From an optimization exercise on the open Yosys and OpenROAD flow, aimed at a short achievable clock period and few clock cycles; shortcuts taken in it are not production practice. Only simulation tests tie the RTL to the original design; equivalence was not proved. The series may have gaps, and a smaller design here may also do less where the tests do not look. Power figures rest on the tool's default switching activity, not on a simulated workload.

==> flow/run.sh <==
#!/bin/bash
# synth_recipe.tcl (not shown) runs the flow's synth.tcl, then flattens the netlist and writes it again
# the make line also repeats each setting of config.mk as NAME=value (left out here)
make -C /OpenROAD-flow-scripts/flow DESIGN_CONFIG=/design/flow/config.mk WORK_HOME=/design/flow/orfs CLKGATE_MAP_FILE= SYNTH_SCRIPT=/design/flow/synth_recipe.tcl finish
==> flow/config.mk <==
export PLATFORM = sky130hd
export DESIGN_NAME = MULTI_CYCLE_PROCESSOR
export DESIGN_NICKNAME = MULTI_CYCLE_PROCESSOR
export VERILOG_FILES = /design/flow/design.v
export SDC_FILE = /design/flow/constraint.sdc
export NUM_CORES = 4
export LEC_CHECK = 0
export CAP_MARGIN = 20
export CORE_MARGIN = 2
export CORE_UTILIZATION = 30
export SETUP_SLACK_MARGIN = 5
export SLEW_MARGIN = 20
export TNS_END_PERCENT = 100
==> flow/constraint.sdc <==
create_clock -name core_clock -period 8.0 [get_ports {clk}]
set_input_delay 1.6000 -clock core_clock [delete_from_list [all_inputs] [get_ports {clk}]]
set_output_delay 1.6000 -clock core_clock [all_outputs]
set_load 0.01 [all_outputs]
==> flow/design.v <==
module MULTI_CYCLE_PROCESSOR#(parameter INSTRUCTION_LEN = 16, INSTRUCTION_MEM_SIZE = 8, DATA_LEN = 16)(input clk ,input reset, output reg [DATA_LEN-1:0] res,
	output [INSTRUCTION_MEM_SIZE-1:0] imem_addr, input [INSTRUCTION_LEN-1:0] imem_data,
	output [4:0] dmem_addr, input [DATA_LEN-1:0] dmem_rdata, output [DATA_LEN-1:0] dmem_wdata, output dmem_we);
	reg [7:0]  pc_f;                  
	reg        v_e, pred_e;           
	reg [1:0]  fn_e;
	reg        sub_e;                 
	reg        r_e, br_e, ld_e, st_e;
	reg [3:0]  rd_e, off_e;
	reg [15:0] wr_e, lw_e;            
	reg [7:0]  pc_e;
	reg [15:0] a_e, b_e;              
	reg        lb_e;                  
	reg        w_pend;                
	reg [3:0]  rd_w;
	reg [15:0] wr_w;
	reg        m_we;                  
	reg        m_ld;                  
	reg [3:0]  m_rd;
	reg [15:0] m_lw;
	reg [4:0]  m_addr;
	reg [15:0] m_wdata;
	reg [15:0] rf [0:15];
	assign imem_addr  = pc_f;
	assign dmem_addr  = m_addr;
	assign dmem_wdata = m_wdata;
	assign dmem_we    = m_we;
	wire [15:0] g0 = a_e & b_e;
	wire [15:0] p0 = a_e ^ b_e;
	wire [15:0] gk0 = {g0[15:1], g0[0] | (p0[0] & sub_e)};
	wire [15:0] gk1, pk1, gk2, pk2, gk3, pk3, gk4;
	genvar k;
	generate
		for (k = 0; k < 16; k = k + 1) begin : ks
			if (k >= 1) begin : l1
				assign gk1[k] = gk0[k] | (p0[k] & gk0[k-1]);
				assign pk1[k] = p0[k] & p0[k-1];
			end else begin : l1n
				assign gk1[k] = gk0[k];
				assign pk1[k] = p0[k];
			end
			if (k >= 2) begin : l2
				assign gk2[k] = gk1[k] | (pk1[k] & gk1[k-2]);
				assign pk2[k] = pk1[k] & pk1[k-2];
			end else begin : l2n
				assign gk2[k] = gk1[k];
				assign pk2[k] = pk1[k];
			end
			if (k >= 4) begin : l3
				assign gk3[k] = gk2[k] | (pk2[k] & gk2[k-4]);
				assign pk3[k] = pk2[k] & pk2[k-4];
			end else begin : l3n
				assign gk3[k] = gk2[k];
				assign pk3[k] = pk2[k];
			end
			if (k >= 8) begin : l4
				assign gk4[k] = gk3[k] | (pk3[k] & gk3[k-8]);
			end else begin : l4n
				assign gk4[k] = gk3[k];
			end
		end
	endgenerate
	wire [15:0] sum = p0 ^ {gk4[14:0], sub_e};
	wire [15:0] alu = fn_e[1] ? (fn_e[0] ? (a_e & b_e) : (a_e | b_e)) : sum;
	wire w_e = v_e & r_e;             
	wire cond = sum[15];
	reg [7:0] tgt;
	always @* begin
		case (fn_e)
			2'd0: tgt = pc_e + {4'd0, off_e};
			2'd1: tgt = pc_e - {4'd0, off_e};
			2'd2: tgt = pc_e | {4'd0, off_e};
			default: tgt = pc_e & {4'd0, off_e};
		endcase
	end
	wire [7:0] pc_e1 = pc_e + 8'd1;
	wire chk = v_e & br_e;            
	wire [4:0] base = ld_e ? b_e[4:0] : a_e[4:0];
	reg  [4:0] maddr;
	always @* begin
		case (fn_e)
			2'd0: maddr = {1'b0, off_e} + base;
			2'd1: maddr = {1'b0, off_e} - base;
			2'd2: maddr = {1'b0, off_e} | base;
			default: maddr = {1'b0, off_e} & base;
		endcase
	end
	wire [15:0] ins = imem_data;
	wire [1:0] opc_f = ins[15:14];
	wire [3:0] f1_f = ins[11:8];
	wire [3:0] f2_f = ins[7:4];
	wire [3:0] f3_f = ins[3:0];
	wire r_f  = (opc_f == 2'd0);
	wire br_f = (opc_f == 2'd1);
	wire ld_f = (opc_f == 2'd2);
	wire st_f = (opc_f == 2'd3);
	wire sub_f = br_f | (r_f & (ins[13:12] == 2'd1));
	wire ea_f = w_e & (rd_e == f2_f);           
	wire eb_f = w_e & (rd_e == f3_f);
	wire wa_f = w_pend & (rd_w == f2_f);        
	wire wb_f = w_pend & (rd_w == f3_f);
	wire ma_f = m_ld & (m_rd == f2_f);          
	wire mb_f = m_ld & (m_rd == f3_f);
	wire la_f = v_e & ld_e & (rd_e == f2_f);    
	wire lb_f = v_e & ld_e & (rd_e == f3_f);
	wire stall = la_f | (lb_f & ~st_f);
	wire [15:0] ra = (wa_f | ma_f) ? (wa_f ? res : dmem_rdata) : rf[f2_f];
	wire [15:0] rb = (wb_f | mb_f) ? (wb_f ? res : dmem_rdata) : rf[f3_f];
	wire [15:0] fa = ea_f ? alu : ra;
	wire [15:0] fb = eb_f ? alu : rb;
	wire pred_f = (ins[15:12] == 4'b0101);
	wire [4:0] lo_m = {1'b0, pc_f[3:0]} - {1'b0, f1_f};
	wire [3:0] hi_m1 = pc_f[7:4] - 4'd1;
	wire [7:0] pc_back = {lo_m[4] ? hi_m1 : pc_f[7:4], lo_m[3:0]};
	wire [7:0] pc_f1 = pc_f + 8'd1;
	wire [7:0] pc_seq = stall ? pc_f : (pred_f ? pc_back : pc_f1);
	wire [7:0] pc_if_t  = (chk & ~pred_e) ? tgt   : pc_seq;
	wire [7:0] pc_if_nt = (chk &  pred_e) ? pc_e1 : pc_seq;
	wire [7:0] pc_next  = cond ? pc_if_t : pc_if_nt;
	wire mispredict = chk & (cond ^ pred_e);
	always @(posedge clk or negedge reset) begin
		if (~reset) begin
			pc_f   <= 8'd0;
			v_e    <= 1'b0;
			w_pend <= 1'b0;
			m_ld   <= 1'b0;
			m_we   <= 1'b0;
			res    <= 16'd0;
		end else begin
			pc_f   <= pc_next;
			v_e    <= ~stall & ~mispredict;
			w_pend <= w_e;
			m_ld   <= v_e & ld_e;
			m_we   <= v_e & st_e;
			if (w_e)
				res <= alu;
		end
	end
	integer i;
	always @(posedge clk) begin
		pred_e <= pred_f;
		fn_e   <= ins[13:12];
		sub_e  <= sub_f;
		r_e    <= r_f;
		br_e   <= br_f;
		ld_e   <= ld_f;
		st_e   <= st_f;
		rd_e   <= f1_f;
		for (i = 0; i < 16; i = i + 1) begin
			wr_e[i] <= r_f  & (f1_f == i);
			lw_e[i] <= ld_f & (f1_f == i);
			m_lw[i] <= v_e & lw_e[i];
		end
		off_e  <= ld_f ? f2_f : f1_f;
		pc_e   <= pc_f;
		a_e    <= fa;
		b_e    <= sub_f ? ~fb : fb;
		lb_e   <= lb_f;
		rd_w   <= rd_e;
		wr_w   <= wr_e;
		m_rd    <= rd_e;
		m_addr  <= maddr;
		m_wdata <= lb_e ? dmem_rdata : b_e;
	end
	always @(posedge clk or negedge reset) begin
		if (~reset)
			rf[0] <= 16'd0;
		else if (w_pend & wr_w[0])
			rf[0] <= res;
		else if (m_lw[0])
			rf[0] <= dmem_rdata;
	end
	genvar g;
	generate
		for (g = 1; g < 16; g = g + 1) begin : rfw
			always @(posedge clk) begin
				if (w_pend & wr_w[g])
					rf[g] <= res;
				else if (m_lw[g])
					rf[g] <= dmem_rdata;
			end
		end
	endgenerate
endmodule
==> reports/results.txt, run 1 <==
Clkbuf count -> 55
Detail-routed via count per cell -> 6.15
Cell type of the slowest stage on the worst timing path -> mux2i_4
Vias in the first global route -> 21101
Fraction of the mapped netlist area in simple logic gates -> 10.3%
Starting utilization of the core area -> 30.2%
Sequential element share of the synthesized area -> 45.3%
Fraction of final layout cells sized beyond drive strength 1 -> 33.5%
Net Count, Synth -> 2447
Largest cells by area after synthesis -> edfxtp_1 (29%), mux2_2 (13%), dfxtp_1 (12%)
Part of the total power dissipated in sequential elements -> 36.1%
Core region area -> 0.0820 mm2
Commonest cells in the netlist -> mux2_2 (279), edfxtp_1 (240), nand2_1 (176)
Detailed-routing wirelength on met1 -> 44.9 mm
Flip-flop and latch count after synthesis -> 430
Routed WL -> 113 mm
Initial antenna violation count -> 4
Worst min-delay path endpoint -> wr_w[8]
Clock Skew -> 0.0469 ns
Non-clock buffer share of cell area -> 10.6%
FF/Latch Area -> 0.0113 mm2
Type of the worst min-delay path -> flop to flop
Sequential group power -> 2.73 mW
Top routing layer in use -> met5
ClkCell Share -> 5.30%
Crit Path Max Fanout -> 7
Transition time at the pin with the least slew margin -> 1.19 ns
Routed wire length per instance -> 31.4 um
Routing layer with the top usage in global route -> met2
Sequential cell count of the final layout -> 430
Antenna diode instance count -> 0
Pleak -> 11.6 nW
Number of inserted filler cells in the final layout -> 7969
Final design instance area without fill -> 0.0315 mm2
Ys Warns -> 2
Combinational family with the most area after synthesis -> multiplexers
Number of library cell types mapped by synthesis -> 89
Post-synthesis instance total -> 2350
DR DRC count -> 0
Clock tree from TritonCTS -> done
Final critical-path setup slack -> 4.85 ns
Run status -> no timing/DRC/antenna violations
First element of the critical path -> imem_data[1]
Critical path startpoint category -> input pin
Minimum clock period after layout -> 3.15 ns
Clock Pin Slew Worst Setup and Hold Paths -> 0.07 ns
Top power group -> sequential cells
Data required time of the critical path -> 8.52 ns
Final number of max-transition violations -> 0
Critical path arrival -> 3.67 ns
Testbench counts for the RTL of run 1, summed over its fixed seeds: cycles 58,057.
**Run 1: cell classes on the final placement**

Fill, decap, tap and diode cells in grey.
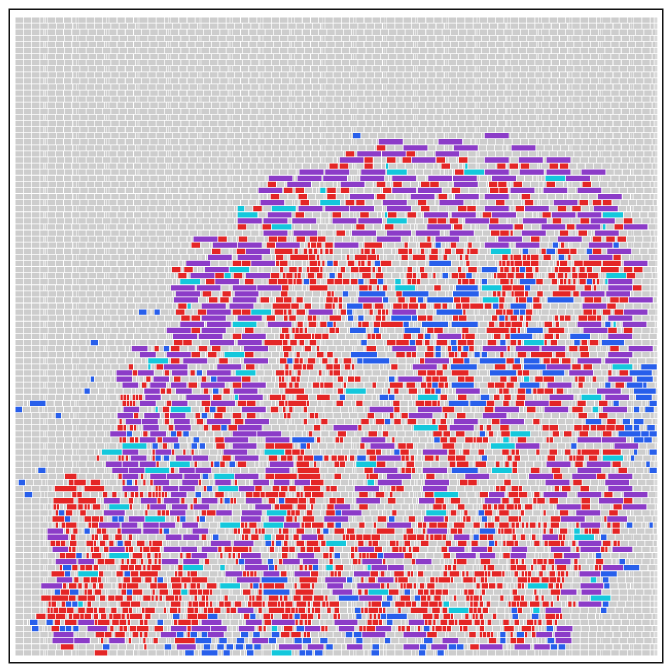
[purple] sequential cells | cells: 430 | share of their area: 38%
[red] combinational and other logic | cells: 1711 | share of their area: 46%
[cyan] clock drivers and dummy loads | cells: 87 | share of their area: 5.5%
[blue] remaining buffers and delay cells | cells: 294 | share of their area: 11%

**Run 1: close-up of the layout**

Region (133, 192) to (158, 217) um. Cells in grey, sequential cells in the stronger grey; small squares are vias.
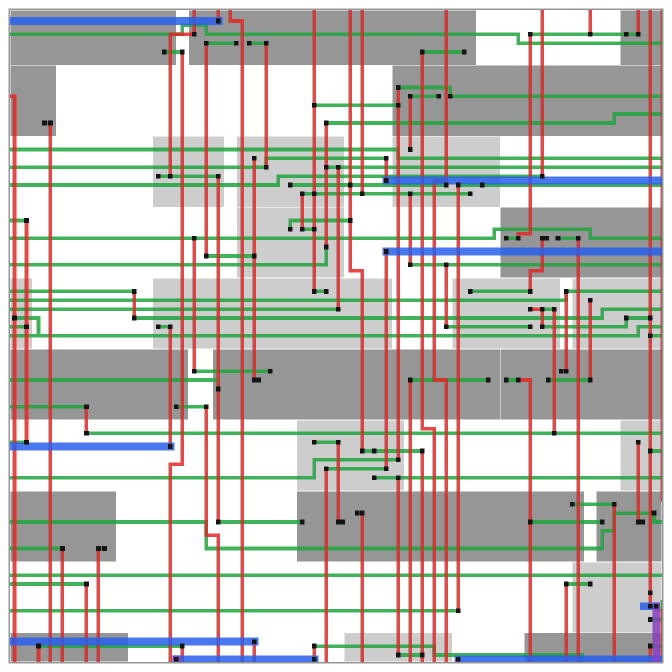
[blue] metal 3
[green] metal 1
[red] metal 2
[purple] metal 4
cells with their middle in the window: 17
netlist names of flops here include: rf (8)
most frequent: edfxtp_1 (8), mux2_2 (7)
sequential cells in the window: 8

**Run 1: PDN straps and rails**

Bar = 100 um. Pins as bars on the die edge. Tap cells in grey.
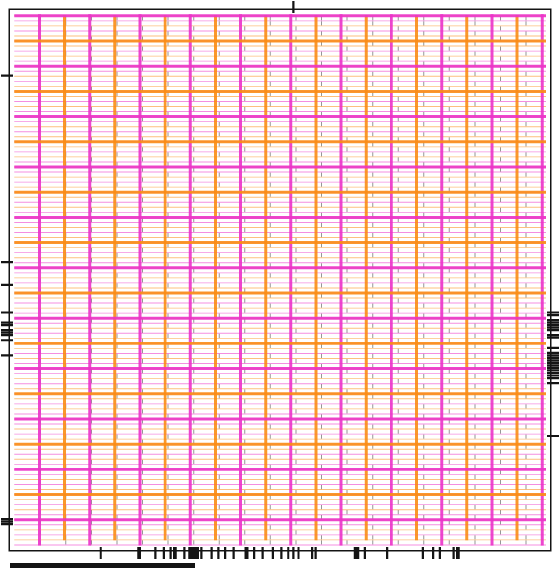
[orange] VDD
[magenta] VSS
signal pins: 80
met4 straps: 21
tap cells: 1070
met1 rails: 106
met5 straps: 21

**Run 1: clock nets**

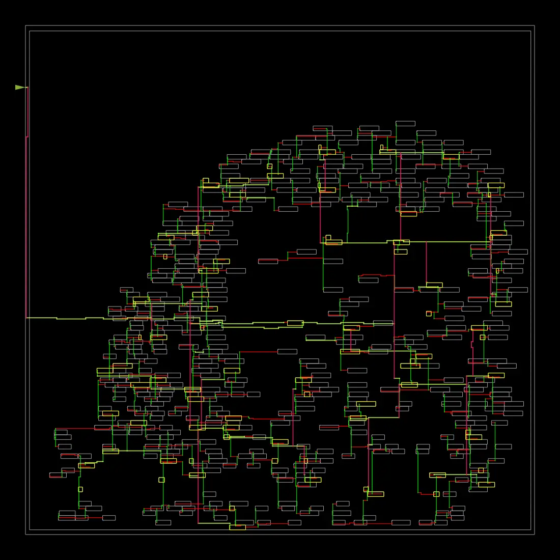

==> run 1 -> run 2 <==
--- a/flow/design.v
+++ b/flow/design.v
@@ -11,12 +11,12 @@
 	reg [7:0]  pc_e;
 	reg [15:0] a_e, b_e;              
+	reg        pa_e, pb_e;            
 	reg        lb_e;                  
+	reg [15:0] res_n;                 
 	reg        w_pend;                
-	reg [3:0]  rd_w;
-	reg [15:0] wr_w;
+	reg [15:0] wr_w;                  
 	reg        m_we;                  
 	reg        m_ld;                  
-	reg [3:0]  m_rd;
-	reg [15:0] m_lw;
+	reg [15:0] m_lw;                  
 	reg [4:0]  m_addr;
 	reg [15:0] m_wdata;
@@ -26,6 +26,8 @@
 	assign dmem_wdata = m_wdata;
 	assign dmem_we    = m_we;
-	wire [15:0] g0 = a_e & b_e;
-	wire [15:0] p0 = a_e ^ b_e;
+	wire [15:0] a_op = pa_e ? res : a_e;
+	wire [15:0] b_op = pb_e ? (sub_e ? res_n : res) : b_e;
+	wire [15:0] g0 = a_op & b_op;
+	wire [15:0] p0 = a_op ^ b_op;
 	wire [15:0] gk0 = {g0[15:1], g0[0] | (p0[0] & sub_e)};
 	wire [15:0] gk1, pk1, gk2, pk2, gk3, pk3, gk4;
@@ -62,5 +64,5 @@
 	endgenerate
 	wire [15:0] sum = p0 ^ {gk4[14:0], sub_e};
-	wire [15:0] alu = fn_e[1] ? (fn_e[0] ? (a_e & b_e) : (a_e | b_e)) : sum;
+	wire [15:0] alu = fn_e[1] ? (fn_e[0] ? (a_op & b_op) : (a_op | b_op)) : sum;
 	wire w_e = v_e & r_e;             
 	wire cond = sum[15];
@@ -76,5 +78,5 @@
 	wire [7:0] pc_e1 = pc_e + 8'd1;
 	wire chk = v_e & br_e;            
-	wire [4:0] base = ld_e ? b_e[4:0] : a_e[4:0];
+	wire [4:0] base = ld_e ? b_op[4:0] : a_op[4:0];
 	reg  [4:0] maddr;
 	always @* begin
@@ -98,15 +100,16 @@
 	wire ea_f = w_e & (rd_e == f2_f);           
 	wire eb_f = w_e & (rd_e == f3_f);
-	wire wa_f = w_pend & (rd_w == f2_f);        
-	wire wb_f = w_pend & (rd_w == f3_f);
-	wire ma_f = m_ld & (m_rd == f2_f);          
-	wire mb_f = m_ld & (m_rd == f3_f);
 	wire la_f = v_e & ld_e & (rd_e == f2_f);    
 	wire lb_f = v_e & ld_e & (rd_e == f3_f);
 	wire stall = la_f | (lb_f & ~st_f);
-	wire [15:0] ra = (wa_f | ma_f) ? (wa_f ? res : dmem_rdata) : rf[f2_f];
-	wire [15:0] rb = (wb_f | mb_f) ? (wb_f ? res : dmem_rdata) : rf[f3_f];
-	wire [15:0] fa = ea_f ? alu : ra;
-	wire [15:0] fb = eb_f ? alu : rb;
+	wire [15:0] rv [0:15];
+	genvar g;
+	generate
+		for (g = 0; g < 16; g = g + 1) begin : rvw
+			assign rv[g] = (w_pend & wr_w[g]) ? res : (m_lw[g] ? dmem_rdata : rf[g]);
+		end
+	endgenerate
+	wire [15:0] ra = rv[f2_f];
+	wire [15:0] rb = rv[f3_f];
 	wire pred_f = (ins[15:12] == 4'b0101);
 	wire [4:0] lo_m = {1'b0, pc_f[3:0]} - {1'b0, f1_f};
@@ -139,4 +142,6 @@
 	integer i;
 	always @(posedge clk) begin
+		if (w_e)
+			res_n <= ~alu;
 		pred_e <= pred_f;
 		fn_e   <= ins[13:12];
@@ -154,12 +159,12 @@
 		off_e  <= ld_f ? f2_f : f1_f;
 		pc_e   <= pc_f;
-		a_e    <= fa;
-		b_e    <= sub_f ? ~fb : fb;
+		a_e    <= ra;
+		b_e    <= sub_f ? ~rb : rb;
+		pa_e   <= ea_f;
+		pb_e   <= eb_f;
 		lb_e   <= lb_f;
-		rd_w   <= rd_e;
 		wr_w   <= wr_e;
-		m_rd    <= rd_e;
 		m_addr  <= maddr;
-		m_wdata <= lb_e ? dmem_rdata : b_e;
+		m_wdata <= lb_e ? dmem_rdata : b_op;
 	end
 	always @(posedge clk or negedge reset) begin
@@ -171,5 +176,4 @@
 			rf[0] <= dmem_rdata;
 	end
-	genvar g;
 	generate
 		for (g = 1; g < 16; g = g + 1) begin : rfw
**Run 2: clock nets**

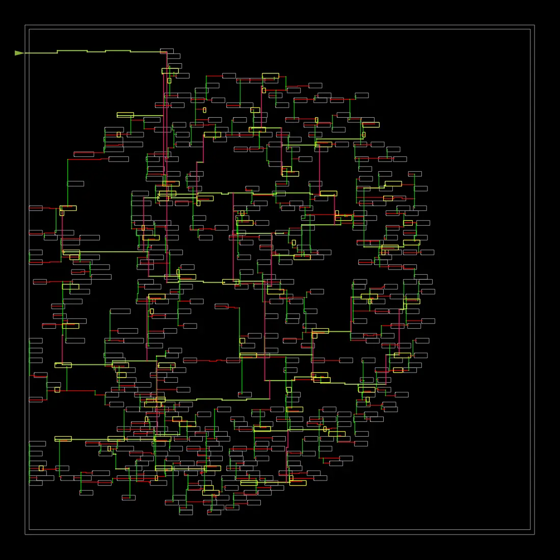
clock-net power: 2.23 mW
clkbuf count: 71

==> reports/results.txt, run 2 <==
Number of inserted filler cells in the final layout -> 7940
Net Count, Synth -> 2809
Fraction of final layout cells sized beyond drive strength 1 -> 19.7%
Transition time at the pin with the least slew margin -> 1.08 ns
Type of the worst min-delay path -> flop to flop
Core region area -> 0.0771 mm2
Cell type of the slowest stage on the worst timing path -> fa_2
Final number of max-transition violations -> 0
Post-synthesis instance total -> 2712
Final critical-path setup slack -> 4.89 ns
Detail-routed via count per cell -> 5.46
Data required time of the critical path -> 8.34 ns
Combinational family with the most area after synthesis -> multiplexers
Critical path startpoint category -> flop
Commonest cells in the netlist -> dfxtp_1 (384), inv_1 (292), mux2i_1 (287)
Critical path arrival -> 3.45 ns
Clock tree from TritonCTS -> done
Worst min-delay path endpoint -> wr_w[3]
Sequential element share of the synthesized area -> 39.7%
Detailed-routing wirelength on met1 -> 40.5 mm
Fraction of the mapped netlist area in simple logic gates -> 11.7%
Top routing layer in use -> met5
Initial antenna violation count -> 8
First element of the critical path -> sub_e
Starting utilization of the core area -> 30.2%
Routed WL -> 96.3 mm
Antenna diode instance count -> 1
Top power group -> combinational cells
Run status -> no timing/DRC/antenna violations
Flip-flop and latch count after synthesis -> 443
Sequential cell count of the final layout -> 443
Part of the total power dissipated in sequential elements -> 35.4%
Routing layer with the top usage in global route -> met2
Testbench counts for the RTL of run 2, summed over its fixed seeds: cycles 58,057.
**Run 2: cell classes on the final placement**

Fill, decap, tap and diode cells in grey.
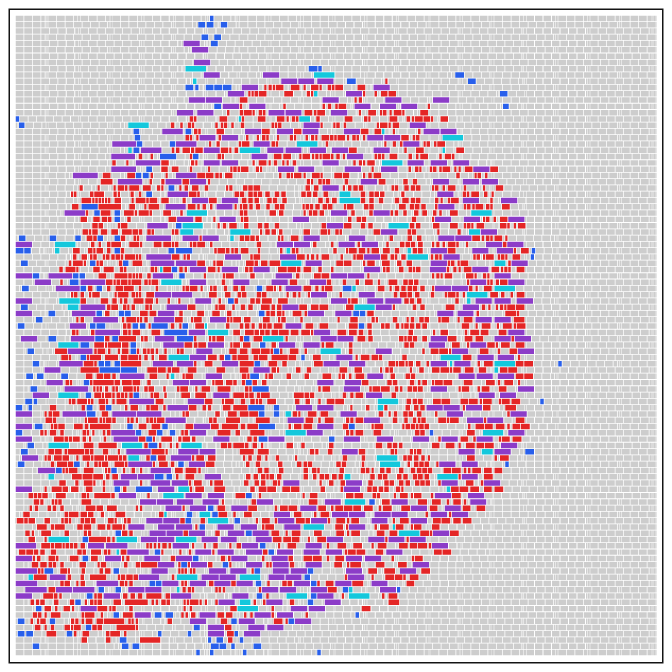
[blue] remaining buffers and delay cells | cells: 225 | share of their area: 7.2%
[red] combinational and other logic | cells: 2064 | share of their area: 52%
[purple] sequential cells | cells: 443 | share of their area: 35%
[cyan] clock drivers and dummy loads | cells: 90 | share of their area: 5.9%
Seq area share: 33.2%
Finished Core Util: 36.4%

**Run 2: metal layers overlaid**

Only two layers are drawn.
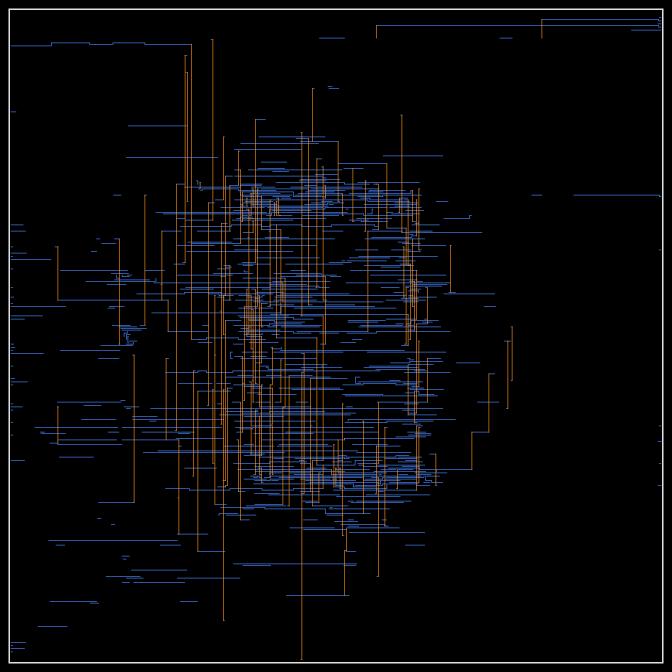

==> run 2 -> run 3 <==
==> flow/flow/run.sh (new file) <==
#!/bin/bash
set -euo pipefail
export BUFFER_PORTS_ARGS="-buffer_cell sky130_fd_sc_hd__buf_4"
export SETUP_SLACK_MARGIN=5.5
bash standard.sh > standard.log 2>&1
==> flow/standard.sh (new file) <==
#!/bin/bash
# synth_recipe.tcl (not shown) runs the flow's synth.tcl, then flattens the netlist and writes it again
# the make line also repeats each setting of config.mk as NAME=value (left out here)
make -C /OpenROAD-flow-scripts/flow DESIGN_CONFIG=/design/flow/config.mk WORK_HOME=/design/flow/orfs CLKGATE_MAP_FILE= SYNTH_SCRIPT=/design/flow/synth_recipe.tcl "${@:-finish}"
--- a/flow/config.mk
+++ b/flow/config.mk
@@ -9,5 +9,4 @@
 export CORE_MARGIN = 2
 export CORE_UTILIZATION = 30
-export SETUP_SLACK_MARGIN = 5
 export SLEW_MARGIN = 20
 export TNS_END_PERCENT = 100
removed: flow/run.sh
**Run 3: metal layers overlaid**

Only two layers are drawn.
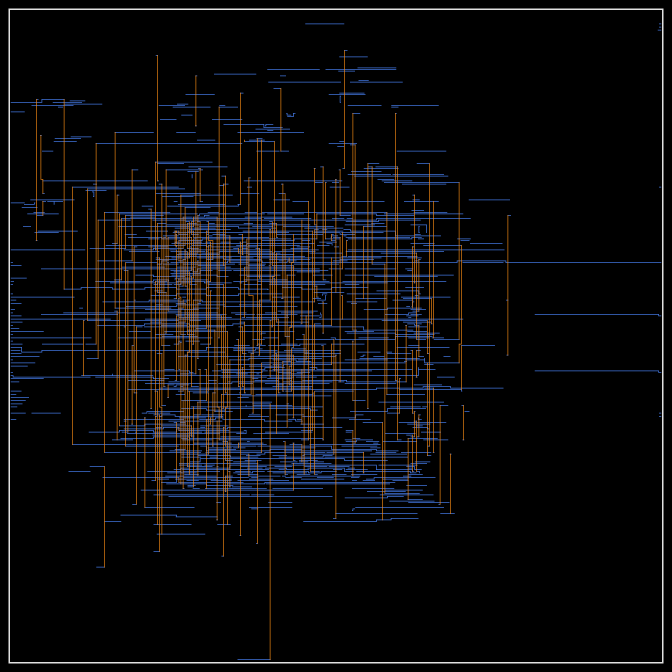
[orange] metal 4 | wire length: 8450 um
[blue] metal 3 | wire length: 12900 um

**Run 3: PDN straps and rails**

Bar = 100 um. Pins as bars on the die edge. Tap cells in grey.
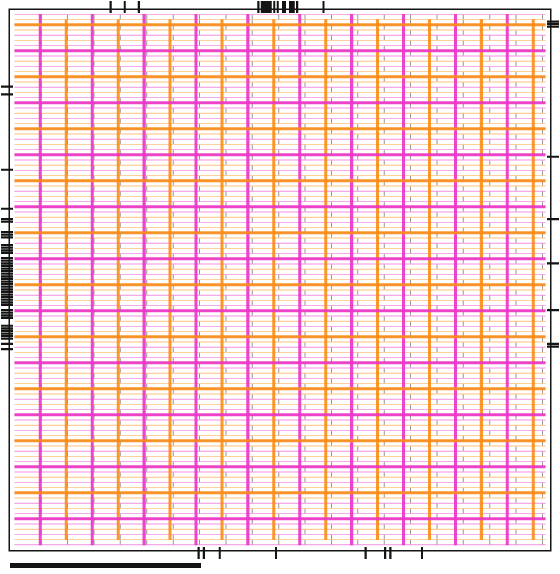
[orange] VDD
[magenta] VSS
rows: 102
met4 straps: 20
signal pins: 80
tap cells: 1040
met5 straps: 20
core region area: 0.0771 mm2
IR drop worst, VDD: 244 uV
Die Span X: 282 um
Die Y-Extent: 282 um

==> reports/results.txt, run 3 <==
Run status -> no timing/DRC/antenna violations
Clock tree from TritonCTS -> done
Vias in the first global route -> 21278
Flip-flop and latch count after synthesis -> 443
FF/Latch Area -> 0.00936 mm2
Starting utilization of the core area -> 30.2%
Clock Skew -> 0.0261 ns
Final design instance area without fill -> 0.0333 mm2
Top routing layer in use -> met5
Detail-routed via count per cell -> 5.71
Final critical-path setup slack -> 5.05 ns
Data required time of the critical path -> 8.36 ns
Critical path startpoint category -> flop
ClkCell Share -> 5.13%
Sequential group power -> 3.21 mW
Crit Path Max Fanout -> 16
First element of the critical path -> pb_e
DR DRC count -> 0
Routing layer with the top usage in global route -> met2
Initial antenna violation count -> 4
Commonest cells in the netlist -> dfxtp_1 (384), inv_1 (292), mux2i_1 (287)
Cell type of the slowest stage on the worst timing path -> o21ai_0
Pleak -> 14.1 nW
Final number of max-transition violations -> 0
Clock Pin Slew Worst Setup and Hold Paths -> 0.07 ns
Number of library cell types mapped by synthesis -> 66
Sequential cell count of the final layout -> 443
**Run 3: congestion heat map**

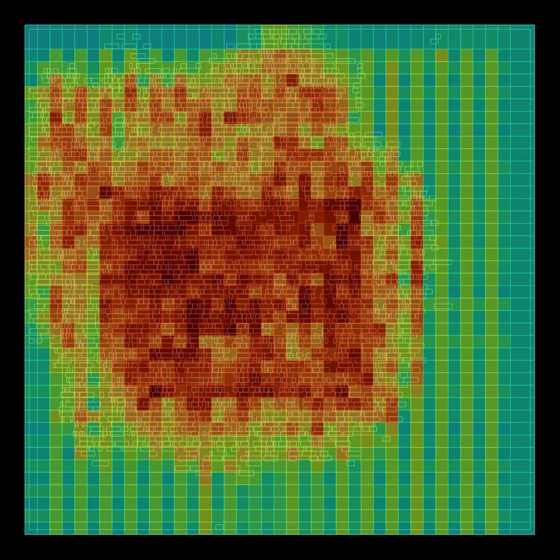

==> run 3 -> run 4 <==
--- a/flow/design.v
+++ b/flow/design.v
@@ -13,5 +13,5 @@
 	reg        pa_e, pb_e;            
 	reg        lb_e;                  
-	reg [15:0] res_n;                 
+	reg [15:0] fw_p, fw_n;            
 	reg        w_pend;                
 	reg [15:0] wr_w;                  
@@ -26,6 +26,6 @@
 	assign dmem_wdata = m_wdata;
 	assign dmem_we    = m_we;
-	wire [15:0] a_op = pa_e ? res : a_e;
-	wire [15:0] b_op = pb_e ? (sub_e ? res_n : res) : b_e;
+	wire [15:0] a_op = pa_e ? fw_p : a_e;
+	wire [15:0] b_op = pb_e ? (sub_e ? fw_n : fw_p) : b_e;
 	wire [15:0] g0 = a_op & b_op;
 	wire [15:0] p0 = a_op ^ b_op;
@@ -78,14 +78,17 @@
 	wire [7:0] pc_e1 = pc_e + 8'd1;
 	wire chk = v_e & br_e;            
-	wire [4:0] base = ld_e ? b_op[4:0] : a_op[4:0];
-	reg  [4:0] maddr;
-	always @* begin
-		case (fn_e)
-			2'd0: maddr = {1'b0, off_e} + base;
-			2'd1: maddr = {1'b0, off_e} - base;
-			2'd2: maddr = {1'b0, off_e} | base;
-			default: maddr = {1'b0, off_e} & base;
+	function [4:0] mop(input [1:0] fn, input [3:0] off, input [4:0] base);
+		case (fn)
+			2'd0: mop = {1'b0, off} + base;
+			2'd1: mop = {1'b0, off} - base;
+			2'd2: mop = {1'b0, off} | base;
+			default: mop = {1'b0, off} & base;
 		endcase
-	end
+	endfunction
+	wire [4:0] base_r = ld_e ? b_e[4:0] : a_e[4:0];
+	wire       base_f = ld_e ? pb_e : pa_e;
+	wire [4:0] maddr_r = mop(fn_e, off_e, base_r);
+	wire [4:0] maddr_f = mop(fn_e, off_e, fw_p[4:0]);
+	wire [4:0] maddr = base_f ? maddr_f : maddr_r;
 	wire [15:0] ins = imem_data;
 	wire [1:0] opc_f = ins[15:14];
@@ -142,6 +145,6 @@
 	integer i;
 	always @(posedge clk) begin
-		if (w_e)
-			res_n <= ~alu;
+		fw_p   <= alu;
+		fw_n   <= ~alu;
 		pred_e <= pred_f;
 		fn_e   <= ins[13:12];
**Run 4: congestion heat map**

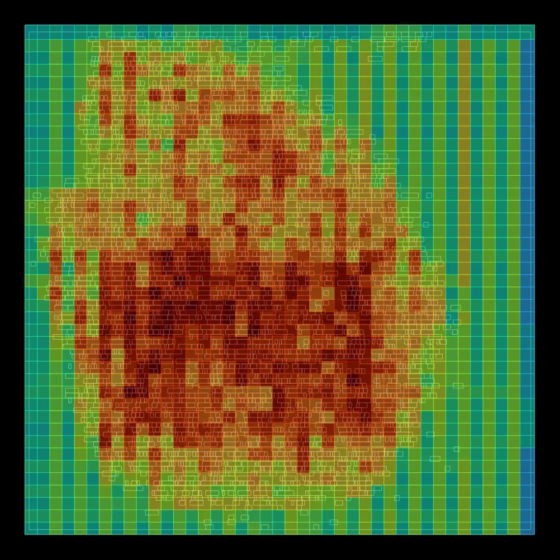
routed wire length per instance: 26.2 um
met2 Track Usage GR: 38.6%

**Run 4: close-up of the layout**

Region (130, 186) to (155, 211) um. Cells in grey, sequential cells in the stronger grey; small squares are vias.
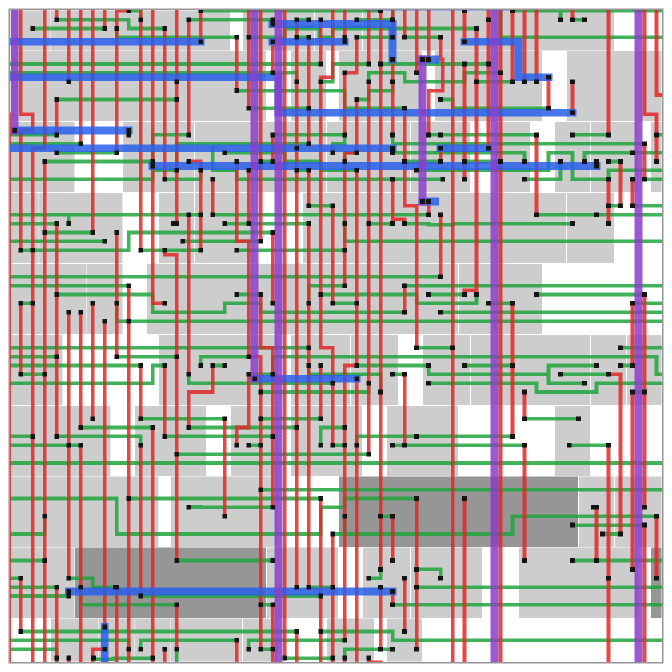
[blue] metal 3
[purple] metal 4
[red] metal 2
[green] metal 1
sequential cells in the window: 2
netlist names of flops here include: fw_n (1), res (1)
most frequent: nand2_1 (8)
cells with their middle in the window: 57

==> reports/results.txt, run 4 <==
Run status -> no timing/DRC/antenna violations
Vias in the first global route -> 21315
Final design instance area without fill -> 0.0320 mm2
Combinational family with the most area after synthesis -> compound AO/OA/AOI/OAI gates
FF/Latch Area -> 0.00949 mm2
Antenna diode instance count -> 1
Critical path arrival -> 3.68 ns
Detail-routed via count per cell -> 5.60
Routed WL -> 108 mm
Flip-flop and latch count after synthesis -> 459
Net Count, Synth -> 2974
Number of buffers added for setup after CTS -> 147
Sequential cell count of the final layout -> 459
Part of the total power dissipated in sequential elements -> 33.7%
Cell type of the slowest stage on the worst timing path -> dfxtp_4
Largest cells by area after synthesis -> dfxtp_1 (35%), mux2i_1 (13%), o21ai_0 (5.3%)
Top routing layer in use -> met5
Critical path startpoint category -> flop
Fraction of the mapped netlist area in simple logic gates -> 13.3%
Detailed-routing wirelength on met1 -> 41.9 mm
IR drop worst, VDD -> 185 uV
Sequential group power -> 3.34 mW
Worst min-delay path endpoint -> wr_w[8]
Starting utilization of the core area -> 30.3%
Commonest cells in the netlist -> dfxtp_1 (416), mux2i_1 (305), inv_1 (286)
Transition time at the pin with the least slew margin -> 1.01 ns
Number of inserted filler cells in the final layout -> 7598
Final critical-path setup slack -> 4.79 ns
Minimum clock period after layout -> 3.21 ns
Type of the worst min-delay path -> flop to flop
Non-clock buffer share of cell area -> 12.5%
Clock Pin Slew Worst Setup and Hold Paths -> 0.06 ns
Final number of max-transition violations -> 0
Crit Path Max Fanout -> 7
First element of the critical path -> sub_e
Initial antenna violation count -> 3
Clock Skew -> 0.0360 ns
Die Y-Extent -> 284 um
ClkCell Share -> 5.40%
Fraction of final layout cells sized beyond drive strength 1 -> 27.4%
Finished Core Util -> 41.3%
Clkbuf count -> 72
Clock tree from TritonCTS -> done
DR DRC count -> 0
Number of library cell types mapped by synthesis -> 73
Pleak -> 13.7 nW
Clock-net power -> 2.47 mW
Data required time of the critical path -> 8.47 ns
Testbench counts for the RTL of run 4, summed over its fixed seeds: cycles 58,057.
**Run 4: clock nets**

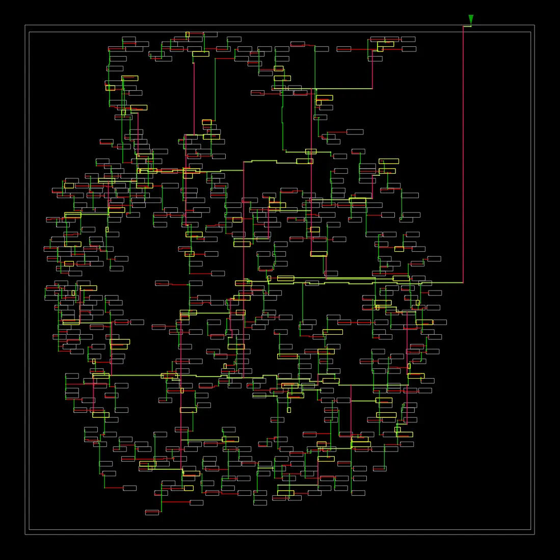

==> run 4 -> run 5 <==
--- a/flow/design.v
+++ b/flow/design.v
@@ -12,4 +12,6 @@
 	reg [15:0] a_e, b_e;              
 	reg        pa_e, pb_e;            
+	reg        sa_f, sa_r;            
+	reg        sb_p, sb_n, sb_r;      
 	reg        lb_e;                  
 	reg [15:0] fw_p, fw_n;            
@@ -26,42 +28,45 @@
 	assign dmem_wdata = m_wdata;
 	assign dmem_we    = m_we;
-	wire [15:0] a_op = pa_e ? fw_p : a_e;
-	wire [15:0] b_op = pb_e ? (sub_e ? fw_n : fw_p) : b_e;
-	wire [15:0] g0 = a_op & b_op;
-	wire [15:0] p0 = a_op ^ b_op;
-	wire [15:0] gk0 = {g0[15:1], g0[0] | (p0[0] & sub_e)};
-	wire [15:0] gk1, pk1, gk2, pk2, gk3, pk3, gk4;
+	wire [15:0] a_op = ({16{sa_f}} & fw_p) | ({16{sa_r}} & a_e);
+	wire [15:0] b_op = ({16{sb_p}} & fw_p) | ({16{sb_n}} & fw_n) | ({16{sb_r}} & b_e);
+	wire [15:0] gg = a_op & b_op;
+	wire [15:0] t = a_op | b_op;
+	wire [15:0] p = a_op ^ b_op;
+	wire [15:0] x0 = {gg[15:1], gg[0] | sub_e};
+	wire [15:0] y0 = {t[14:0], 1'b0};
+	wire [15:0] x1, y1, x2, y2, x3, y3, x4;
 	genvar k;
 	generate
-		for (k = 0; k < 16; k = k + 1) begin : ks
+		for (k = 0; k < 16; k = k + 1) begin : lp
 			if (k >= 1) begin : l1
-				assign gk1[k] = gk0[k] | (p0[k] & gk0[k-1]);
-				assign pk1[k] = p0[k] & p0[k-1];
+				assign x1[k] = x0[k] | (y0[k] & x0[k-1]);
+				assign y1[k] = y0[k] & y0[k-1];
 			end else begin : l1n
-				assign gk1[k] = gk0[k];
-				assign pk1[k] = p0[k];
+				assign x1[k] = x0[k];
+				assign y1[k] = y0[k];
 			end
 			if (k >= 2) begin : l2
-				assign gk2[k] = gk1[k] | (pk1[k] & gk1[k-2]);
-				assign pk2[k] = pk1[k] & pk1[k-2];
+				assign x2[k] = x1[k] | (y1[k] & x1[k-2]);
+				assign y2[k] = y1[k] & y1[k-2];
 			end else begin : l2n
-				assign gk2[k] = gk1[k];
-				assign pk2[k] = pk1[k];
+				assign x2[k] = x1[k];
+				assign y2[k] = y1[k];
 			end
 			if (k >= 4) begin : l3
-				assign gk3[k] = gk2[k] | (pk2[k] & gk2[k-4]);
-				assign pk3[k] = pk2[k] & pk2[k-4];
+				assign x3[k] = x2[k] | (y2[k] & x2[k-4]);
+				assign y3[k] = y2[k] & y2[k-4];
 			end else begin : l3n
-				assign gk3[k] = gk2[k];
-				assign pk3[k] = pk2[k];
+				assign x3[k] = x2[k];
+				assign y3[k] = y2[k];
 			end
 			if (k >= 8) begin : l4
-				assign gk4[k] = gk3[k] | (pk3[k] & gk3[k-8]);
+				assign x4[k] = x3[k] | (y3[k] & x3[k-8]);
 			end else begin : l4n
-				assign gk4[k] = gk3[k];
+				assign x4[k] = x3[k];
 			end
 		end
 	endgenerate
-	wire [15:0] sum = p0 ^ {gk4[14:0], sub_e};
+	wire [15:0] cy = t & x4;          
+	wire [15:0] sum = p ^ {cy[14:0], sub_e};
 	wire [15:0] alu = fn_e[1] ? (fn_e[0] ? (a_op & b_op) : (a_op | b_op)) : sum;
 	wire w_e = v_e & r_e;             
@@ -166,4 +171,9 @@
 		pa_e   <= ea_f;
 		pb_e   <= eb_f;
+		sa_f   <= ea_f;
+		sa_r   <= ~ea_f;
+		sb_p   <= eb_f & ~sub_f;
+		sb_n   <= eb_f & sub_f;
+		sb_r   <= ~eb_f;
 		lb_e   <= lb_f;
 		wr_w   <= wr_e;
**Run 5: clock nets**

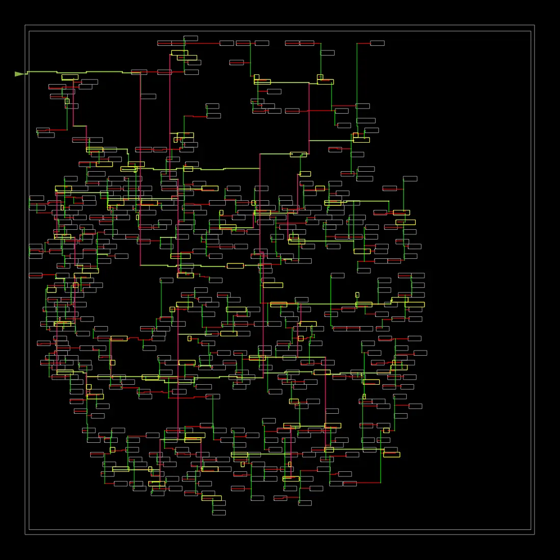
clkbuf count: 63
sequential cell count of the final layout: 463
Worst-Skew Late Latency: 0.62 ns
Clock Skew: 0.0364 ns

**Run 5: close-up of the layout**

Region (131, 188) to (156, 213) um. Cells in grey, sequential cells in the stronger grey; small squares are vias.
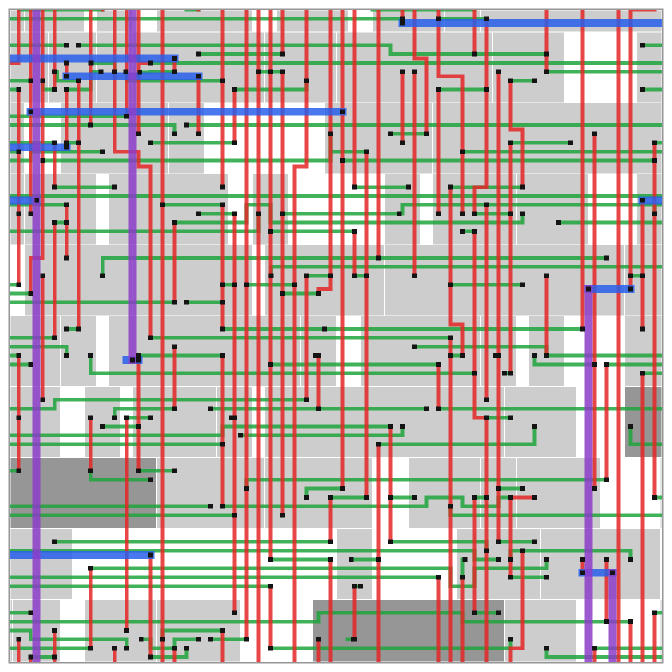
[green] metal 1
[red] metal 2
[blue] metal 3
[purple] metal 4
sequential cells in the window: 2
cells with their middle in the window: 46
netlist names of flops here include: fw_n (2)
most frequent: buf_4 (8), inv_1 (5), nor2_1 (4)

==> reports/results.txt, run 5 <==
Final design instance area without fill -> 0.0331 mm2
First element of the critical path -> res[8]
Routed wire length per instance -> 26.1 um
Worst min-delay path endpoint -> wr_w[0]
Detailed-routing wirelength on met1 -> 41.9 mm
Seq area share -> 29.0%
Non-clock buffer share of cell area -> 12.6%
Number of buffers added for setup after CTS -> 161
FF/Latch Area -> 0.00959 mm2
Clock-net power -> 2.51 mW
Post-synthesis instance total -> 2888
Crit Path Max Fanout -> 2
Final number of max-transition violations -> 0
Run status -> no timing/DRC/antenna violations
Combinational family with the most area after synthesis -> compound AO/OA/AOI/OAI gates
Die Span X -> 286 um
Detail-routed via count per cell -> 5.64
Core region area -> 0.0790 mm2
Critical path startpoint category -> flop
Net Count, Synth -> 3004
Transition time at the pin with the least slew margin -> 1.08 ns
Commonest cells in the netlist -> dfxtp_1 (420), inv_1 (297), mux2i_1 (275)
Final critical-path setup slack -> 5.10 ns
Ys Warns -> 2
Routed WL -> 109 mm
Testbench counts for the RTL of run 5, summed over its fixed seeds: cycles 58,057.
**Run 5: PDN straps and rails**

Bar = 100 um. Pins as bars on the die edge. Tap cells in grey.
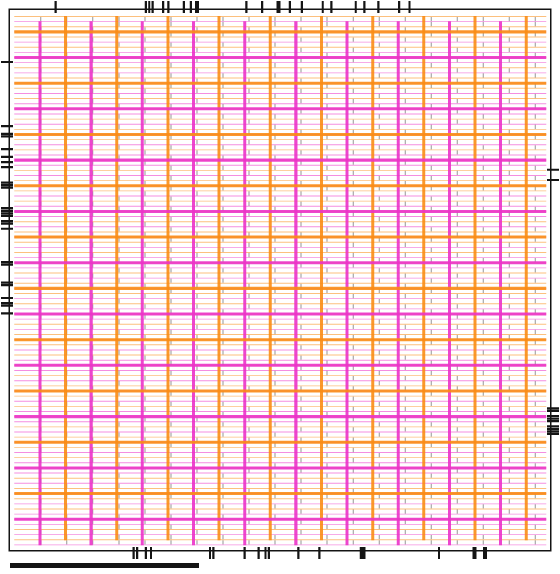

==> run 5 -> run 6 <==
--- a/flow/design.v
+++ b/flow/design.v
@@ -21,4 +21,5 @@
 	reg        m_ld;                  
 	reg [15:0] m_lw;                  
+	reg [3:0]  m_rd;
 	reg [4:0]  m_addr;
 	reg [15:0] m_wdata;
@@ -115,9 +116,11 @@
 	generate
 		for (g = 0; g < 16; g = g + 1) begin : rvw
-			assign rv[g] = (w_pend & wr_w[g]) ? res : (m_lw[g] ? dmem_rdata : rf[g]);
+			assign rv[g] = (w_pend & wr_w[g]) ? res : rf[g];
 		end
 	endgenerate
-	wire [15:0] ra = rv[f2_f];
-	wire [15:0] rb = rv[f3_f];
+	wire ma_f = m_ld & (m_rd == f2_f);
+	wire mb_f = m_ld & (m_rd == f3_f);
+	wire [15:0] ra = ma_f ? dmem_rdata : rv[f2_f];
+	wire [15:0] rb = mb_f ? dmem_rdata : rv[f3_f];
 	wire pred_f = (ins[15:12] == 4'b0101);
 	wire [4:0] lo_m = {1'b0, pc_f[3:0]} - {1'b0, f1_f};
@@ -178,4 +181,5 @@
 		lb_e   <= lb_f;
 		wr_w   <= wr_e;
+		m_rd   <= rd_e;
 		m_addr  <= maddr;
 		m_wdata <= lb_e ? dmem_rdata : b_op;
**Run 6: PDN straps and rails**

Bar = 100 um. Pins as bars on the die edge. Tap cells in grey.
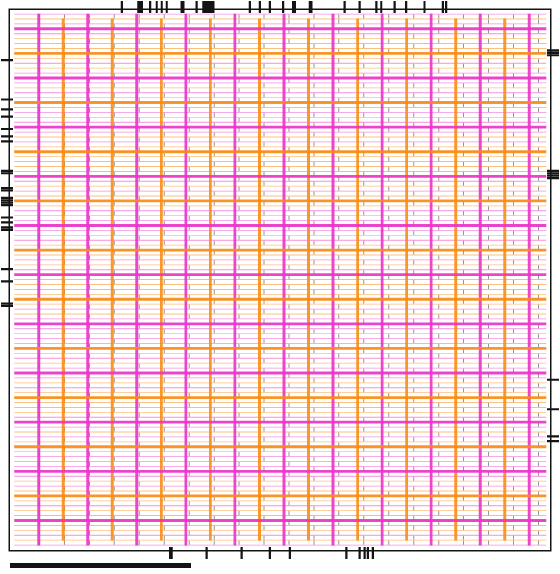
[magenta] VSS
[orange] VDD
met4 straps: 21
met5 straps: 21
signal pins: 80
tap cells: 1155
rows: 108
Die Span X: 299 um
core region area: 0.0865 mm2

**Run 6: clock nets**

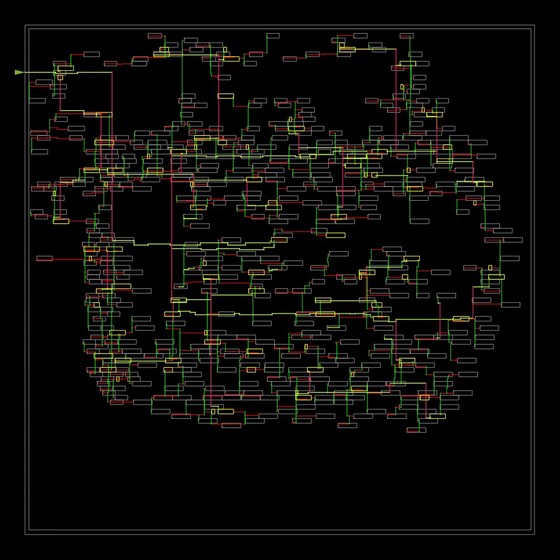
Worst-Skew Late Latency: 0.65 ns
CTS buffer count: 51
number of clock sinks: 468

==> reports/results.txt, run 6 <==
Data required time of the critical path -> 6.40 ns
Routed WL -> 129 mm
Clock tree from TritonCTS -> done
Net Count, Synth -> 2812
Number of library cell types mapped by synthesis -> 81
Run status -> no timing/DRC/antenna violations
Detailed-routing wirelength on met1 -> 47.4 mm
Detail-routed via count per cell -> 6.26
Final number of max-transition violations -> 0
Transition time at the pin with the least slew margin -> 1.12 ns
Count of nets left with antenna violations after detail routing -> 0
CTS resizes -> 649
Fraction of the mapped netlist area in simple logic gates -> 14.3%
Pleak -> 15.3 nW
Routing layer with the top usage in global route -> met2
Number of buffers added for setup after CTS -> 191
Non-clock buffer share of cell area -> 13.5%
Initial antenna violation count -> 5
Placement-stage cell area -> 0.0279 mm2
Part of the total power dissipated in sequential elements -> 35.5%
I/O Pins -> 80
Met2 Track Usage GR -> 40.0%
Commonest cells in the netlist -> a21oi_1 (257), edfxtp_1 (240), o22ai_1 (228)
Starting utilization of the core area -> 30.1%
Mean Syn Cell Area -> 9.67 um2
Worst flop-to-flop path startpoint -> sa_f
ClkCell Share -> 4.76%
Finished Core Util -> 42.6%
Top routing layer in use -> met5
Type of the worst min-delay path -> flop to flop
Fraction of final layout cells sized beyond drive strength 1 -> 36.7%
Final design instance area without fill -> 0.0369 mm2
Final critical-path setup slack -> 5.06 ns
Clock Pin Slew Worst Setup and Hold Paths -> 0.06 ns
IR drop worst, VDD -> 214 uV
Number of inserted filler cells in the final layout -> 8008
Sequential cell count of the final layout -> 468
Sequential element share of the synthesized area -> 46.0%
Flip-flop and latch count after synthesis -> 468
Standard-cell rows -> 108
Worst min-delay path endpoint -> wr_w[2]
Minimum clock period after layout -> 2.94 ns
Clkbuf count -> 76
Crit Path Max Fanout -> 2
Seq area share -> 32.8%
Largest cells by area after synthesis -> edfxtp_1 (28%), dfxtp_1 (14%), a21o_1 (6.4%)
DR DRC count -> 0
Cell type of the slowest stage on the worst timing path -> dfrtp_4
Critical Path, Cell by Cell -> buf_6
Ys Warns -> 2
Vias in the first global route -> 24326
Combinational family with the most area after synthesis -> compound AO/OA/AOI/OAI gates
Post-synthesis instance total -> 2696
Critical path startpoint category -> flop
Reg2Reg Setup Slack -> 5.16 ns
First element of the critical path -> res[0]
Clock-net power -> 2.55 mW
Testbench counts for the RTL of run 6, summed over its fixed seeds: cycles 58,057.
**Run 6: metal layers overlaid**

Only two layers are drawn.
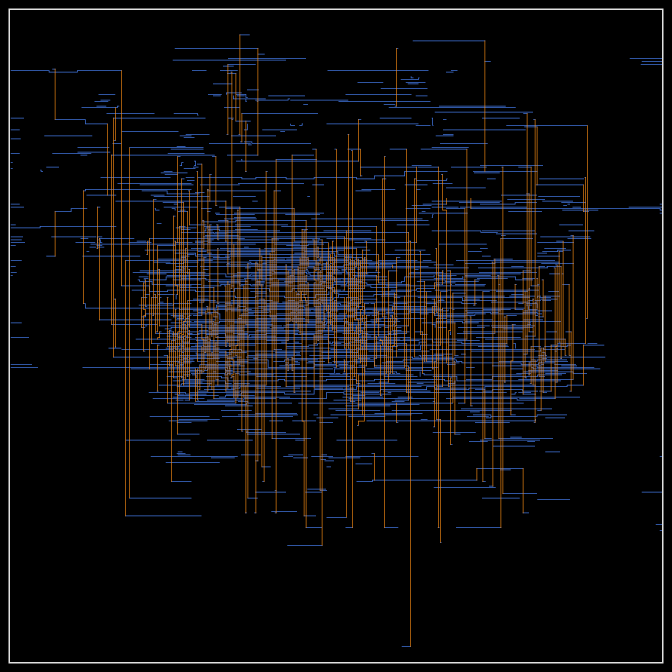

==> run 6 -> run 7 <==
--- a/flow/config.mk
+++ b/flow/config.mk
@@ -8,5 +8,5 @@
 export CAP_MARGIN = 20
 export CORE_MARGIN = 2
-export CORE_UTILIZATION = 30
+export CORE_UTILIZATION = 45
 export SLEW_MARGIN = 20
 export TNS_END_PERCENT = 100
**Run 7: metal layers overlaid**

Only two layers are drawn.
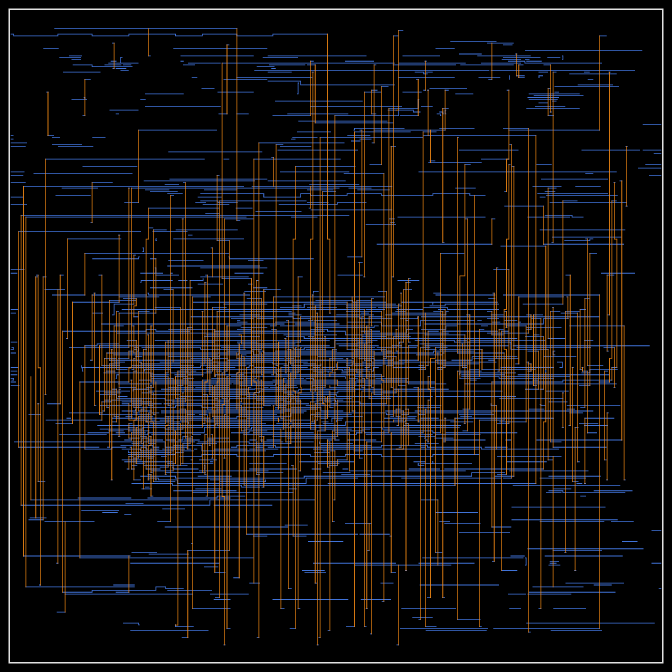
[orange] metal 4 | wire length: 14200 um
[blue] metal 3 | wire length: 15700 um

**Run 7: cell classes on the final placement**

Fill, decap, tap and diode cells in grey.
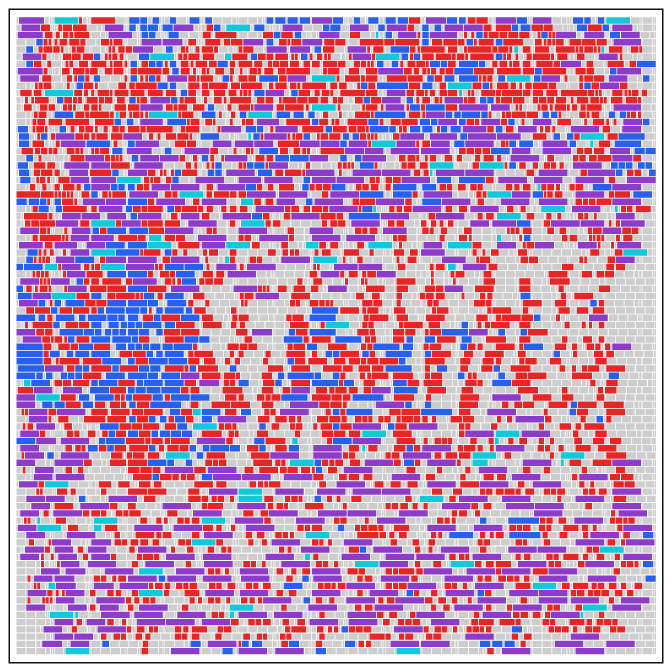
[blue] remaining buffers and delay cells | cells: 503 | share of their area: 16%
[purple] sequential cells | cells: 468 | share of their area: 32%
[red] combinational and other logic | cells: 2014 | share of their area: 47%
[cyan] clock drivers and dummy loads | cells: 94 | share of their area: 4.7%

==> reports/results.txt, run 7 <==
Run status -> no timing/DRC/antenna violations
Routed wire length per instance -> 35.8 um
Worst flop-to-flop path startpoint -> off_e[0]
Met2 Track Usage GR -> 65.0%
Final critical-path setup slack -> 5.06 ns
Minimum clock period after layout -> 2.94 ns
Vias in the first global route -> 25518
ClkCell Share -> 4.55%
Number of inserted filler cells in the final layout -> 4318
Clock-net power -> 2.50 mW
Number of clock sinks -> 468
Routed WL -> 138 mm
Part of the total power dissipated in sequential elements -> 34.9%
Crit Path Max Fanout -> 2
Final design instance area without fill -> 0.0384 mm2
Starting utilization of the core area -> 45.3%
Pleak -> 16.1 nW
CTS buffer count -> 53
Worst-Skew Late Latency -> 0.63 ns
Net Count, Synth -> 2812
Post-synthesis instance total -> 2696
Final number of max-transition violations -> 0
Routing layer with the top usage in global route -> met2
Critical path arrival -> 1.34 ns
Detail-routed via count per cell -> 6.96
Sequential element share of the synthesized area -> 46.0%
**Run 7: PDN straps and rails**

Bar = 50 um. Pins as bars on the die edge. Tap cells in grey.
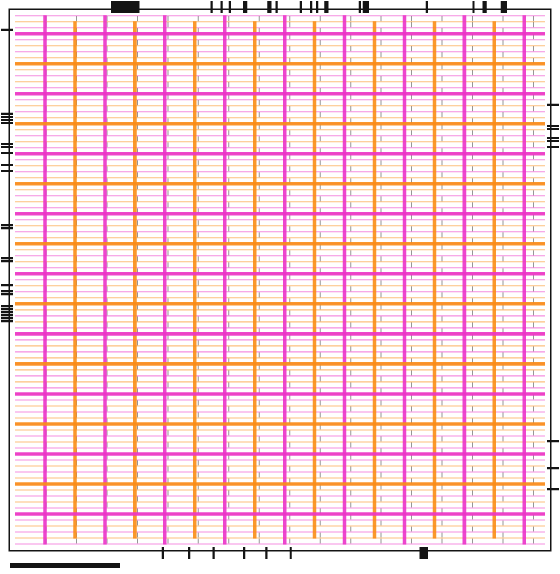

==> run 7 -> run 8 <==
--- a/flow/design.v
+++ b/flow/design.v
@@ -116,5 +116,5 @@
 	generate
 		for (g = 0; g < 16; g = g + 1) begin : rvw
-			assign rv[g] = (w_pend & wr_w[g]) ? res : rf[g];
+			assign rv[g] = (w_pend & wr_w[g]) ? fw_p : rf[g];
 		end
 	endgenerate
@@ -147,6 +147,6 @@
 			m_ld   <= v_e & ld_e;
 			m_we   <= v_e & st_e;
-			if (w_e)
-				res <= alu;
+			if (w_pend)
+				res <= fw_p;
 		end
 	end
@@ -189,5 +189,5 @@
 			rf[0] <= 16'd0;
 		else if (w_pend & wr_w[0])
-			rf[0] <= res;
+			rf[0] <= fw_p;
 		else if (m_lw[0])
 			rf[0] <= dmem_rdata;
@@ -197,5 +197,5 @@
 			always @(posedge clk) begin
 				if (w_pend & wr_w[g])
-					rf[g] <= res;
+					rf[g] <= fw_p;
 				else if (m_lw[g])
 					rf[g] <= dmem_rdata;
--- a/flow/config.mk
+++ b/flow/config.mk
@@ -8,5 +8,5 @@
 export CAP_MARGIN = 20
 export CORE_MARGIN = 2
-export CORE_UTILIZATION = 45
+export CORE_UTILIZATION = 30
 export SLEW_MARGIN = 20
 export TNS_END_PERCENT = 100
**Run 8: PDN straps and rails**

Bar = 100 um. Pins as bars on the die edge. Tap cells in grey.
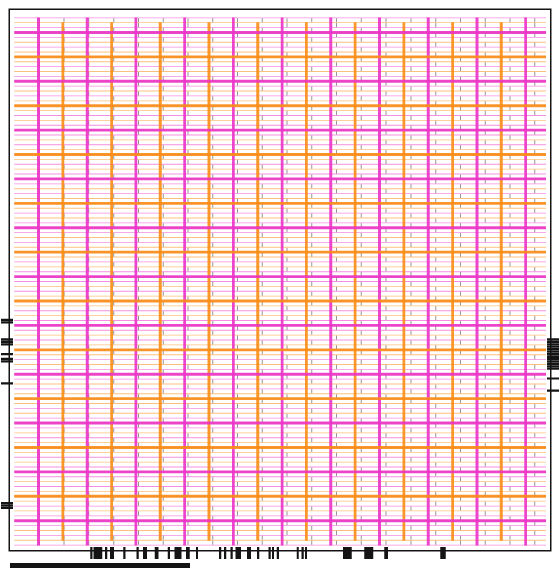
[orange] VDD
[magenta] VSS
met5 straps: 21
rows: 108
tap cells: 1155
IR drop worst, VDD: 174 uV
Die Y-Extent: 301 um

**Run 8: cell classes on the final placement**

Fill, decap, tap and diode cells in grey.
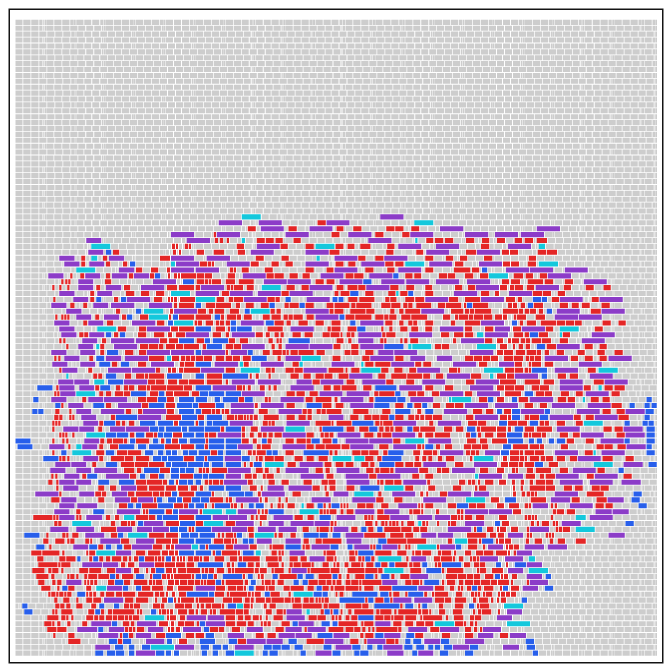
[purple] sequential cells | cells: 468 | share of their area: 34%
[cyan] clock drivers and dummy loads | cells: 94 | share of their area: 4.7%
[blue] remaining buffers and delay cells | cells: 447 | share of their area: 15%
[red] combinational and other logic | cells: 1871 | share of their area: 47%

==> reports/results.txt, run 8 <==
Final number of max-transition violations -> 0
Worst-Skew Late Latency -> 0.63 ns
Run status -> no timing/DRC/antenna violations
Core region area -> 0.0870 mm2
Pleak -> 15.4 nW
Placement-stage cell area -> 0.0286 mm2
Fraction of the mapped netlist area in simple logic gates -> 9.98%
Ys Warns -> 2
Type of the worst min-delay path -> flop to flop
Antenna diode instance count -> 4
Top power group -> combinational cells
CTS buffer count -> 50
DR DRC count -> 0
Sequential element share of the synthesized area -> 45.4%
Detailed-routing wirelength on met1 -> 44.9 mm
Clkbuf count -> 66
Reg2Reg Setup Slack -> 5.04 ns
Non-clock buffer share of cell area -> 14.5%
Post-synthesis instance total -> 2551
Number of inserted filler cells in the final layout -> 7816
Fraction of final layout cells sized beyond drive strength 1 -> 43.6%
Clock Pin Slew Worst Setup and Hold Paths -> 0.07 ns
ClkCell Share -> 4.55%
Worst flop-to-flop path startpoint -> sb_n
Sequential cell count of the final layout -> 468
FF/Latch Area -> 0.0121 mm2
Largest cells by area after synthesis -> edfxtp_1 (27%), dfxtp_1 (14%), mux2i_1 (10%)
Transition time at the pin with the least slew margin -> 1.09 ns
Mean Syn Cell Area -> 10.4 um2
Clock Skew -> 0.0221 ns
Testbench counts for the RTL of run 8, summed over its fixed seeds: cycles 58,057.
**Run 8: metal layers overlaid**

Only two layers are drawn.
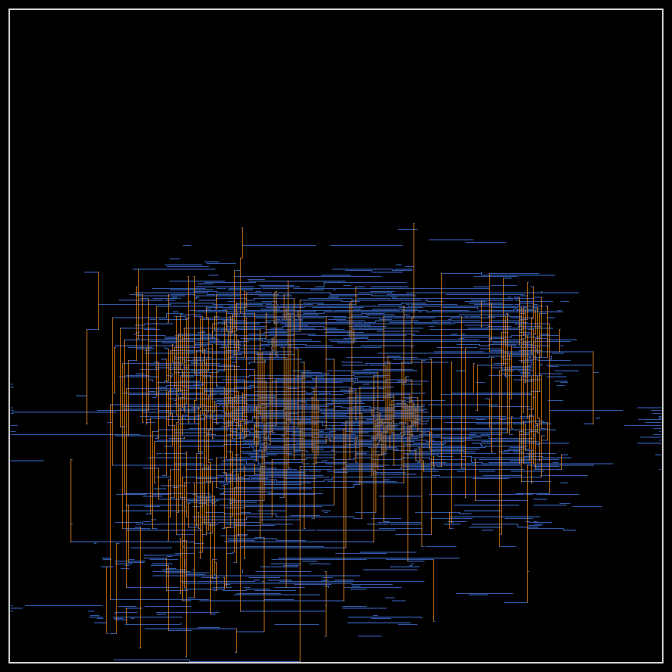

==> run 8 -> run 9 <==
--- a/flow/design.v
+++ b/flow/design.v
@@ -3,4 +3,5 @@
 	output [4:0] dmem_addr, input [DATA_LEN-1:0] dmem_rdata, output [DATA_LEN-1:0] dmem_wdata, output dmem_we);
 	reg [7:0]  pc_f;                  
+	reg [7:0]  pc_o;                  
 	reg        v_e, pred_e;           
 	reg [1:0]  fn_e;
@@ -25,5 +26,5 @@
 	reg [15:0] m_wdata;
 	reg [15:0] rf [0:15];
-	assign imem_addr  = pc_f;
+	assign imem_addr  = pc_o;
 	assign dmem_addr  = m_addr;
 	assign dmem_wdata = m_wdata;
@@ -151,4 +152,6 @@
 		end
 	end
+	always @(posedge clk)
+		pc_o <= reset ? pc_next : 8'd0;
 	integer i;
 	always @(posedge clk) begin
**Run 9: metal layers overlaid**

Only two layers are drawn.
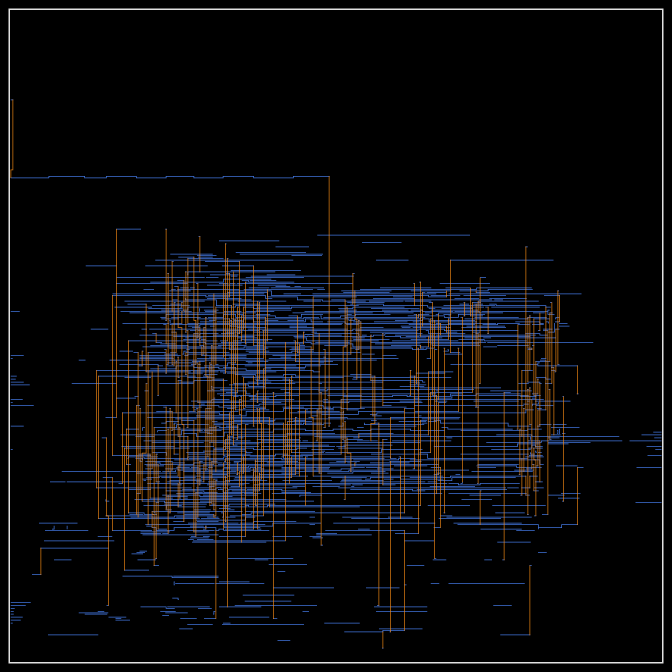
[orange] metal 4 | wire length: 7840 um
[blue] metal 3 | wire length: 17100 um
number of vias in the routed layout: 24032
routed wire length per instance: 29.0 um
Routed WL: 116 mm

==> reports/results.txt, run 9 <==
Run status -> no timing/DRC/antenna violations
Seq area share -> 33.3%
IR drop worst, VDD -> 259 uV
Post-synthesis instance total -> 2564
Standard-cell rows -> 109
Final critical-path setup slack -> 5.02 ns
Type of the worst min-delay path -> flop to flop
Non-clock buffer share of cell area -> 13.6%
Critical Path, Cell by Cell -> buf_16, buf_12, buf_4, nand3_4, buf_4, o22ai_1, nor4_1, a21oi_1, mux2i_1, xnor2_1
Detailed-routing wirelength on met1 -> 43.6 mm
Minimum clock period after layout -> 2.98 ns
Critical path startpoint category -> input pin
Number of clock sinks -> 476
Placement-stage cell area -> 0.0286 mm2
CTS resizes -> 448
Transition time at the pin with the least slew margin -> 1.07 ns
Part of the total power dissipated in sequential elements -> 37.7%
Clock tree from TritonCTS -> done
Pleak -> 15.3 nW
Final design instance area without fill -> 0.0367 mm2
Non-clock inverter total of the final layout -> 75
Top routing layer in use -> met5
Net Count, Synth -> 2680
Initial antenna violation count -> 2
Met2 Track Usage GR -> 33.9%
Clock Skew -> 0.0205 ns
CTS buffer count -> 50
Worst min-delay path endpoint -> wr_w[2]
Sequential element share of the synthesized area -> 45.7%
Clock Pin Slew Worst Setup and Hold Paths -> 0.07 ns
Mean Syn Cell Area -> 10.4 um2
Top power group -> sequential cells
Data required time of the critical path -> 8.46 ns
Number of inserted filler cells in the final layout -> 8095
Cell type of the slowest stage on the worst timing path -> nor4_1
Count of nets left with antenna violations after detail routing -> 0
Most common cell in the netlist -> mux2i_1
Worst flop-to-flop path startpoint -> sb_n
Commonest cells in the netlist -> mux2i_1 (275), edfxtp_1 (240), mux2_2 (231)
Number of library cell types mapped by synthesis -> 69
Die Span X -> 302 um
Die Y-Extent -> 302 um
Ys Warns -> 2
DR DRC count -> 0
FF/Latch Area -> 0.0123 mm2
Clock-net power -> 2.46 mW
Vias in the first global route -> 22500
Clkbuf count -> 83
ClkCell Share -> 4.60%
Starting utilization of the core area -> 30.2%
Fraction of final layout cells sized beyond drive strength 1 -> 39.4%
Final number of max-transition violations -> 0
Number of buffers added for setup after CTS -> 199
Routing layer with the top usage in global route -> met2
Largest cells by area after synthesis -> edfxtp_1 (27%), dfxtp_1 (14%), mux2i_1 (10%)
Flip-flop and latch count after synthesis -> 476
Detail-routed via count per cell -> 6.00
Antenna diode instance count -> 5
Fraction of the mapped netlist area in simple logic gates -> 10.2%
Testbench counts for the RTL of run 9, summed over its fixed seeds: cycles 58,057.
**Run 9: clock nets**

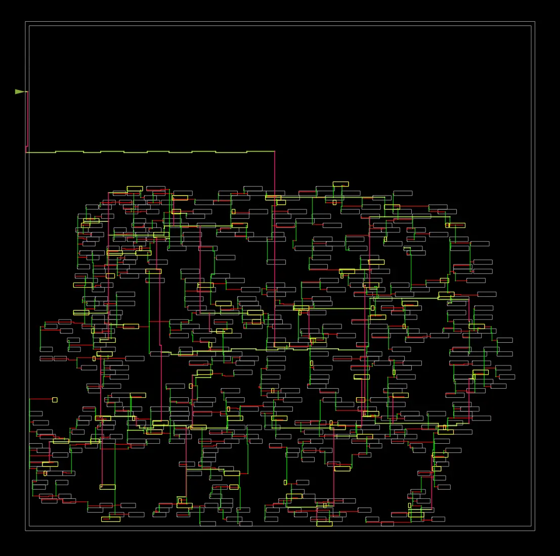
Worst-Skew Late Latency: 0.62 ns
sequential cell count of the final layout: 476

**Run 9: congestion heat map**

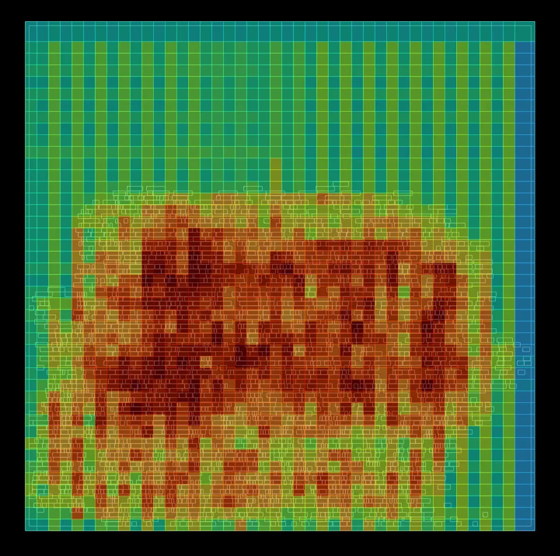

==> run 9 -> run 10 <==
--- a/flow/design.v
+++ b/flow/design.v
@@ -3,5 +3,4 @@
 	output [4:0] dmem_addr, input [DATA_LEN-1:0] dmem_rdata, output [DATA_LEN-1:0] dmem_wdata, output dmem_we);
 	reg [7:0]  pc_f;                  
-	reg [7:0]  pc_o;                  
 	reg        v_e, pred_e;           
 	reg [1:0]  fn_e;
@@ -11,8 +10,8 @@
 	reg [15:0] wr_e, lw_e;            
 	reg [7:0]  pc_e;
-	reg [15:0] a_e, b_e;              
+	reg [15:0] a_e, b_e, bn_e;        
 	reg        pa_e, pb_e;            
 	reg        sa_f, sa_r;            
-	reg        sb_p, sb_n, sb_r;      
+	reg        sb_p, sb_n, sb_r, sb_rn;  
 	reg        lb_e;                  
 	reg [15:0] fw_p, fw_n;            
@@ -26,10 +25,10 @@
 	reg [15:0] m_wdata;
 	reg [15:0] rf [0:15];
-	assign imem_addr  = pc_o;
+	assign imem_addr  = pc_f;
 	assign dmem_addr  = m_addr;
 	assign dmem_wdata = m_wdata;
 	assign dmem_we    = m_we;
 	wire [15:0] a_op = ({16{sa_f}} & fw_p) | ({16{sa_r}} & a_e);
-	wire [15:0] b_op = ({16{sb_p}} & fw_p) | ({16{sb_n}} & fw_n) | ({16{sb_r}} & b_e);
+	wire [15:0] b_op = ({16{sb_p}} & fw_p) | ({16{sb_n}} & fw_n) | ({16{sb_r}} & b_e) | ({16{sb_rn}} & bn_e);
 	wire [15:0] gg = a_op & b_op;
 	wire [15:0] t = a_op | b_op;
@@ -152,6 +151,4 @@
 		end
 	end
-	always @(posedge clk)
-		pc_o <= reset ? pc_next : 8'd0;
 	integer i;
 	always @(posedge clk) begin
@@ -174,5 +171,6 @@
 		pc_e   <= pc_f;
 		a_e    <= ra;
-		b_e    <= sub_f ? ~rb : rb;
+		b_e    <= rb;
+		bn_e   <= ~rb;
 		pa_e   <= ea_f;
 		pb_e   <= eb_f;
@@ -181,5 +179,6 @@
 		sb_p   <= eb_f & ~sub_f;
 		sb_n   <= eb_f & sub_f;
-		sb_r   <= ~eb_f;
+		sb_r   <= ~eb_f & ~sub_f;
+		sb_rn  <= ~eb_f & sub_f;
 		lb_e   <= lb_f;
 		wr_w   <= wr_e;
**Run 10: congestion heat map**

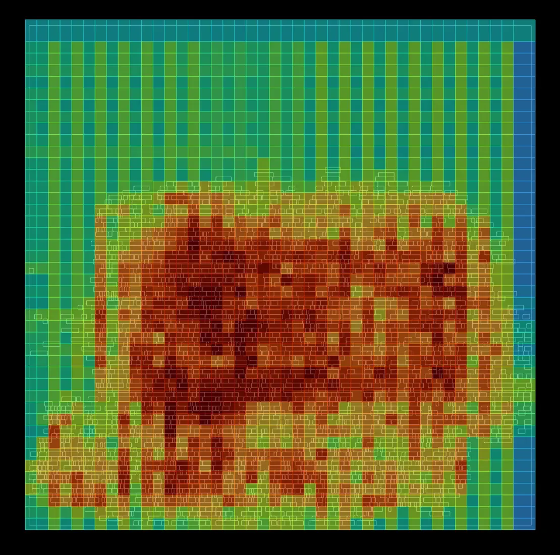
met1 layer usage reported by global route: 31.9%
routing layer with the top usage in global route: met2
met3 capacity usage during global routing: 9.97%
routed wire length per instance: 30.5 um

**Run 10: clock nets**

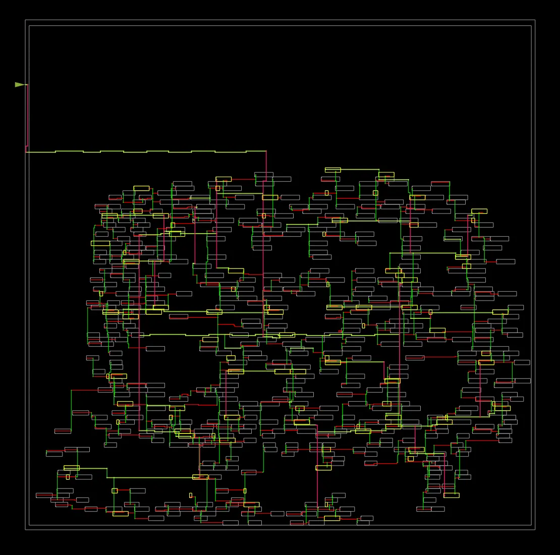
CTS buffer count: 50
number of clock sinks: 485
Clock Skew: 0.0189 ns
sequential cell count of the final layout: 485

==> reports/results.txt, run 10 <==
Run status -> no timing/DRC/antenna violations
Part of the total power dissipated in sequential elements -> 37.0%
Die Span X -> 303 um
Critical path arrival -> 3.60 ns
Reg2Reg Setup Slack -> 4.92 ns
Commonest cells in the netlist -> mux2i_1 (276), mux2_2 (266), edfxtp_1 (240)
DR DRC count -> 0
Flip-flop and latch count after synthesis -> 485
Final number of max-transition violations -> 0
Mean Syn Cell Area -> 10.7 um2
Worst-Skew Late Latency -> 0.64 ns
Sequential element share of the synthesized area -> 46.1%
IR drop worst, VDD -> 189 uV
Combinational family with the most area after synthesis -> multiplexers
Pleak -> 15.6 nW
Data required time of the critical path -> 8.52 ns
Top power group -> sequential cells
Non-clock inverter total of the final layout -> 98
Vias in the first global route -> 22991
Fraction of the mapped netlist area in simple logic gates -> 8.56%
Critical path startpoint category -> flop
FF/Latch Area -> 0.0124 mm2
Met2 Track Usage GR -> 34.5%
Final critical-path setup slack -> 4.92 ns
CTS resizes -> 536
Number of vias in the routed layout -> 24372
Top routing layer in use -> met5
Placement-stage cell area -> 0.0291 mm2
Type of the worst min-delay path -> flop to flop
Cell type of the slowest stage on the worst timing path -> fa_2
Die Y-Extent -> 303 um
Number of inserted filler cells in the final layout -> 7953
Number of buffers added for setup after CTS -> 189
Detail-routed via count per cell -> 6.12
Worst flop-to-flop path startpoint -> sb_p
Critical Path, Cell by Cell -> buf_16, a22oi_2, nand2_2, fa_2, nor2_4, o31ai_4, a211oi_2, nor3_2, o41ai_2, buf_4, a311oi_4, xnor2_1, mux2_2
Standard-cell rows -> 109
Antenna diode instance count -> 3
Clkbuf count -> 75
Transition time at the pin with the least slew margin -> 1.34 ns
Most common cell in the netlist -> mux2i_1
Clock tree from TritonCTS -> done
Minimum clock period after layout -> 3.08 ns
Worst min-delay path endpoint -> wr_w[1]
Core region area -> 0.0884 mm2
Post-synthesis instance total -> 2508
Clock-net power -> 2.47 mW
Testbench counts for the RTL of run 10, summed over its fixed seeds: cycles 58,057.
**Run 10: cell classes on the final placement**

Fill, decap, tap and diode cells in grey.
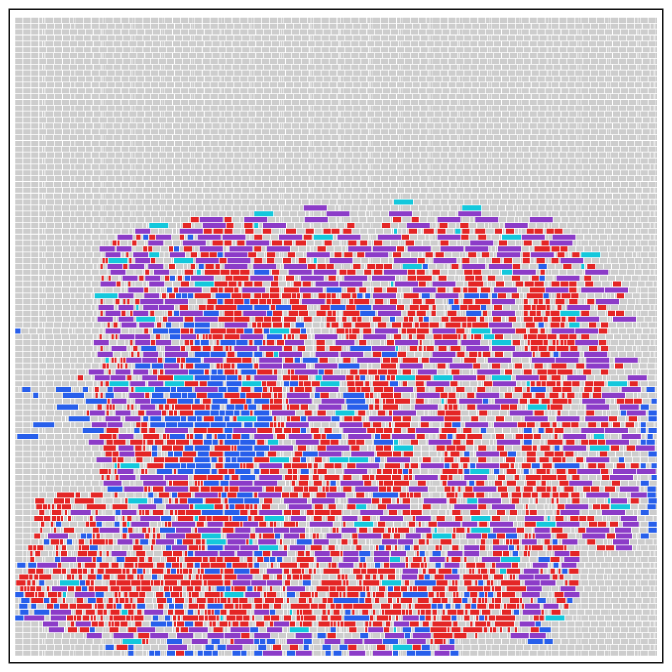

==> run 10 -> run 11 <==
--- a/flow/design.v
+++ b/flow/design.v
@@ -124,5 +124,24 @@
 	wire [15:0] rb = mb_f ? dmem_rdata : rv[f3_f];
 	wire pred_f = (ins[15:12] == 4'b0101);
-	wire [4:0] lo_m = {1'b0, pc_f[3:0]} - {1'b0, f1_f};
+	function [4:0] sub4(input [3:0] x, input [3:0] y);    
+		reg [4:0] b;
+		integer j;
+		begin
+			b[0] = 1'b0;
+			for (j = 0; j < 4; j = j + 1) begin
+				sub4[j] = x[j] ^ y[j] ^ b[j];
+				b[j+1] = (~x[j] & y[j]) | (~(x[j] ^ y[j]) & b[j]);
+			end
+			sub4[4] = b[4];
+		end
+	endfunction
+	wire [4:0] lo_sel [0:16];
+	assign lo_sel[0] = 5'd0;
+	generate
+		for (g = 0; g < 16; g = g + 1) begin : lot
+			assign lo_sel[g+1] = lo_sel[g] | ({5{f1_f == g}} & sub4(pc_f[3:0], g));
+		end
+	endgenerate
+	wire [4:0] lo_m = lo_sel[16];
 	wire [3:0] hi_m1 = pc_f[7:4] - 4'd1;
 	wire [7:0] pc_back = {lo_m[4] ? hi_m1 : pc_f[7:4], lo_m[3:0]};
**Run 11: cell classes on the final placement**

Fill, decap, tap and diode cells in grey.
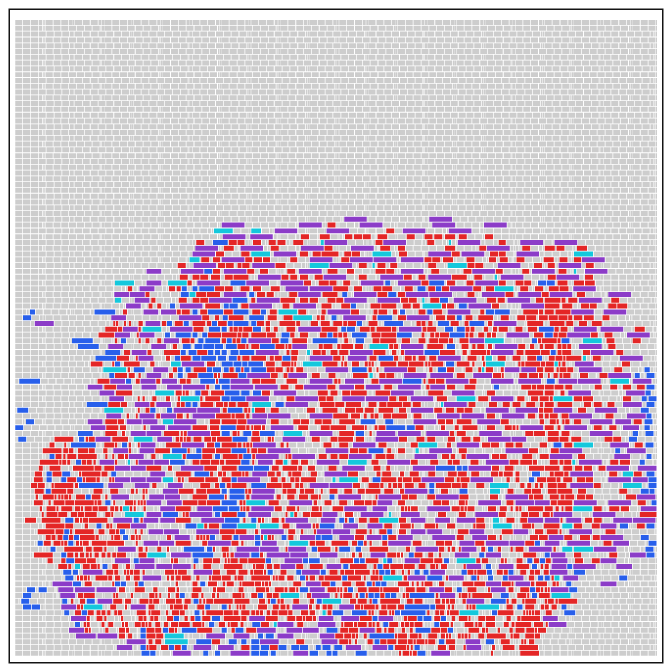
[red] combinational and other logic | cells: 1879 | share of their area: 48%
[cyan] clock drivers and dummy loads | cells: 96 | share of their area: 4.6%
[purple] sequential cells | cells: 485 | share of their area: 34%
[blue] remaining buffers and delay cells | cells: 437 | share of their area: 13%

**Run 11: congestion heat map**

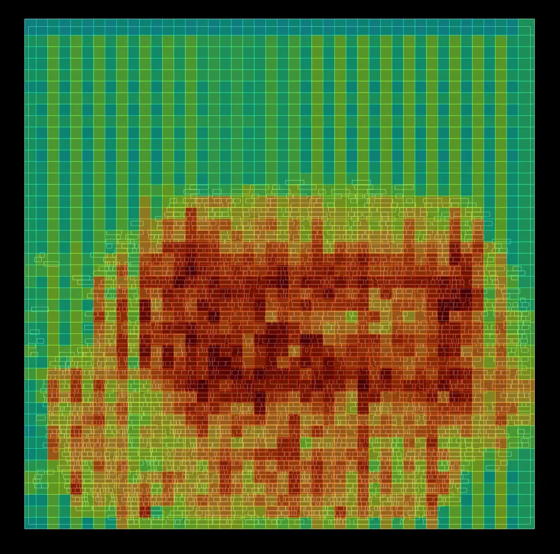
Total Routing Usage GR: 23.5%
routed wire length per instance: 29.5 um
met2 Track Usage GR: 34.1%
Finished Core Util: 42.7%
met1 layer usage reported by global route: 31.4%

==> reports/results.txt, run 11 <==
Cell type of the slowest stage on the worst timing path -> a32oi_2
Ys Warns -> 2
Pleak -> 15.5 nW
Commonest cells in the netlist -> mux2i_1 (279), mux2_2 (267), edfxtp_1 (240)
First element of the critical path -> imem_data[2]
Clkbuf count -> 71
Die Span X -> 306 um
Reg2Reg Setup Slack -> 5.22 ns
Critical Path, Cell by Cell -> buf_16, buf_12, nor2b_4, buf_12, buf_12, nand2_8, o22ai_4, nor4_4, a32oi_2, mux2_4, inv_2
Data required time of the critical path -> 8.54 ns
Run status -> no timing/DRC/antenna violations
Final design instance area without fill -> 0.0386 mm2
Worst flop-to-flop path startpoint -> sa_f
Type of the worst min-delay path -> flop to flop
Post-synthesis instance total -> 2586
Number of inserted filler cells in the final layout -> 8107
DR DRC count -> 0
Sequential cell count of the final layout -> 485
Non-clock buffer share of cell area -> 13.0%
Clock tree from TritonCTS -> done
Non-clock inverter total of the final layout -> 100
CTS resizes -> 553
Final number of max-transition violations -> 0
Part of the total power dissipated in sequential elements -> 35.7%
Crit Path Max Fanout -> 8
I/O Pins -> 80
Standard-cell rows -> 110
Met3 capacity usage during global routing -> 8.25%
Vias in the first global route -> 23462
Fraction of the mapped netlist area in simple logic gates -> 8.97%
CTS buffer count -> 51
Initial antenna violation count -> 3
Final critical-path setup slack -> 5.08 ns
Routing layer with the top usage in global route -> met2
Sequential element share of the synthesized area -> 44.9%
Largest cells by area after synthesis -> edfxtp_1 (26%), dfxtp_1 (15%), mux2_2 (11%)
Combinational family with the most area after synthesis -> multiplexers
Core region area -> 0.0903 mm2
Placement-stage cell area -> 0.0293 mm2
Transition time at the pin with the least slew margin -> 1.22 ns
Testbench counts for the RTL of run 11, summed over its fixed seeds: cycles 58,057.
**Run 11: PDN straps and rails**

Bar = 100 um. Pins as bars on the die edge. Tap cells in grey.
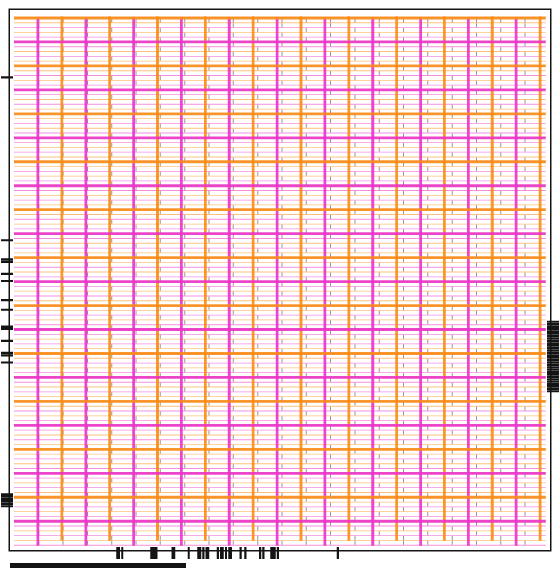

==> run 11 -> run 12 <==
--- a/flow/config.mk
+++ b/flow/config.mk
@@ -8,5 +8,5 @@
 export CAP_MARGIN = 20
 export CORE_MARGIN = 2
-export CORE_UTILIZATION = 30
+export CORE_UTILIZATION = 45
 export SLEW_MARGIN = 20
 export TNS_END_PERCENT = 100
**Run 12: PDN straps and rails**

Bar = 100 um. Pins as bars on the die edge. Tap cells in grey.
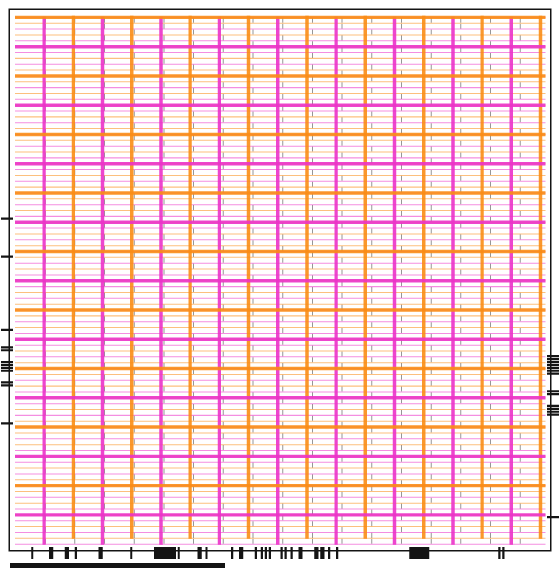
[magenta] VSS
[orange] VDD
met4 straps: 18
met5 straps: 18
signal pins: 80
core region area: 0.0604 mm2
Die Span X: 251 um
Die Y-Extent: 251 um
IR drop worst, VDD: 195 uV

**Run 12: cell classes on the final placement**

Fill, decap, tap and diode cells in grey.
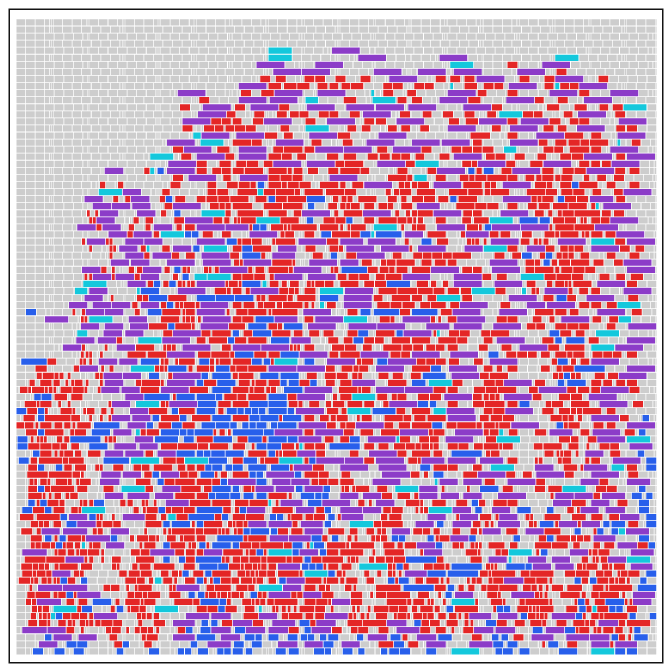
[purple] sequential cells | cells: 485 | share of their area: 33%
[red] combinational and other logic | cells: 1882 | share of their area: 49%
[cyan] clock drivers and dummy loads | cells: 100 | share of their area: 4.8%
[blue] remaining buffers and delay cells | cells: 410 | share of their area: 13%

==> reports/results.txt, run 12 <==
CTS resizes -> 543
Worst flop-to-flop path startpoint -> w_pend
Combinational family with the most area after synthesis -> multiplexers
Met3 capacity usage during global routing -> 12.3%
Largest cells by area after synthesis -> edfxtp_1 (26%), dfxtp_1 (15%), mux2_2 (11%)
Routing layer with the top usage in global route -> met2
ClkCell Share -> 4.69%
Cell type of the slowest stage on the worst timing path -> a32oi_4
Critical Path, Cell by Cell -> buf_16, buf_12, nor2b_4, buf_12, buf_12, nand2_8, buf_4, buf_4, o22ai_2, nor4_4, a32oi_4, mux2_4, inv_2
Starting utilization of the core area -> 45.5%
Minimum clock period after layout -> 2.96 ns
Sequential element share of the synthesized area -> 44.9%
Reg2Reg Setup Slack -> 5.13 ns
Number of H-tree branching levels -> 2
Final design instance area without fill -> 0.0385 mm2
Non-clock inverter total of the final layout -> 99
Count of nets left with antenna violations after detail routing -> 0
Worst-Skew Late Latency -> 0.64 ns
Run status -> no timing/DRC/antenna violations
Top routing layer in use -> met5
Clock Skew -> 0.0323 ns
Number of inserted filler cells in the final layout -> 4317
Routed WL -> 123 mm
Net Count, Synth -> 2723
Antenna diode instance count -> 3
Detail-routed via count per cell -> 6.89
Standard-cell rows -> 90
DR DRC count -> 0
Final number of max-transition violations -> 0
Number of vias in the routed layout -> 25215
FF/Latch Area -> 0.0124 mm2
Finished Core Util -> 63.9%
Routed wire length per instance -> 33.6 um
Type of the worst min-delay path -> flop to flop
Fraction of the mapped netlist area in simple logic gates -> 8.97%
Met1 layer usage reported by global route -> 44.7%
Clock tree from TritonCTS -> done
Crit Path Max Fanout -> 6
Number of buffers added for setup after CTS -> 191
Critical path arrival -> 3.48 ns
Critical path startpoint category -> input pin
Final hold viol count -> 0
Clkbuf count -> 78
Detailed-routing wirelength on met1 -> 43.7 mm
Post-synthesis instance total -> 2586
Number of library cell types mapped by synthesis -> 75
Sequential group power -> 3.14 mW
Transition time at the pin with the least slew margin -> 1.13 ns
Flip-flop and latch count after synthesis -> 485
Vias in the first global route -> 23864
Mean Syn Cell Area -> 10.6 um2
Sequential cell count of the final layout -> 485
Ys Warns -> 2
Number of clock sinks -> 485
Clock Pin Slew Worst Setup and Hold Paths -> 0.07 ns
Fraction of final layout cells sized beyond drive strength 1 -> 46.6%
**Run 12: close-up of the layout**

Region (113, 163) to (138, 188) um. Cells in grey, sequential cells in the stronger grey; small squares are vias.
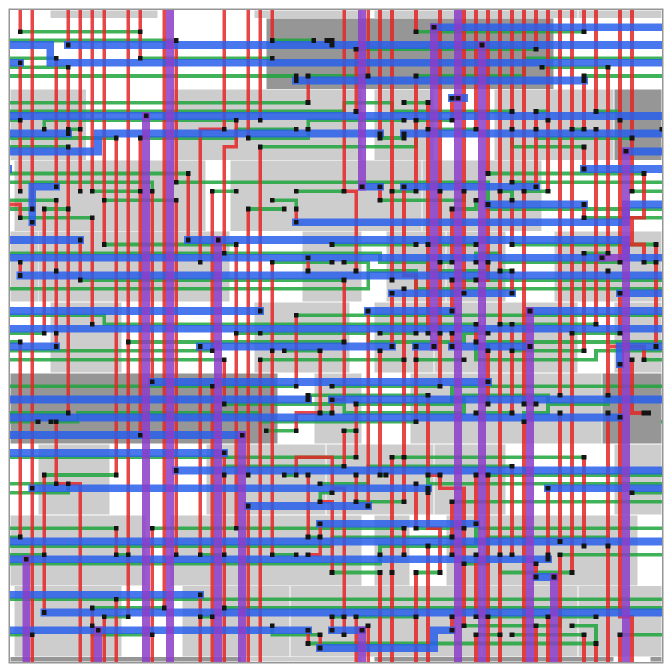

==> run 12 -> run 13 <==
--- a/flow/design.v
+++ b/flow/design.v
@@ -10,8 +10,8 @@
 	reg [15:0] wr_e, lw_e;            
 	reg [7:0]  pc_e;
-	reg [15:0] a_e, b_e, bn_e;        
+	reg [15:0] a_e, b_e;              
 	reg        pa_e, pb_e;            
 	reg        sa_f, sa_r;            
-	reg        sb_p, sb_n, sb_r, sb_rn;  
+	reg        sb_p, sb_n, sb_r;      
 	reg        lb_e;                  
 	reg [15:0] fw_p, fw_n;            
@@ -30,5 +30,5 @@
 	assign dmem_we    = m_we;
 	wire [15:0] a_op = ({16{sa_f}} & fw_p) | ({16{sa_r}} & a_e);
-	wire [15:0] b_op = ({16{sb_p}} & fw_p) | ({16{sb_n}} & fw_n) | ({16{sb_r}} & b_e) | ({16{sb_rn}} & bn_e);
+	wire [15:0] b_op = ({16{sb_p}} & fw_p) | ({16{sb_n}} & fw_n) | ({16{sb_r}} & b_e);
 	wire [15:0] gg = a_op & b_op;
 	wire [15:0] t = a_op | b_op;
@@ -116,5 +116,5 @@
 	generate
 		for (g = 0; g < 16; g = g + 1) begin : rvw
-			assign rv[g] = (w_pend & wr_w[g]) ? fw_p : rf[g];
+			assign rv[g] = (w_pend & wr_w[g]) ? res : rf[g];
 		end
 	endgenerate
@@ -166,6 +166,6 @@
 			m_ld   <= v_e & ld_e;
 			m_we   <= v_e & st_e;
-			if (w_pend)
-				res <= fw_p;
+			if (w_e)
+				res <= alu;
 		end
 	end
@@ -190,6 +190,5 @@
 		pc_e   <= pc_f;
 		a_e    <= ra;
-		b_e    <= rb;
-		bn_e   <= ~rb;
+		b_e    <= sub_f ? ~rb : rb;
 		pa_e   <= ea_f;
 		pb_e   <= eb_f;
@@ -198,6 +197,5 @@
 		sb_p   <= eb_f & ~sub_f;
 		sb_n   <= eb_f & sub_f;
-		sb_r   <= ~eb_f & ~sub_f;
-		sb_rn  <= ~eb_f & sub_f;
+		sb_r   <= ~eb_f;
 		lb_e   <= lb_f;
 		wr_w   <= wr_e;
@@ -210,5 +208,5 @@
 			rf[0] <= 16'd0;
 		else if (w_pend & wr_w[0])
-			rf[0] <= fw_p;
+			rf[0] <= res;
 		else if (m_lw[0])
 			rf[0] <= dmem_rdata;
@@ -218,5 +216,5 @@
 			always @(posedge clk) begin
 				if (w_pend & wr_w[g])
-					rf[g] <= fw_p;
+					rf[g] <= res;
 				else if (m_lw[g])
 					rf[g] <= dmem_rdata;
--- a/flow/config.mk
+++ b/flow/config.mk
@@ -8,5 +8,5 @@
 export CAP_MARGIN = 20
 export CORE_MARGIN = 2
-export CORE_UTILIZATION = 45
+export CORE_UTILIZATION = 30
 export SLEW_MARGIN = 20
 export TNS_END_PERCENT = 100
**Run 13: close-up of the layout**

Region (139, 199) to (164, 224) um. Cells in grey, sequential cells in the stronger grey; small squares are vias.
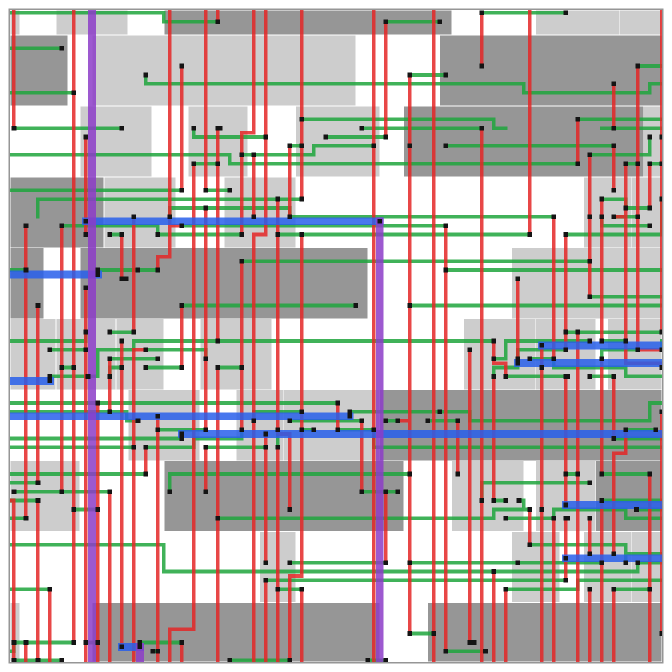
[red] metal 2
[purple] metal 4
[green] metal 1
[blue] metal 3
netlist names of flops here include: rf (6), res (1)
sequential cells in the window: 7
most frequent: and3_1 (4), a21o_1 (4), edfxtp_1 (4)
cells with their middle in the window: 32

**Run 13: congestion heat map**

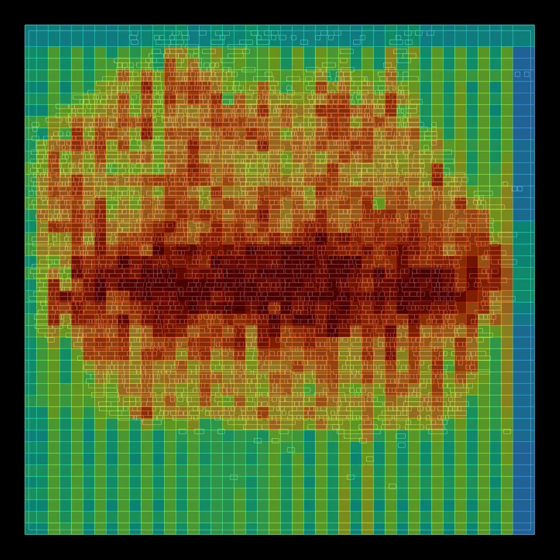
met1 layer usage reported by global route: 33.2%
met3 capacity usage during global routing: 9.83%
Finished Core Util: 44.0%
met2 Track Usage GR: 39.9%
routed wire length per instance: 31.2 um

==> reports/results.txt, run 13 <==
Ys Warns -> 2
Most common cell in the netlist -> a21oi_1
Pleak -> 16.2 nW
Number of vias in the routed layout -> 27406
First element of the critical path -> imem_data[0]
CTS resizes -> 563
Non-clock inverter total of the final layout -> 89
FF/Latch Area -> 0.0121 mm2
Routed WL -> 134 mm
Starting utilization of the core area -> 30.3%
Crit Path Max Fanout -> 7
Worst flop-to-flop path startpoint -> pa_e
Data required time of the critical path -> 8.49 ns
Critical Path, Cell by Cell -> buf_16, buf_6, nand4_1, buf_12, buf_12, o22ai_2, nor4_2, a32oi_1, mux2i_1, xnor2_1
Run status -> no timing/DRC/antenna violations
Detailed-routing wirelength on met1 -> 48.0 mm
Die Span X -> 303 um
Combinational family with the most area after synthesis -> compound AO/OA/AOI/OAI gates
DR DRC count -> 0
ClkCell Share -> 4.76%
Number of H-tree branching levels -> 2
Routing layer with the top usage in global route -> met2
Clock tree from TritonCTS -> done
Final number of max-transition violations -> 0
Commonest cells in the netlist -> a21oi_1 (255), edfxtp_1 (240), a21o_1 (227)
Non-clock buffer share of cell area -> 14.9%
Transition time at the pin with the least slew margin -> 1.10 ns
Number of library cell types mapped by synthesis -> 90
Seq area share -> 31.1%
Testbench counts for the RTL of run 13, summed over its fixed seeds: cycles 58,057.
**Run 13: cell classes on the final placement**

Fill, decap, tap and diode cells in grey.
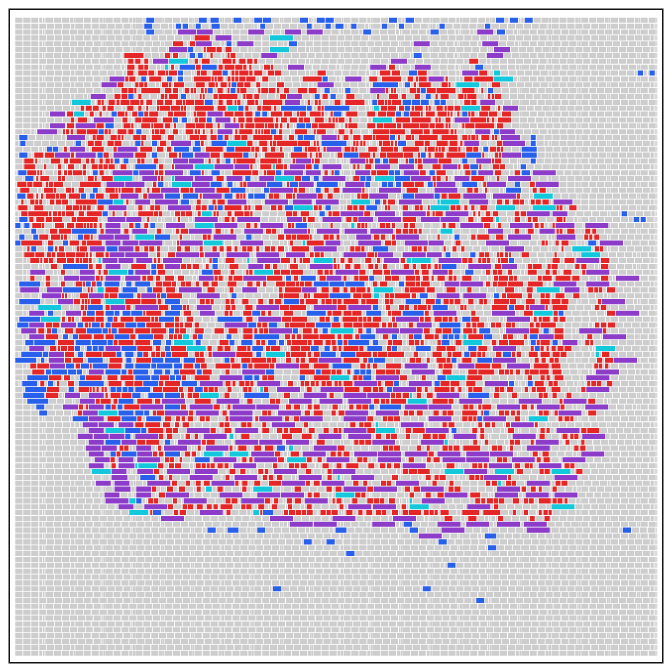

==> run 13 -> run 14 <==
--- a/flow/design.v
+++ b/flow/design.v
@@ -12,8 +12,10 @@
 	reg [15:0] a_e, b_e;              
 	reg        pa_e, pb_e;            
-	reg        sa_f, sa_r;            
-	reg        sb_p, sb_n, sb_r;      
+	reg        sa_s, sa_l, sa_r;      
+	reg        sb_sp, sb_sn, sb_lp, sb_ln, sb_r;  
 	reg        lb_e;                  
-	reg [15:0] fw_p, fw_n;            
+	reg [15:0] fs_p, fs_n;            
+	reg [15:0] fl_p, fl_n;            
+	reg        wl_w;                  
 	reg        w_pend;                
 	reg [15:0] wr_w;                  
@@ -29,6 +31,8 @@
 	assign dmem_wdata = m_wdata;
 	assign dmem_we    = m_we;
-	wire [15:0] a_op = ({16{sa_f}} & fw_p) | ({16{sa_r}} & a_e);
-	wire [15:0] b_op = ({16{sb_p}} & fw_p) | ({16{sb_n}} & fw_n) | ({16{sb_r}} & b_e);
+	wire [15:0] a_op = ({16{sa_s}} & fs_p) | ({16{sa_l}} & fl_p) | ({16{sa_r}} & a_e);
+	wire [15:0] b_op = ({16{sb_sp}} & fs_p) | ({16{sb_sn}} & fs_n) |
+	                   ({16{sb_lp}} & fl_p) | ({16{sb_ln}} & fl_n) | ({16{sb_r}} & b_e);
+	wire [15:0] fw_p = wl_w ? fl_p : fs_p;
 	wire [15:0] gg = a_op & b_op;
 	wire [15:0] t = a_op | b_op;
@@ -70,5 +74,5 @@
 	wire [15:0] cy = t & x4;          
 	wire [15:0] sum = p ^ {cy[14:0], sub_e};
-	wire [15:0] alu = fn_e[1] ? (fn_e[0] ? (a_op & b_op) : (a_op | b_op)) : sum;
+	wire [15:0] lgc = fn_e[0] ? (a_op & b_op) : (a_op | b_op);
 	wire w_e = v_e & r_e;             
 	wire cond = sum[15];
@@ -116,5 +120,5 @@
 	generate
 		for (g = 0; g < 16; g = g + 1) begin : rvw
-			assign rv[g] = (w_pend & wr_w[g]) ? res : rf[g];
+			assign rv[g] = (w_pend & wr_w[g]) ? fw_p : rf[g];
 		end
 	endgenerate
@@ -166,12 +170,15 @@
 			m_ld   <= v_e & ld_e;
 			m_we   <= v_e & st_e;
-			if (w_e)
-				res <= alu;
+			if (w_pend)
+				res <= fw_p;
 		end
 	end
 	integer i;
 	always @(posedge clk) begin
-		fw_p   <= alu;
-		fw_n   <= ~alu;
+		fs_p   <= sum;
+		fs_n   <= ~sum;
+		fl_p   <= lgc;
+		fl_n   <= ~lgc;
+		wl_w   <= fn_e[1];
 		pred_e <= pred_f;
 		fn_e   <= ins[13:12];
@@ -193,8 +200,11 @@
 		pa_e   <= ea_f;
 		pb_e   <= eb_f;
-		sa_f   <= ea_f;
+		sa_s   <= ea_f & ~fn_e[1];
+		sa_l   <= ea_f & fn_e[1];
 		sa_r   <= ~ea_f;
-		sb_p   <= eb_f & ~sub_f;
-		sb_n   <= eb_f & sub_f;
+		sb_sp  <= eb_f & ~fn_e[1] & ~sub_f;
+		sb_sn  <= eb_f & ~fn_e[1] & sub_f;
+		sb_lp  <= eb_f & fn_e[1] & ~sub_f;
+		sb_ln  <= eb_f & fn_e[1] & sub_f;
 		sb_r   <= ~eb_f;
 		lb_e   <= lb_f;
@@ -208,5 +218,5 @@
 			rf[0] <= 16'd0;
 		else if (w_pend & wr_w[0])
-			rf[0] <= res;
+			rf[0] <= fw_p;
 		else if (m_lw[0])
 			rf[0] <= dmem_rdata;
@@ -216,5 +226,5 @@
 			always @(posedge clk) begin
 				if (w_pend & wr_w[g])
-					rf[g] <= res;
+					rf[g] <= fw_p;
 				else if (m_lw[g])
 					rf[g] <= dmem_rdata;
**Run 14: cell classes on the final placement**

Fill, decap, tap and diode cells in grey.
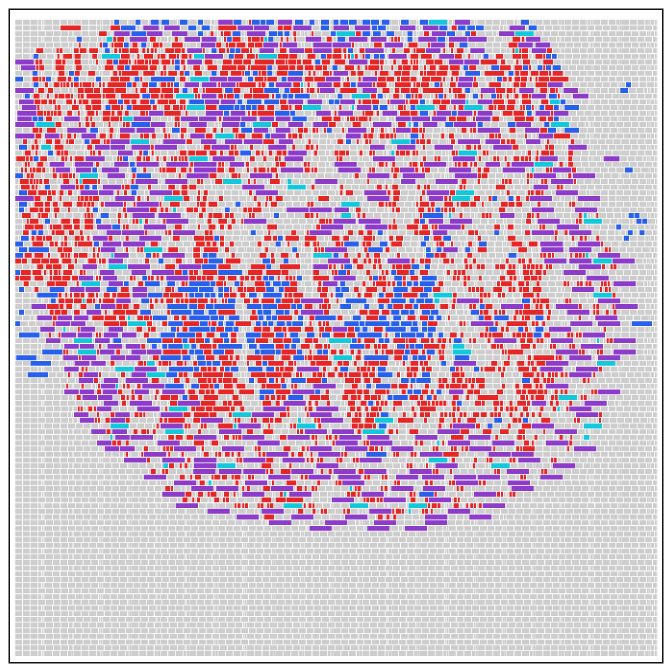
[cyan] clock drivers and dummy loads | cells: 103 | share of their area: 4.7%
[blue] remaining buffers and delay cells | cells: 523 | share of their area: 15%
[red] combinational and other logic | cells: 2382 | share of their area: 46%
[purple] sequential cells | cells: 505 | share of their area: 34%
Seq area share: 32.5%
core region area: 0.0936 mm2
final design instance area without fill: 0.0395 mm2
Finished Core Util: 42.2%

**Run 14: PDN straps and rails**

Bar = 100 um. Pins as bars on the die edge. Tap cells in grey.
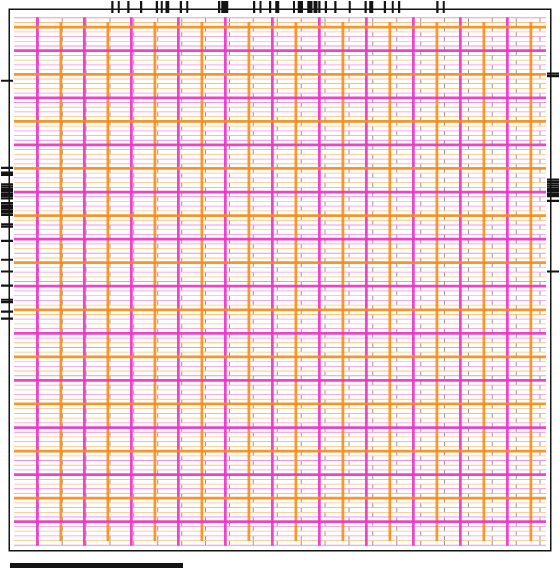
[orange] VDD
[magenta] VSS
met5 straps: 22
rows: 112

==> reports/results.txt, run 14 <==
Run status -> no timing/DRC/antenna violations
Data required time of the critical path -> 8.54 ns
Worst-Skew Late Latency -> 0.66 ns
Pleak -> 15.1 nW
DR DRC count -> 0
Vias in the first global route -> 26838
Die Span X -> 312 um
Number of buffers added for setup after CTS -> 293
Starting utilization of the core area -> 30.4%
Fraction of the mapped netlist area in simple logic gates -> 14.5%
Part of the total power dissipated in sequential elements -> 36.0%
Net Count, Synth -> 3291
Worst min-delay path endpoint -> wr_w[10]
Post-synthesis instance total -> 3154
Non-clock buffer share of cell area -> 14.9%
Number of library cell types mapped by synthesis -> 100
Routed wire length per instance -> 30.1 um
Die Y-Extent -> 312 um
Placement-stage cell area -> 0.0304 mm2
Met3 capacity usage during global routing -> 9.20%
CTS buffer count -> 55
Clkbuf count -> 80
ClkCell Share -> 4.52%
Initial antenna violation count -> 6
Standard-cell rows -> 112
IR drop worst, VDD -> 220 uV
Flip-flop and latch count after synthesis -> 505
Number of H-tree branching levels -> 2
Mean Syn Cell Area -> 9.01 um2
Routing layer with the top usage in global route -> met2
Combinational family with the most area after synthesis -> compound AO/OA/AOI/OAI gates
Number of inserted filler cells in the final layout -> 9004
Largest cells by area after synthesis -> edfxtp_1 (25%), dfxtp_1 (16%), a21oi_1 (7.0%)
Detailed-routing wirelength on met1 -> 55.9 mm
Clock-net power -> 2.61 mW
Fraction of final layout cells sized beyond drive strength 1 -> 33.6%
Met1 layer usage reported by global route -> 36.7%
Final critical-path setup slack -> 4.87 ns
Cell type of the slowest stage on the worst timing path -> ha_1
Final hold viol count -> 0
Top routing layer in use -> met5
Type of the worst min-delay path -> flop to flop
Clock tree from TritonCTS -> done
Minimum clock period after layout -> 3.13 ns
Detail-routed via count per cell -> 6.05
Number of clock sinks -> 505
Transition time at the pin with the least slew margin -> 1.10 ns
Clock Pin Slew Worst Setup and Hold Paths -> 0.06 ns
Sequential element share of the synthesized area -> 44.8%
Crit Path Max Fanout -> 8
Count of nets left with antenna violations after detail routing -> 0
Reg2Reg Setup Slack -> 4.87 ns
Critical path startpoint category -> flop
Final number of max-transition violations -> 0
CTS resizes -> 639
Testbench counts for the RTL of run 14, summed over its fixed seeds: cycles 58,057.
**Run 14: congestion heat map**

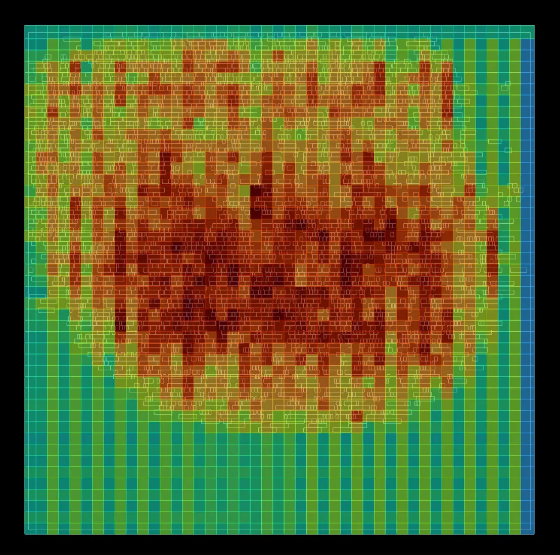

==> run 14 -> run 15 <==
--- a/flow/design.v
+++ b/flow/design.v
@@ -128,24 +128,5 @@
 	wire [15:0] rb = mb_f ? dmem_rdata : rv[f3_f];
 	wire pred_f = (ins[15:12] == 4'b0101);
-	function [4:0] sub4(input [3:0] x, input [3:0] y);    
-		reg [4:0] b;
-		integer j;
-		begin
-			b[0] = 1'b0;
-			for (j = 0; j < 4; j = j + 1) begin
-				sub4[j] = x[j] ^ y[j] ^ b[j];
-				b[j+1] = (~x[j] & y[j]) | (~(x[j] ^ y[j]) & b[j]);
-			end
-			sub4[4] = b[4];
-		end
-	endfunction
-	wire [4:0] lo_sel [0:16];
-	assign lo_sel[0] = 5'd0;
-	generate
-		for (g = 0; g < 16; g = g + 1) begin : lot
-			assign lo_sel[g+1] = lo_sel[g] | ({5{f1_f == g}} & sub4(pc_f[3:0], g));
-		end
-	endgenerate
-	wire [4:0] lo_m = lo_sel[16];
+	wire [4:0] lo_m = {1'b0, pc_f[3:0]} - {1'b0, f1_f};
 	wire [3:0] hi_m1 = pc_f[7:4] - 4'd1;
 	wire [7:0] pc_back = {lo_m[4] ? hi_m1 : pc_f[7:4], lo_m[3:0]};
**Run 15: congestion heat map**

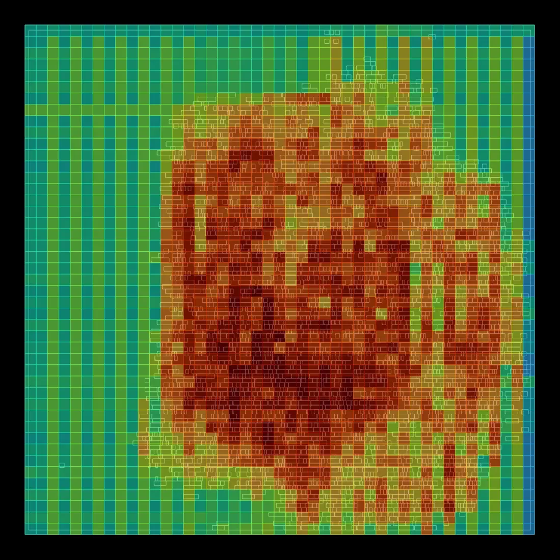
Total Routing Usage GR: 24.9%
met1 layer usage reported by global route: 30.9%
Finished Core Util: 41.6%
met2 Track Usage GR: 38.5%

==> reports/results.txt, run 15 <==
Run status -> no timing/DRC/antenna violations
Die Y-Extent -> 311 um
Number of vias in the routed layout -> 28448
DR DRC count -> 0
Net Count, Synth -> 3164
Largest cells by area after synthesis -> edfxtp_1 (26%), dfxtp_1 (16%), o21a_1 (6.0%)
Detailed-routing wirelength on met1 -> 46.4 mm
Fraction of final layout cells sized beyond drive strength 1 -> 29.6%
Sequential element share of the synthesized area -> 45.2%
Pleak -> 14.2 nW
Part of the total power dissipated in sequential elements -> 37.1%
Most common cell in the netlist -> nand2_1
CTS buffer count -> 56
Seq area share -> 33.1%
Number of buffers added for setup after CTS -> 244
Routing layer with the top usage in global route -> met2
Routed WL -> 130 mm
Clock tree from TritonCTS -> done
Non-clock inverter total of the final layout -> 106
Die Span X -> 311 um
Standard-cell rows -> 112
Worst-Skew Late Latency -> 0.65 ns
ClkCell Share -> 5.13%
Commonest cells in the netlist -> nand2_1 (348), o21ai_0 (306), edfxtp_1 (240)
Sequential group power -> 3.32 mW
Reg2Reg Setup Slack -> 5.02 ns
Combinational family with the most area after synthesis -> compound AO/OA/AOI/OAI gates
Placement-stage cell area -> 0.0301 mm2
Top routing layer in use -> met5
CTS resizes -> 423
Mean Syn Cell Area -> 9.25 um2
IR drop worst, VDD -> 197 uV
Final hold viol count -> 0
Post-synthesis instance total -> 3048
Met3 capacity usage during global routing -> 6.65%
Testbench counts for the RTL of run 15, summed over its fixed seeds: cycles 58,057.
**Run 15: close-up of the layout**

Region (143, 205) to (168, 230) um. Cells in grey, sequential cells in the stronger grey; small squares are vias.
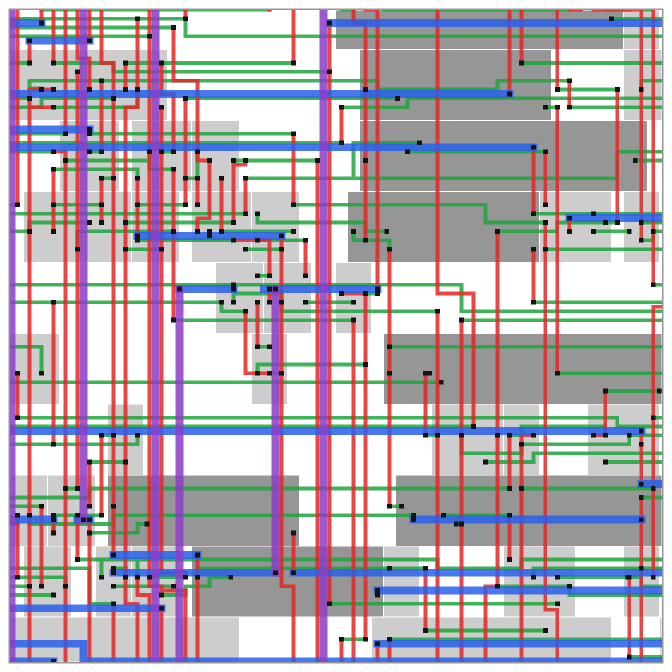
[purple] metal 4
[green] metal 1
[red] metal 2
[blue] metal 3
sequential cells in the window: 8
most frequent: nand2_1 (8)
netlist names of flops here include: rf (4), a_e (2), b_e (2)
cells with their middle in the window: 39

**Run 15: PDN straps and rails**

Bar = 100 um. Pins as bars on the die edge. Tap cells in grey.
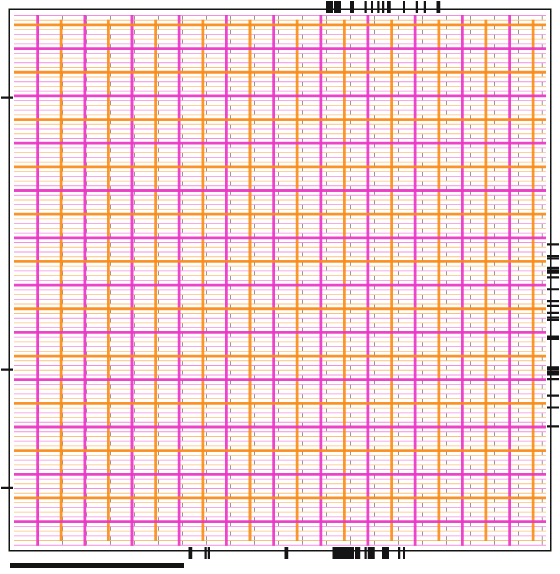

==> run 15 -> run 16 <==
--- a/flow/design.v
+++ b/flow/design.v
@@ -75,4 +75,5 @@
 	wire [15:0] sum = p ^ {cy[14:0], sub_e};
 	wire [15:0] lgc = fn_e[0] ? (a_op & b_op) : (a_op | b_op);
+	wire [15:0] alu = fn_e[1] ? lgc : sum;
 	wire w_e = v_e & r_e;             
 	wire cond = sum[15];
@@ -120,5 +121,5 @@
 	generate
 		for (g = 0; g < 16; g = g + 1) begin : rvw
-			assign rv[g] = (w_pend & wr_w[g]) ? fw_p : rf[g];
+			assign rv[g] = (w_pend & wr_w[g]) ? res : rf[g];
 		end
 	endgenerate
@@ -151,6 +152,6 @@
 			m_ld   <= v_e & ld_e;
 			m_we   <= v_e & st_e;
-			if (w_pend)
-				res <= fw_p;
+			if (w_e)
+				res <= alu;
 		end
 	end
@@ -199,5 +200,5 @@
 			rf[0] <= 16'd0;
 		else if (w_pend & wr_w[0])
-			rf[0] <= fw_p;
+			rf[0] <= res;
 		else if (m_lw[0])
 			rf[0] <= dmem_rdata;
@@ -207,5 +208,5 @@
 			always @(posedge clk) begin
 				if (w_pend & wr_w[g])
-					rf[g] <= fw_p;
+					rf[g] <= res;
 				else if (m_lw[g])
 					rf[g] <= dmem_rdata;
**Run 16: PDN straps and rails**

Bar = 100 um. Pins as bars on the die edge. Tap cells in grey.
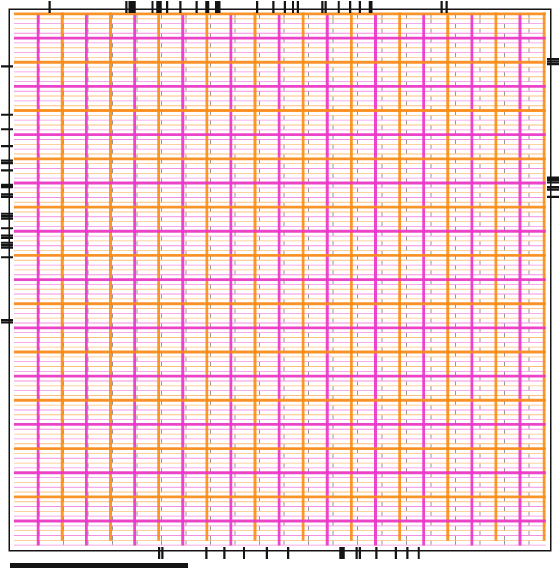
[orange] VDD
[magenta] VSS
tap cells: 1176
met1 rails: 111
met5 straps: 22
rows: 110
Die Span X: 304 um
IR drop worst, VDD: 188 uV
core region area: 0.0896 mm2
Die Y-Extent: 304 um

**Run 16: clock nets**

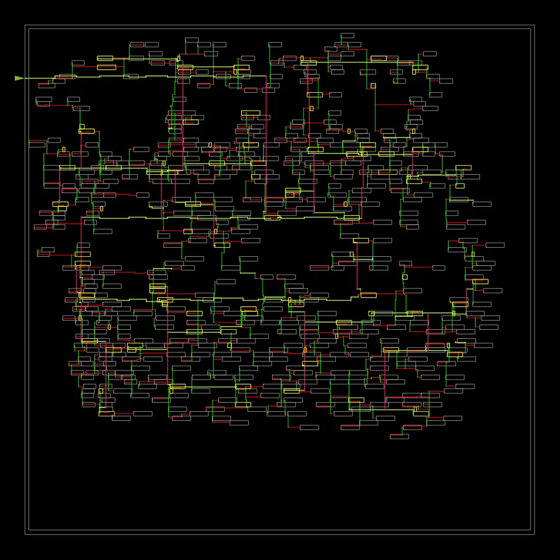
clkbuf count: 80
number of clock sinks: 505
sequential cell count of the final layout: 505

==> reports/results.txt, run 16 <==
Starting utilization of the core area -> 30.2%
Total Routing Usage GR -> 26.1%
Number of vias in the routed layout -> 27299
Worst min-delay path endpoint -> wr_w[2]
Detailed-routing wirelength on met1 -> 47.7 mm
Non-clock inverter total of the final layout -> 97
Crit Path Max Fanout -> 2
Flip-flop and latch count after synthesis -> 505
Top power group -> sequential cells
Critical path startpoint category -> flop
Routing layer with the top usage in global route -> met2
DR DRC count -> 0
CTS buffer count -> 55
Met2 Track Usage GR -> 38.9%
Routed wire length per instance -> 29.8 um
FF/Latch Area -> 0.0129 mm2
First element of the critical path -> res[3]
Number of inserted filler cells in the final layout -> 8156
Non-clock buffer share of cell area -> 15.3%
Worst-Skew Late Latency -> 0.68 ns
Most common cell in the netlist -> a21oi_1
Combinational family with the most area after synthesis -> compound AO/OA/AOI/OAI gates
Clock-net power -> 2.67 mW
Mean Syn Cell Area -> 9.65 um2
Number of library cell types mapped by synthesis -> 82
Worst flop-to-flop path startpoint -> sb_sp
Run status -> no timing/DRC/antenna violations
Final design instance area without fill -> 0.0390 mm2
Critical path arrival -> 1.38 ns
Final hold viol count -> 0
Testbench counts for the RTL of run 16, summed over its fixed seeds: cycles 58,057.

==> notes/layouts.md <==
Pictures saved along the way, in no particular order.

Clock nets.
image #1
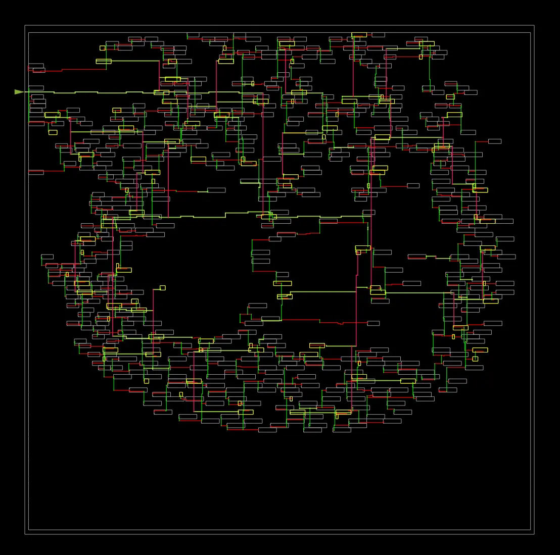
image #2
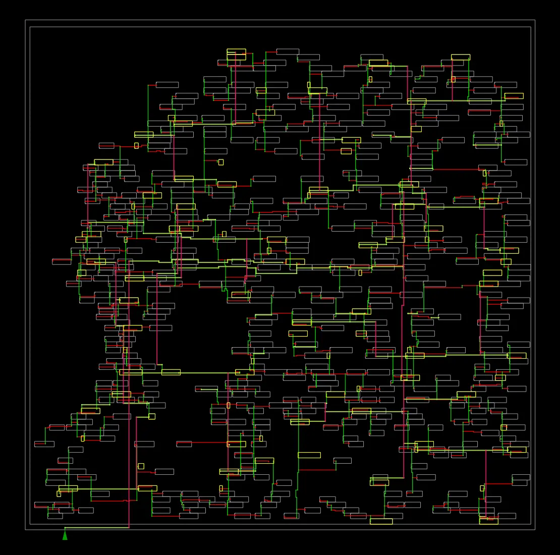
image #3
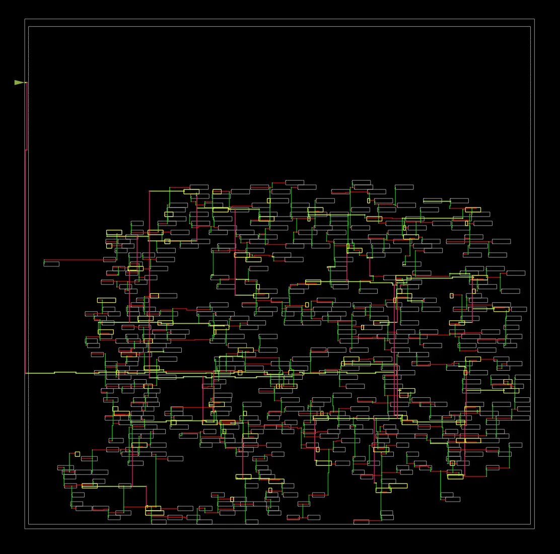
image #4
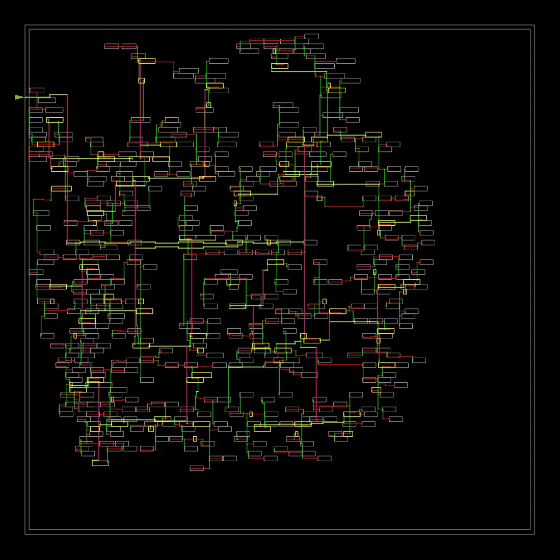
image #5
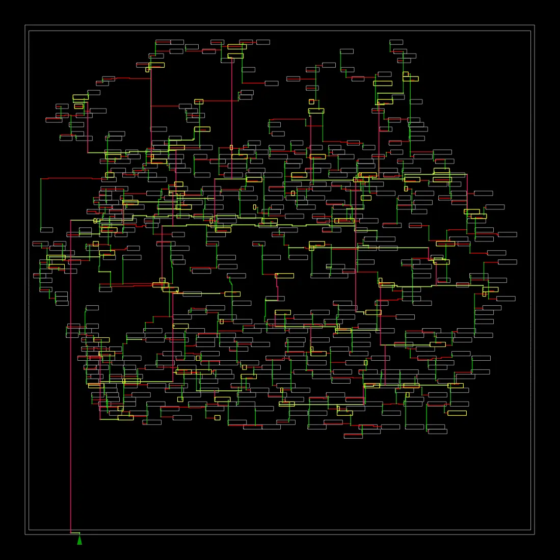
image #6
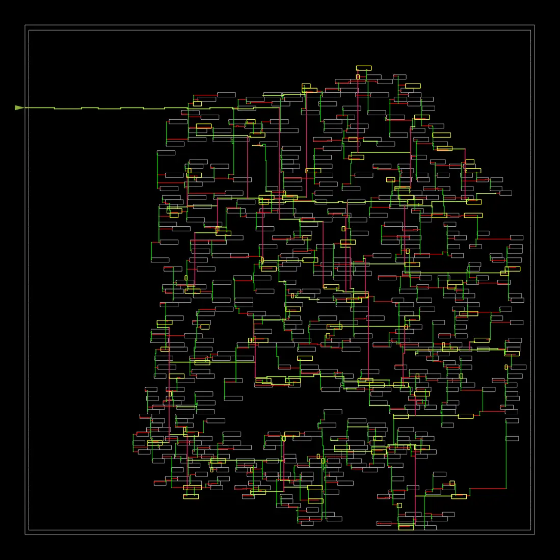
| picture | from |
|---|---|
| image #3 | run 11 |
| image #2 | run 12 |
| image #5 | run 13 |
| image #4 | run 3 |
| image #6 | run 15 |
| image #1 | run 14 |


## Gallery

Metal layers overlaid.
Only two layers are drawn.
picture 1
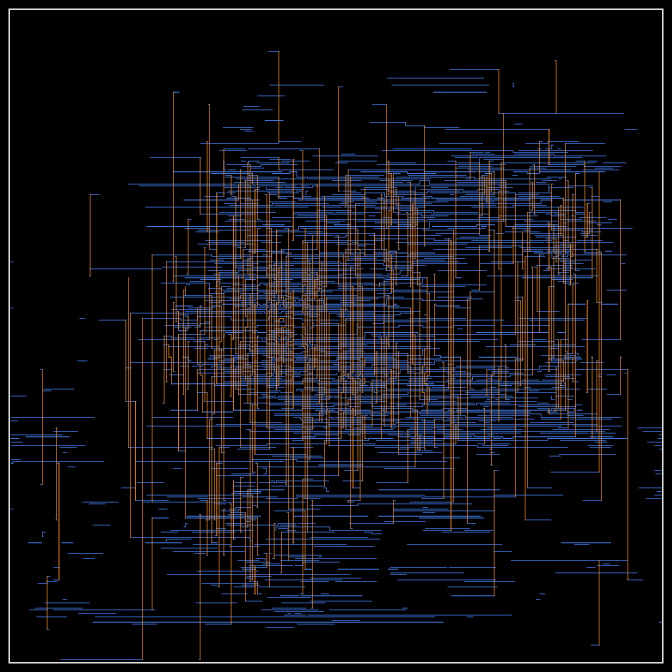
picture 2
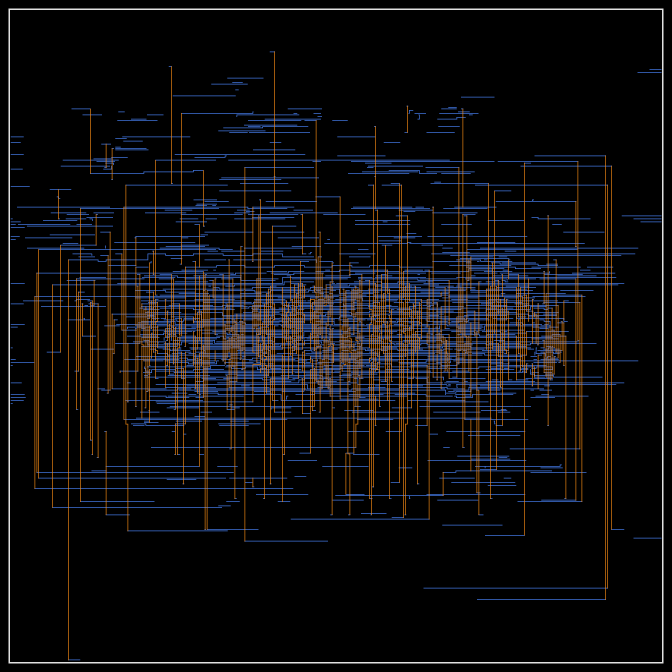
picture 3
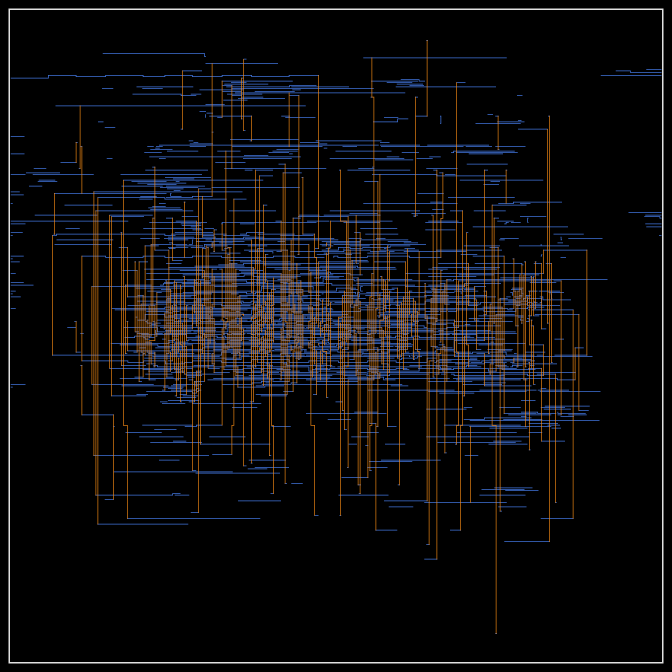
picture 4
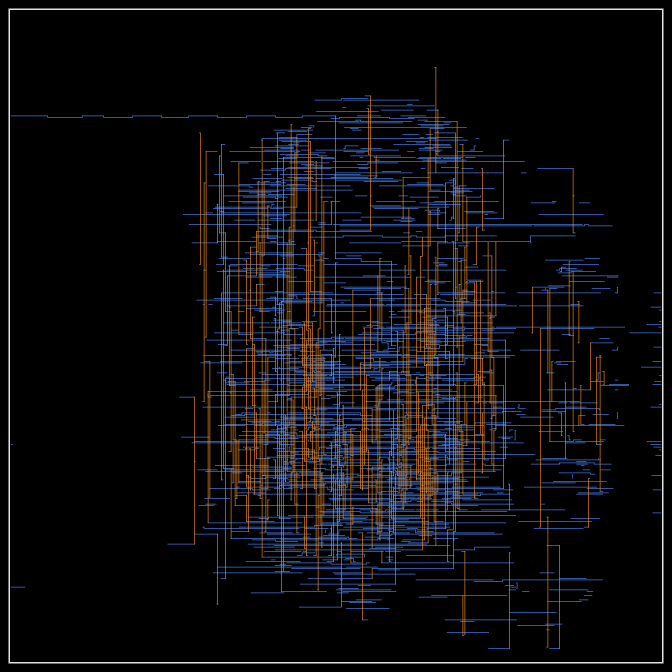
picture 5
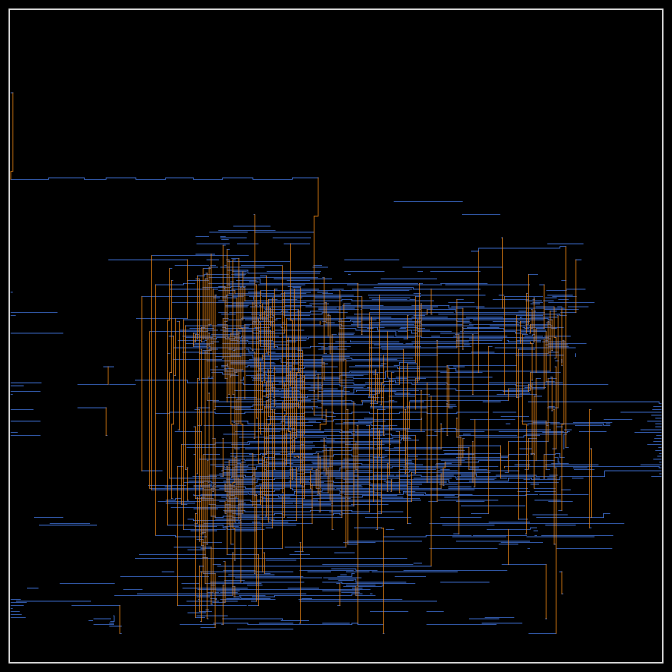
picture 6
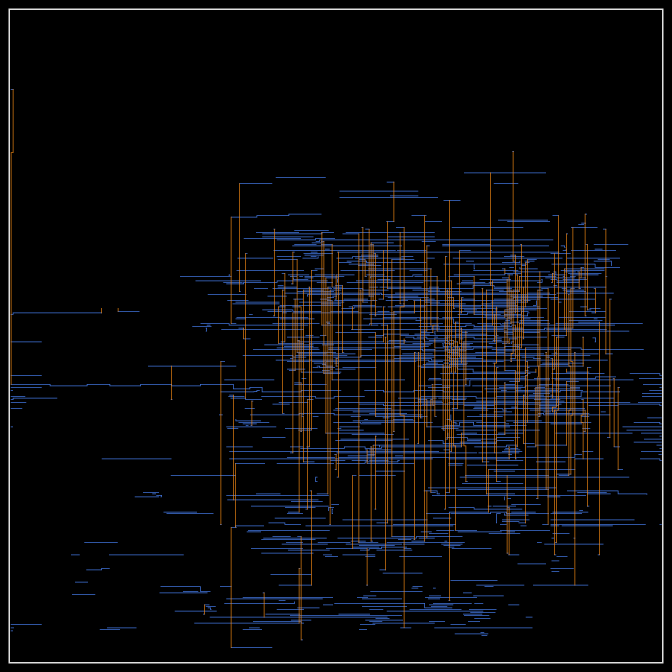
run 15 -> picture 4
run 16 -> picture 3
run 10 -> picture 5
run 13 -> picture 2
run 1 -> picture 6
run 12 -> picture 1

Key to picture 2:
[blue] metal 3 | wire length: 18100 um
[orange] metal 4 | wire length: 11700 um

Setup slack of run 16, layout unchanged: 5.021 ns with ideal ports, 4.954 ns with driving cells assumed (clock clkbuf_16, inputs buf_2), 4.392 ns with port delays also shifted by the 0.724 ns mid clock arrival.
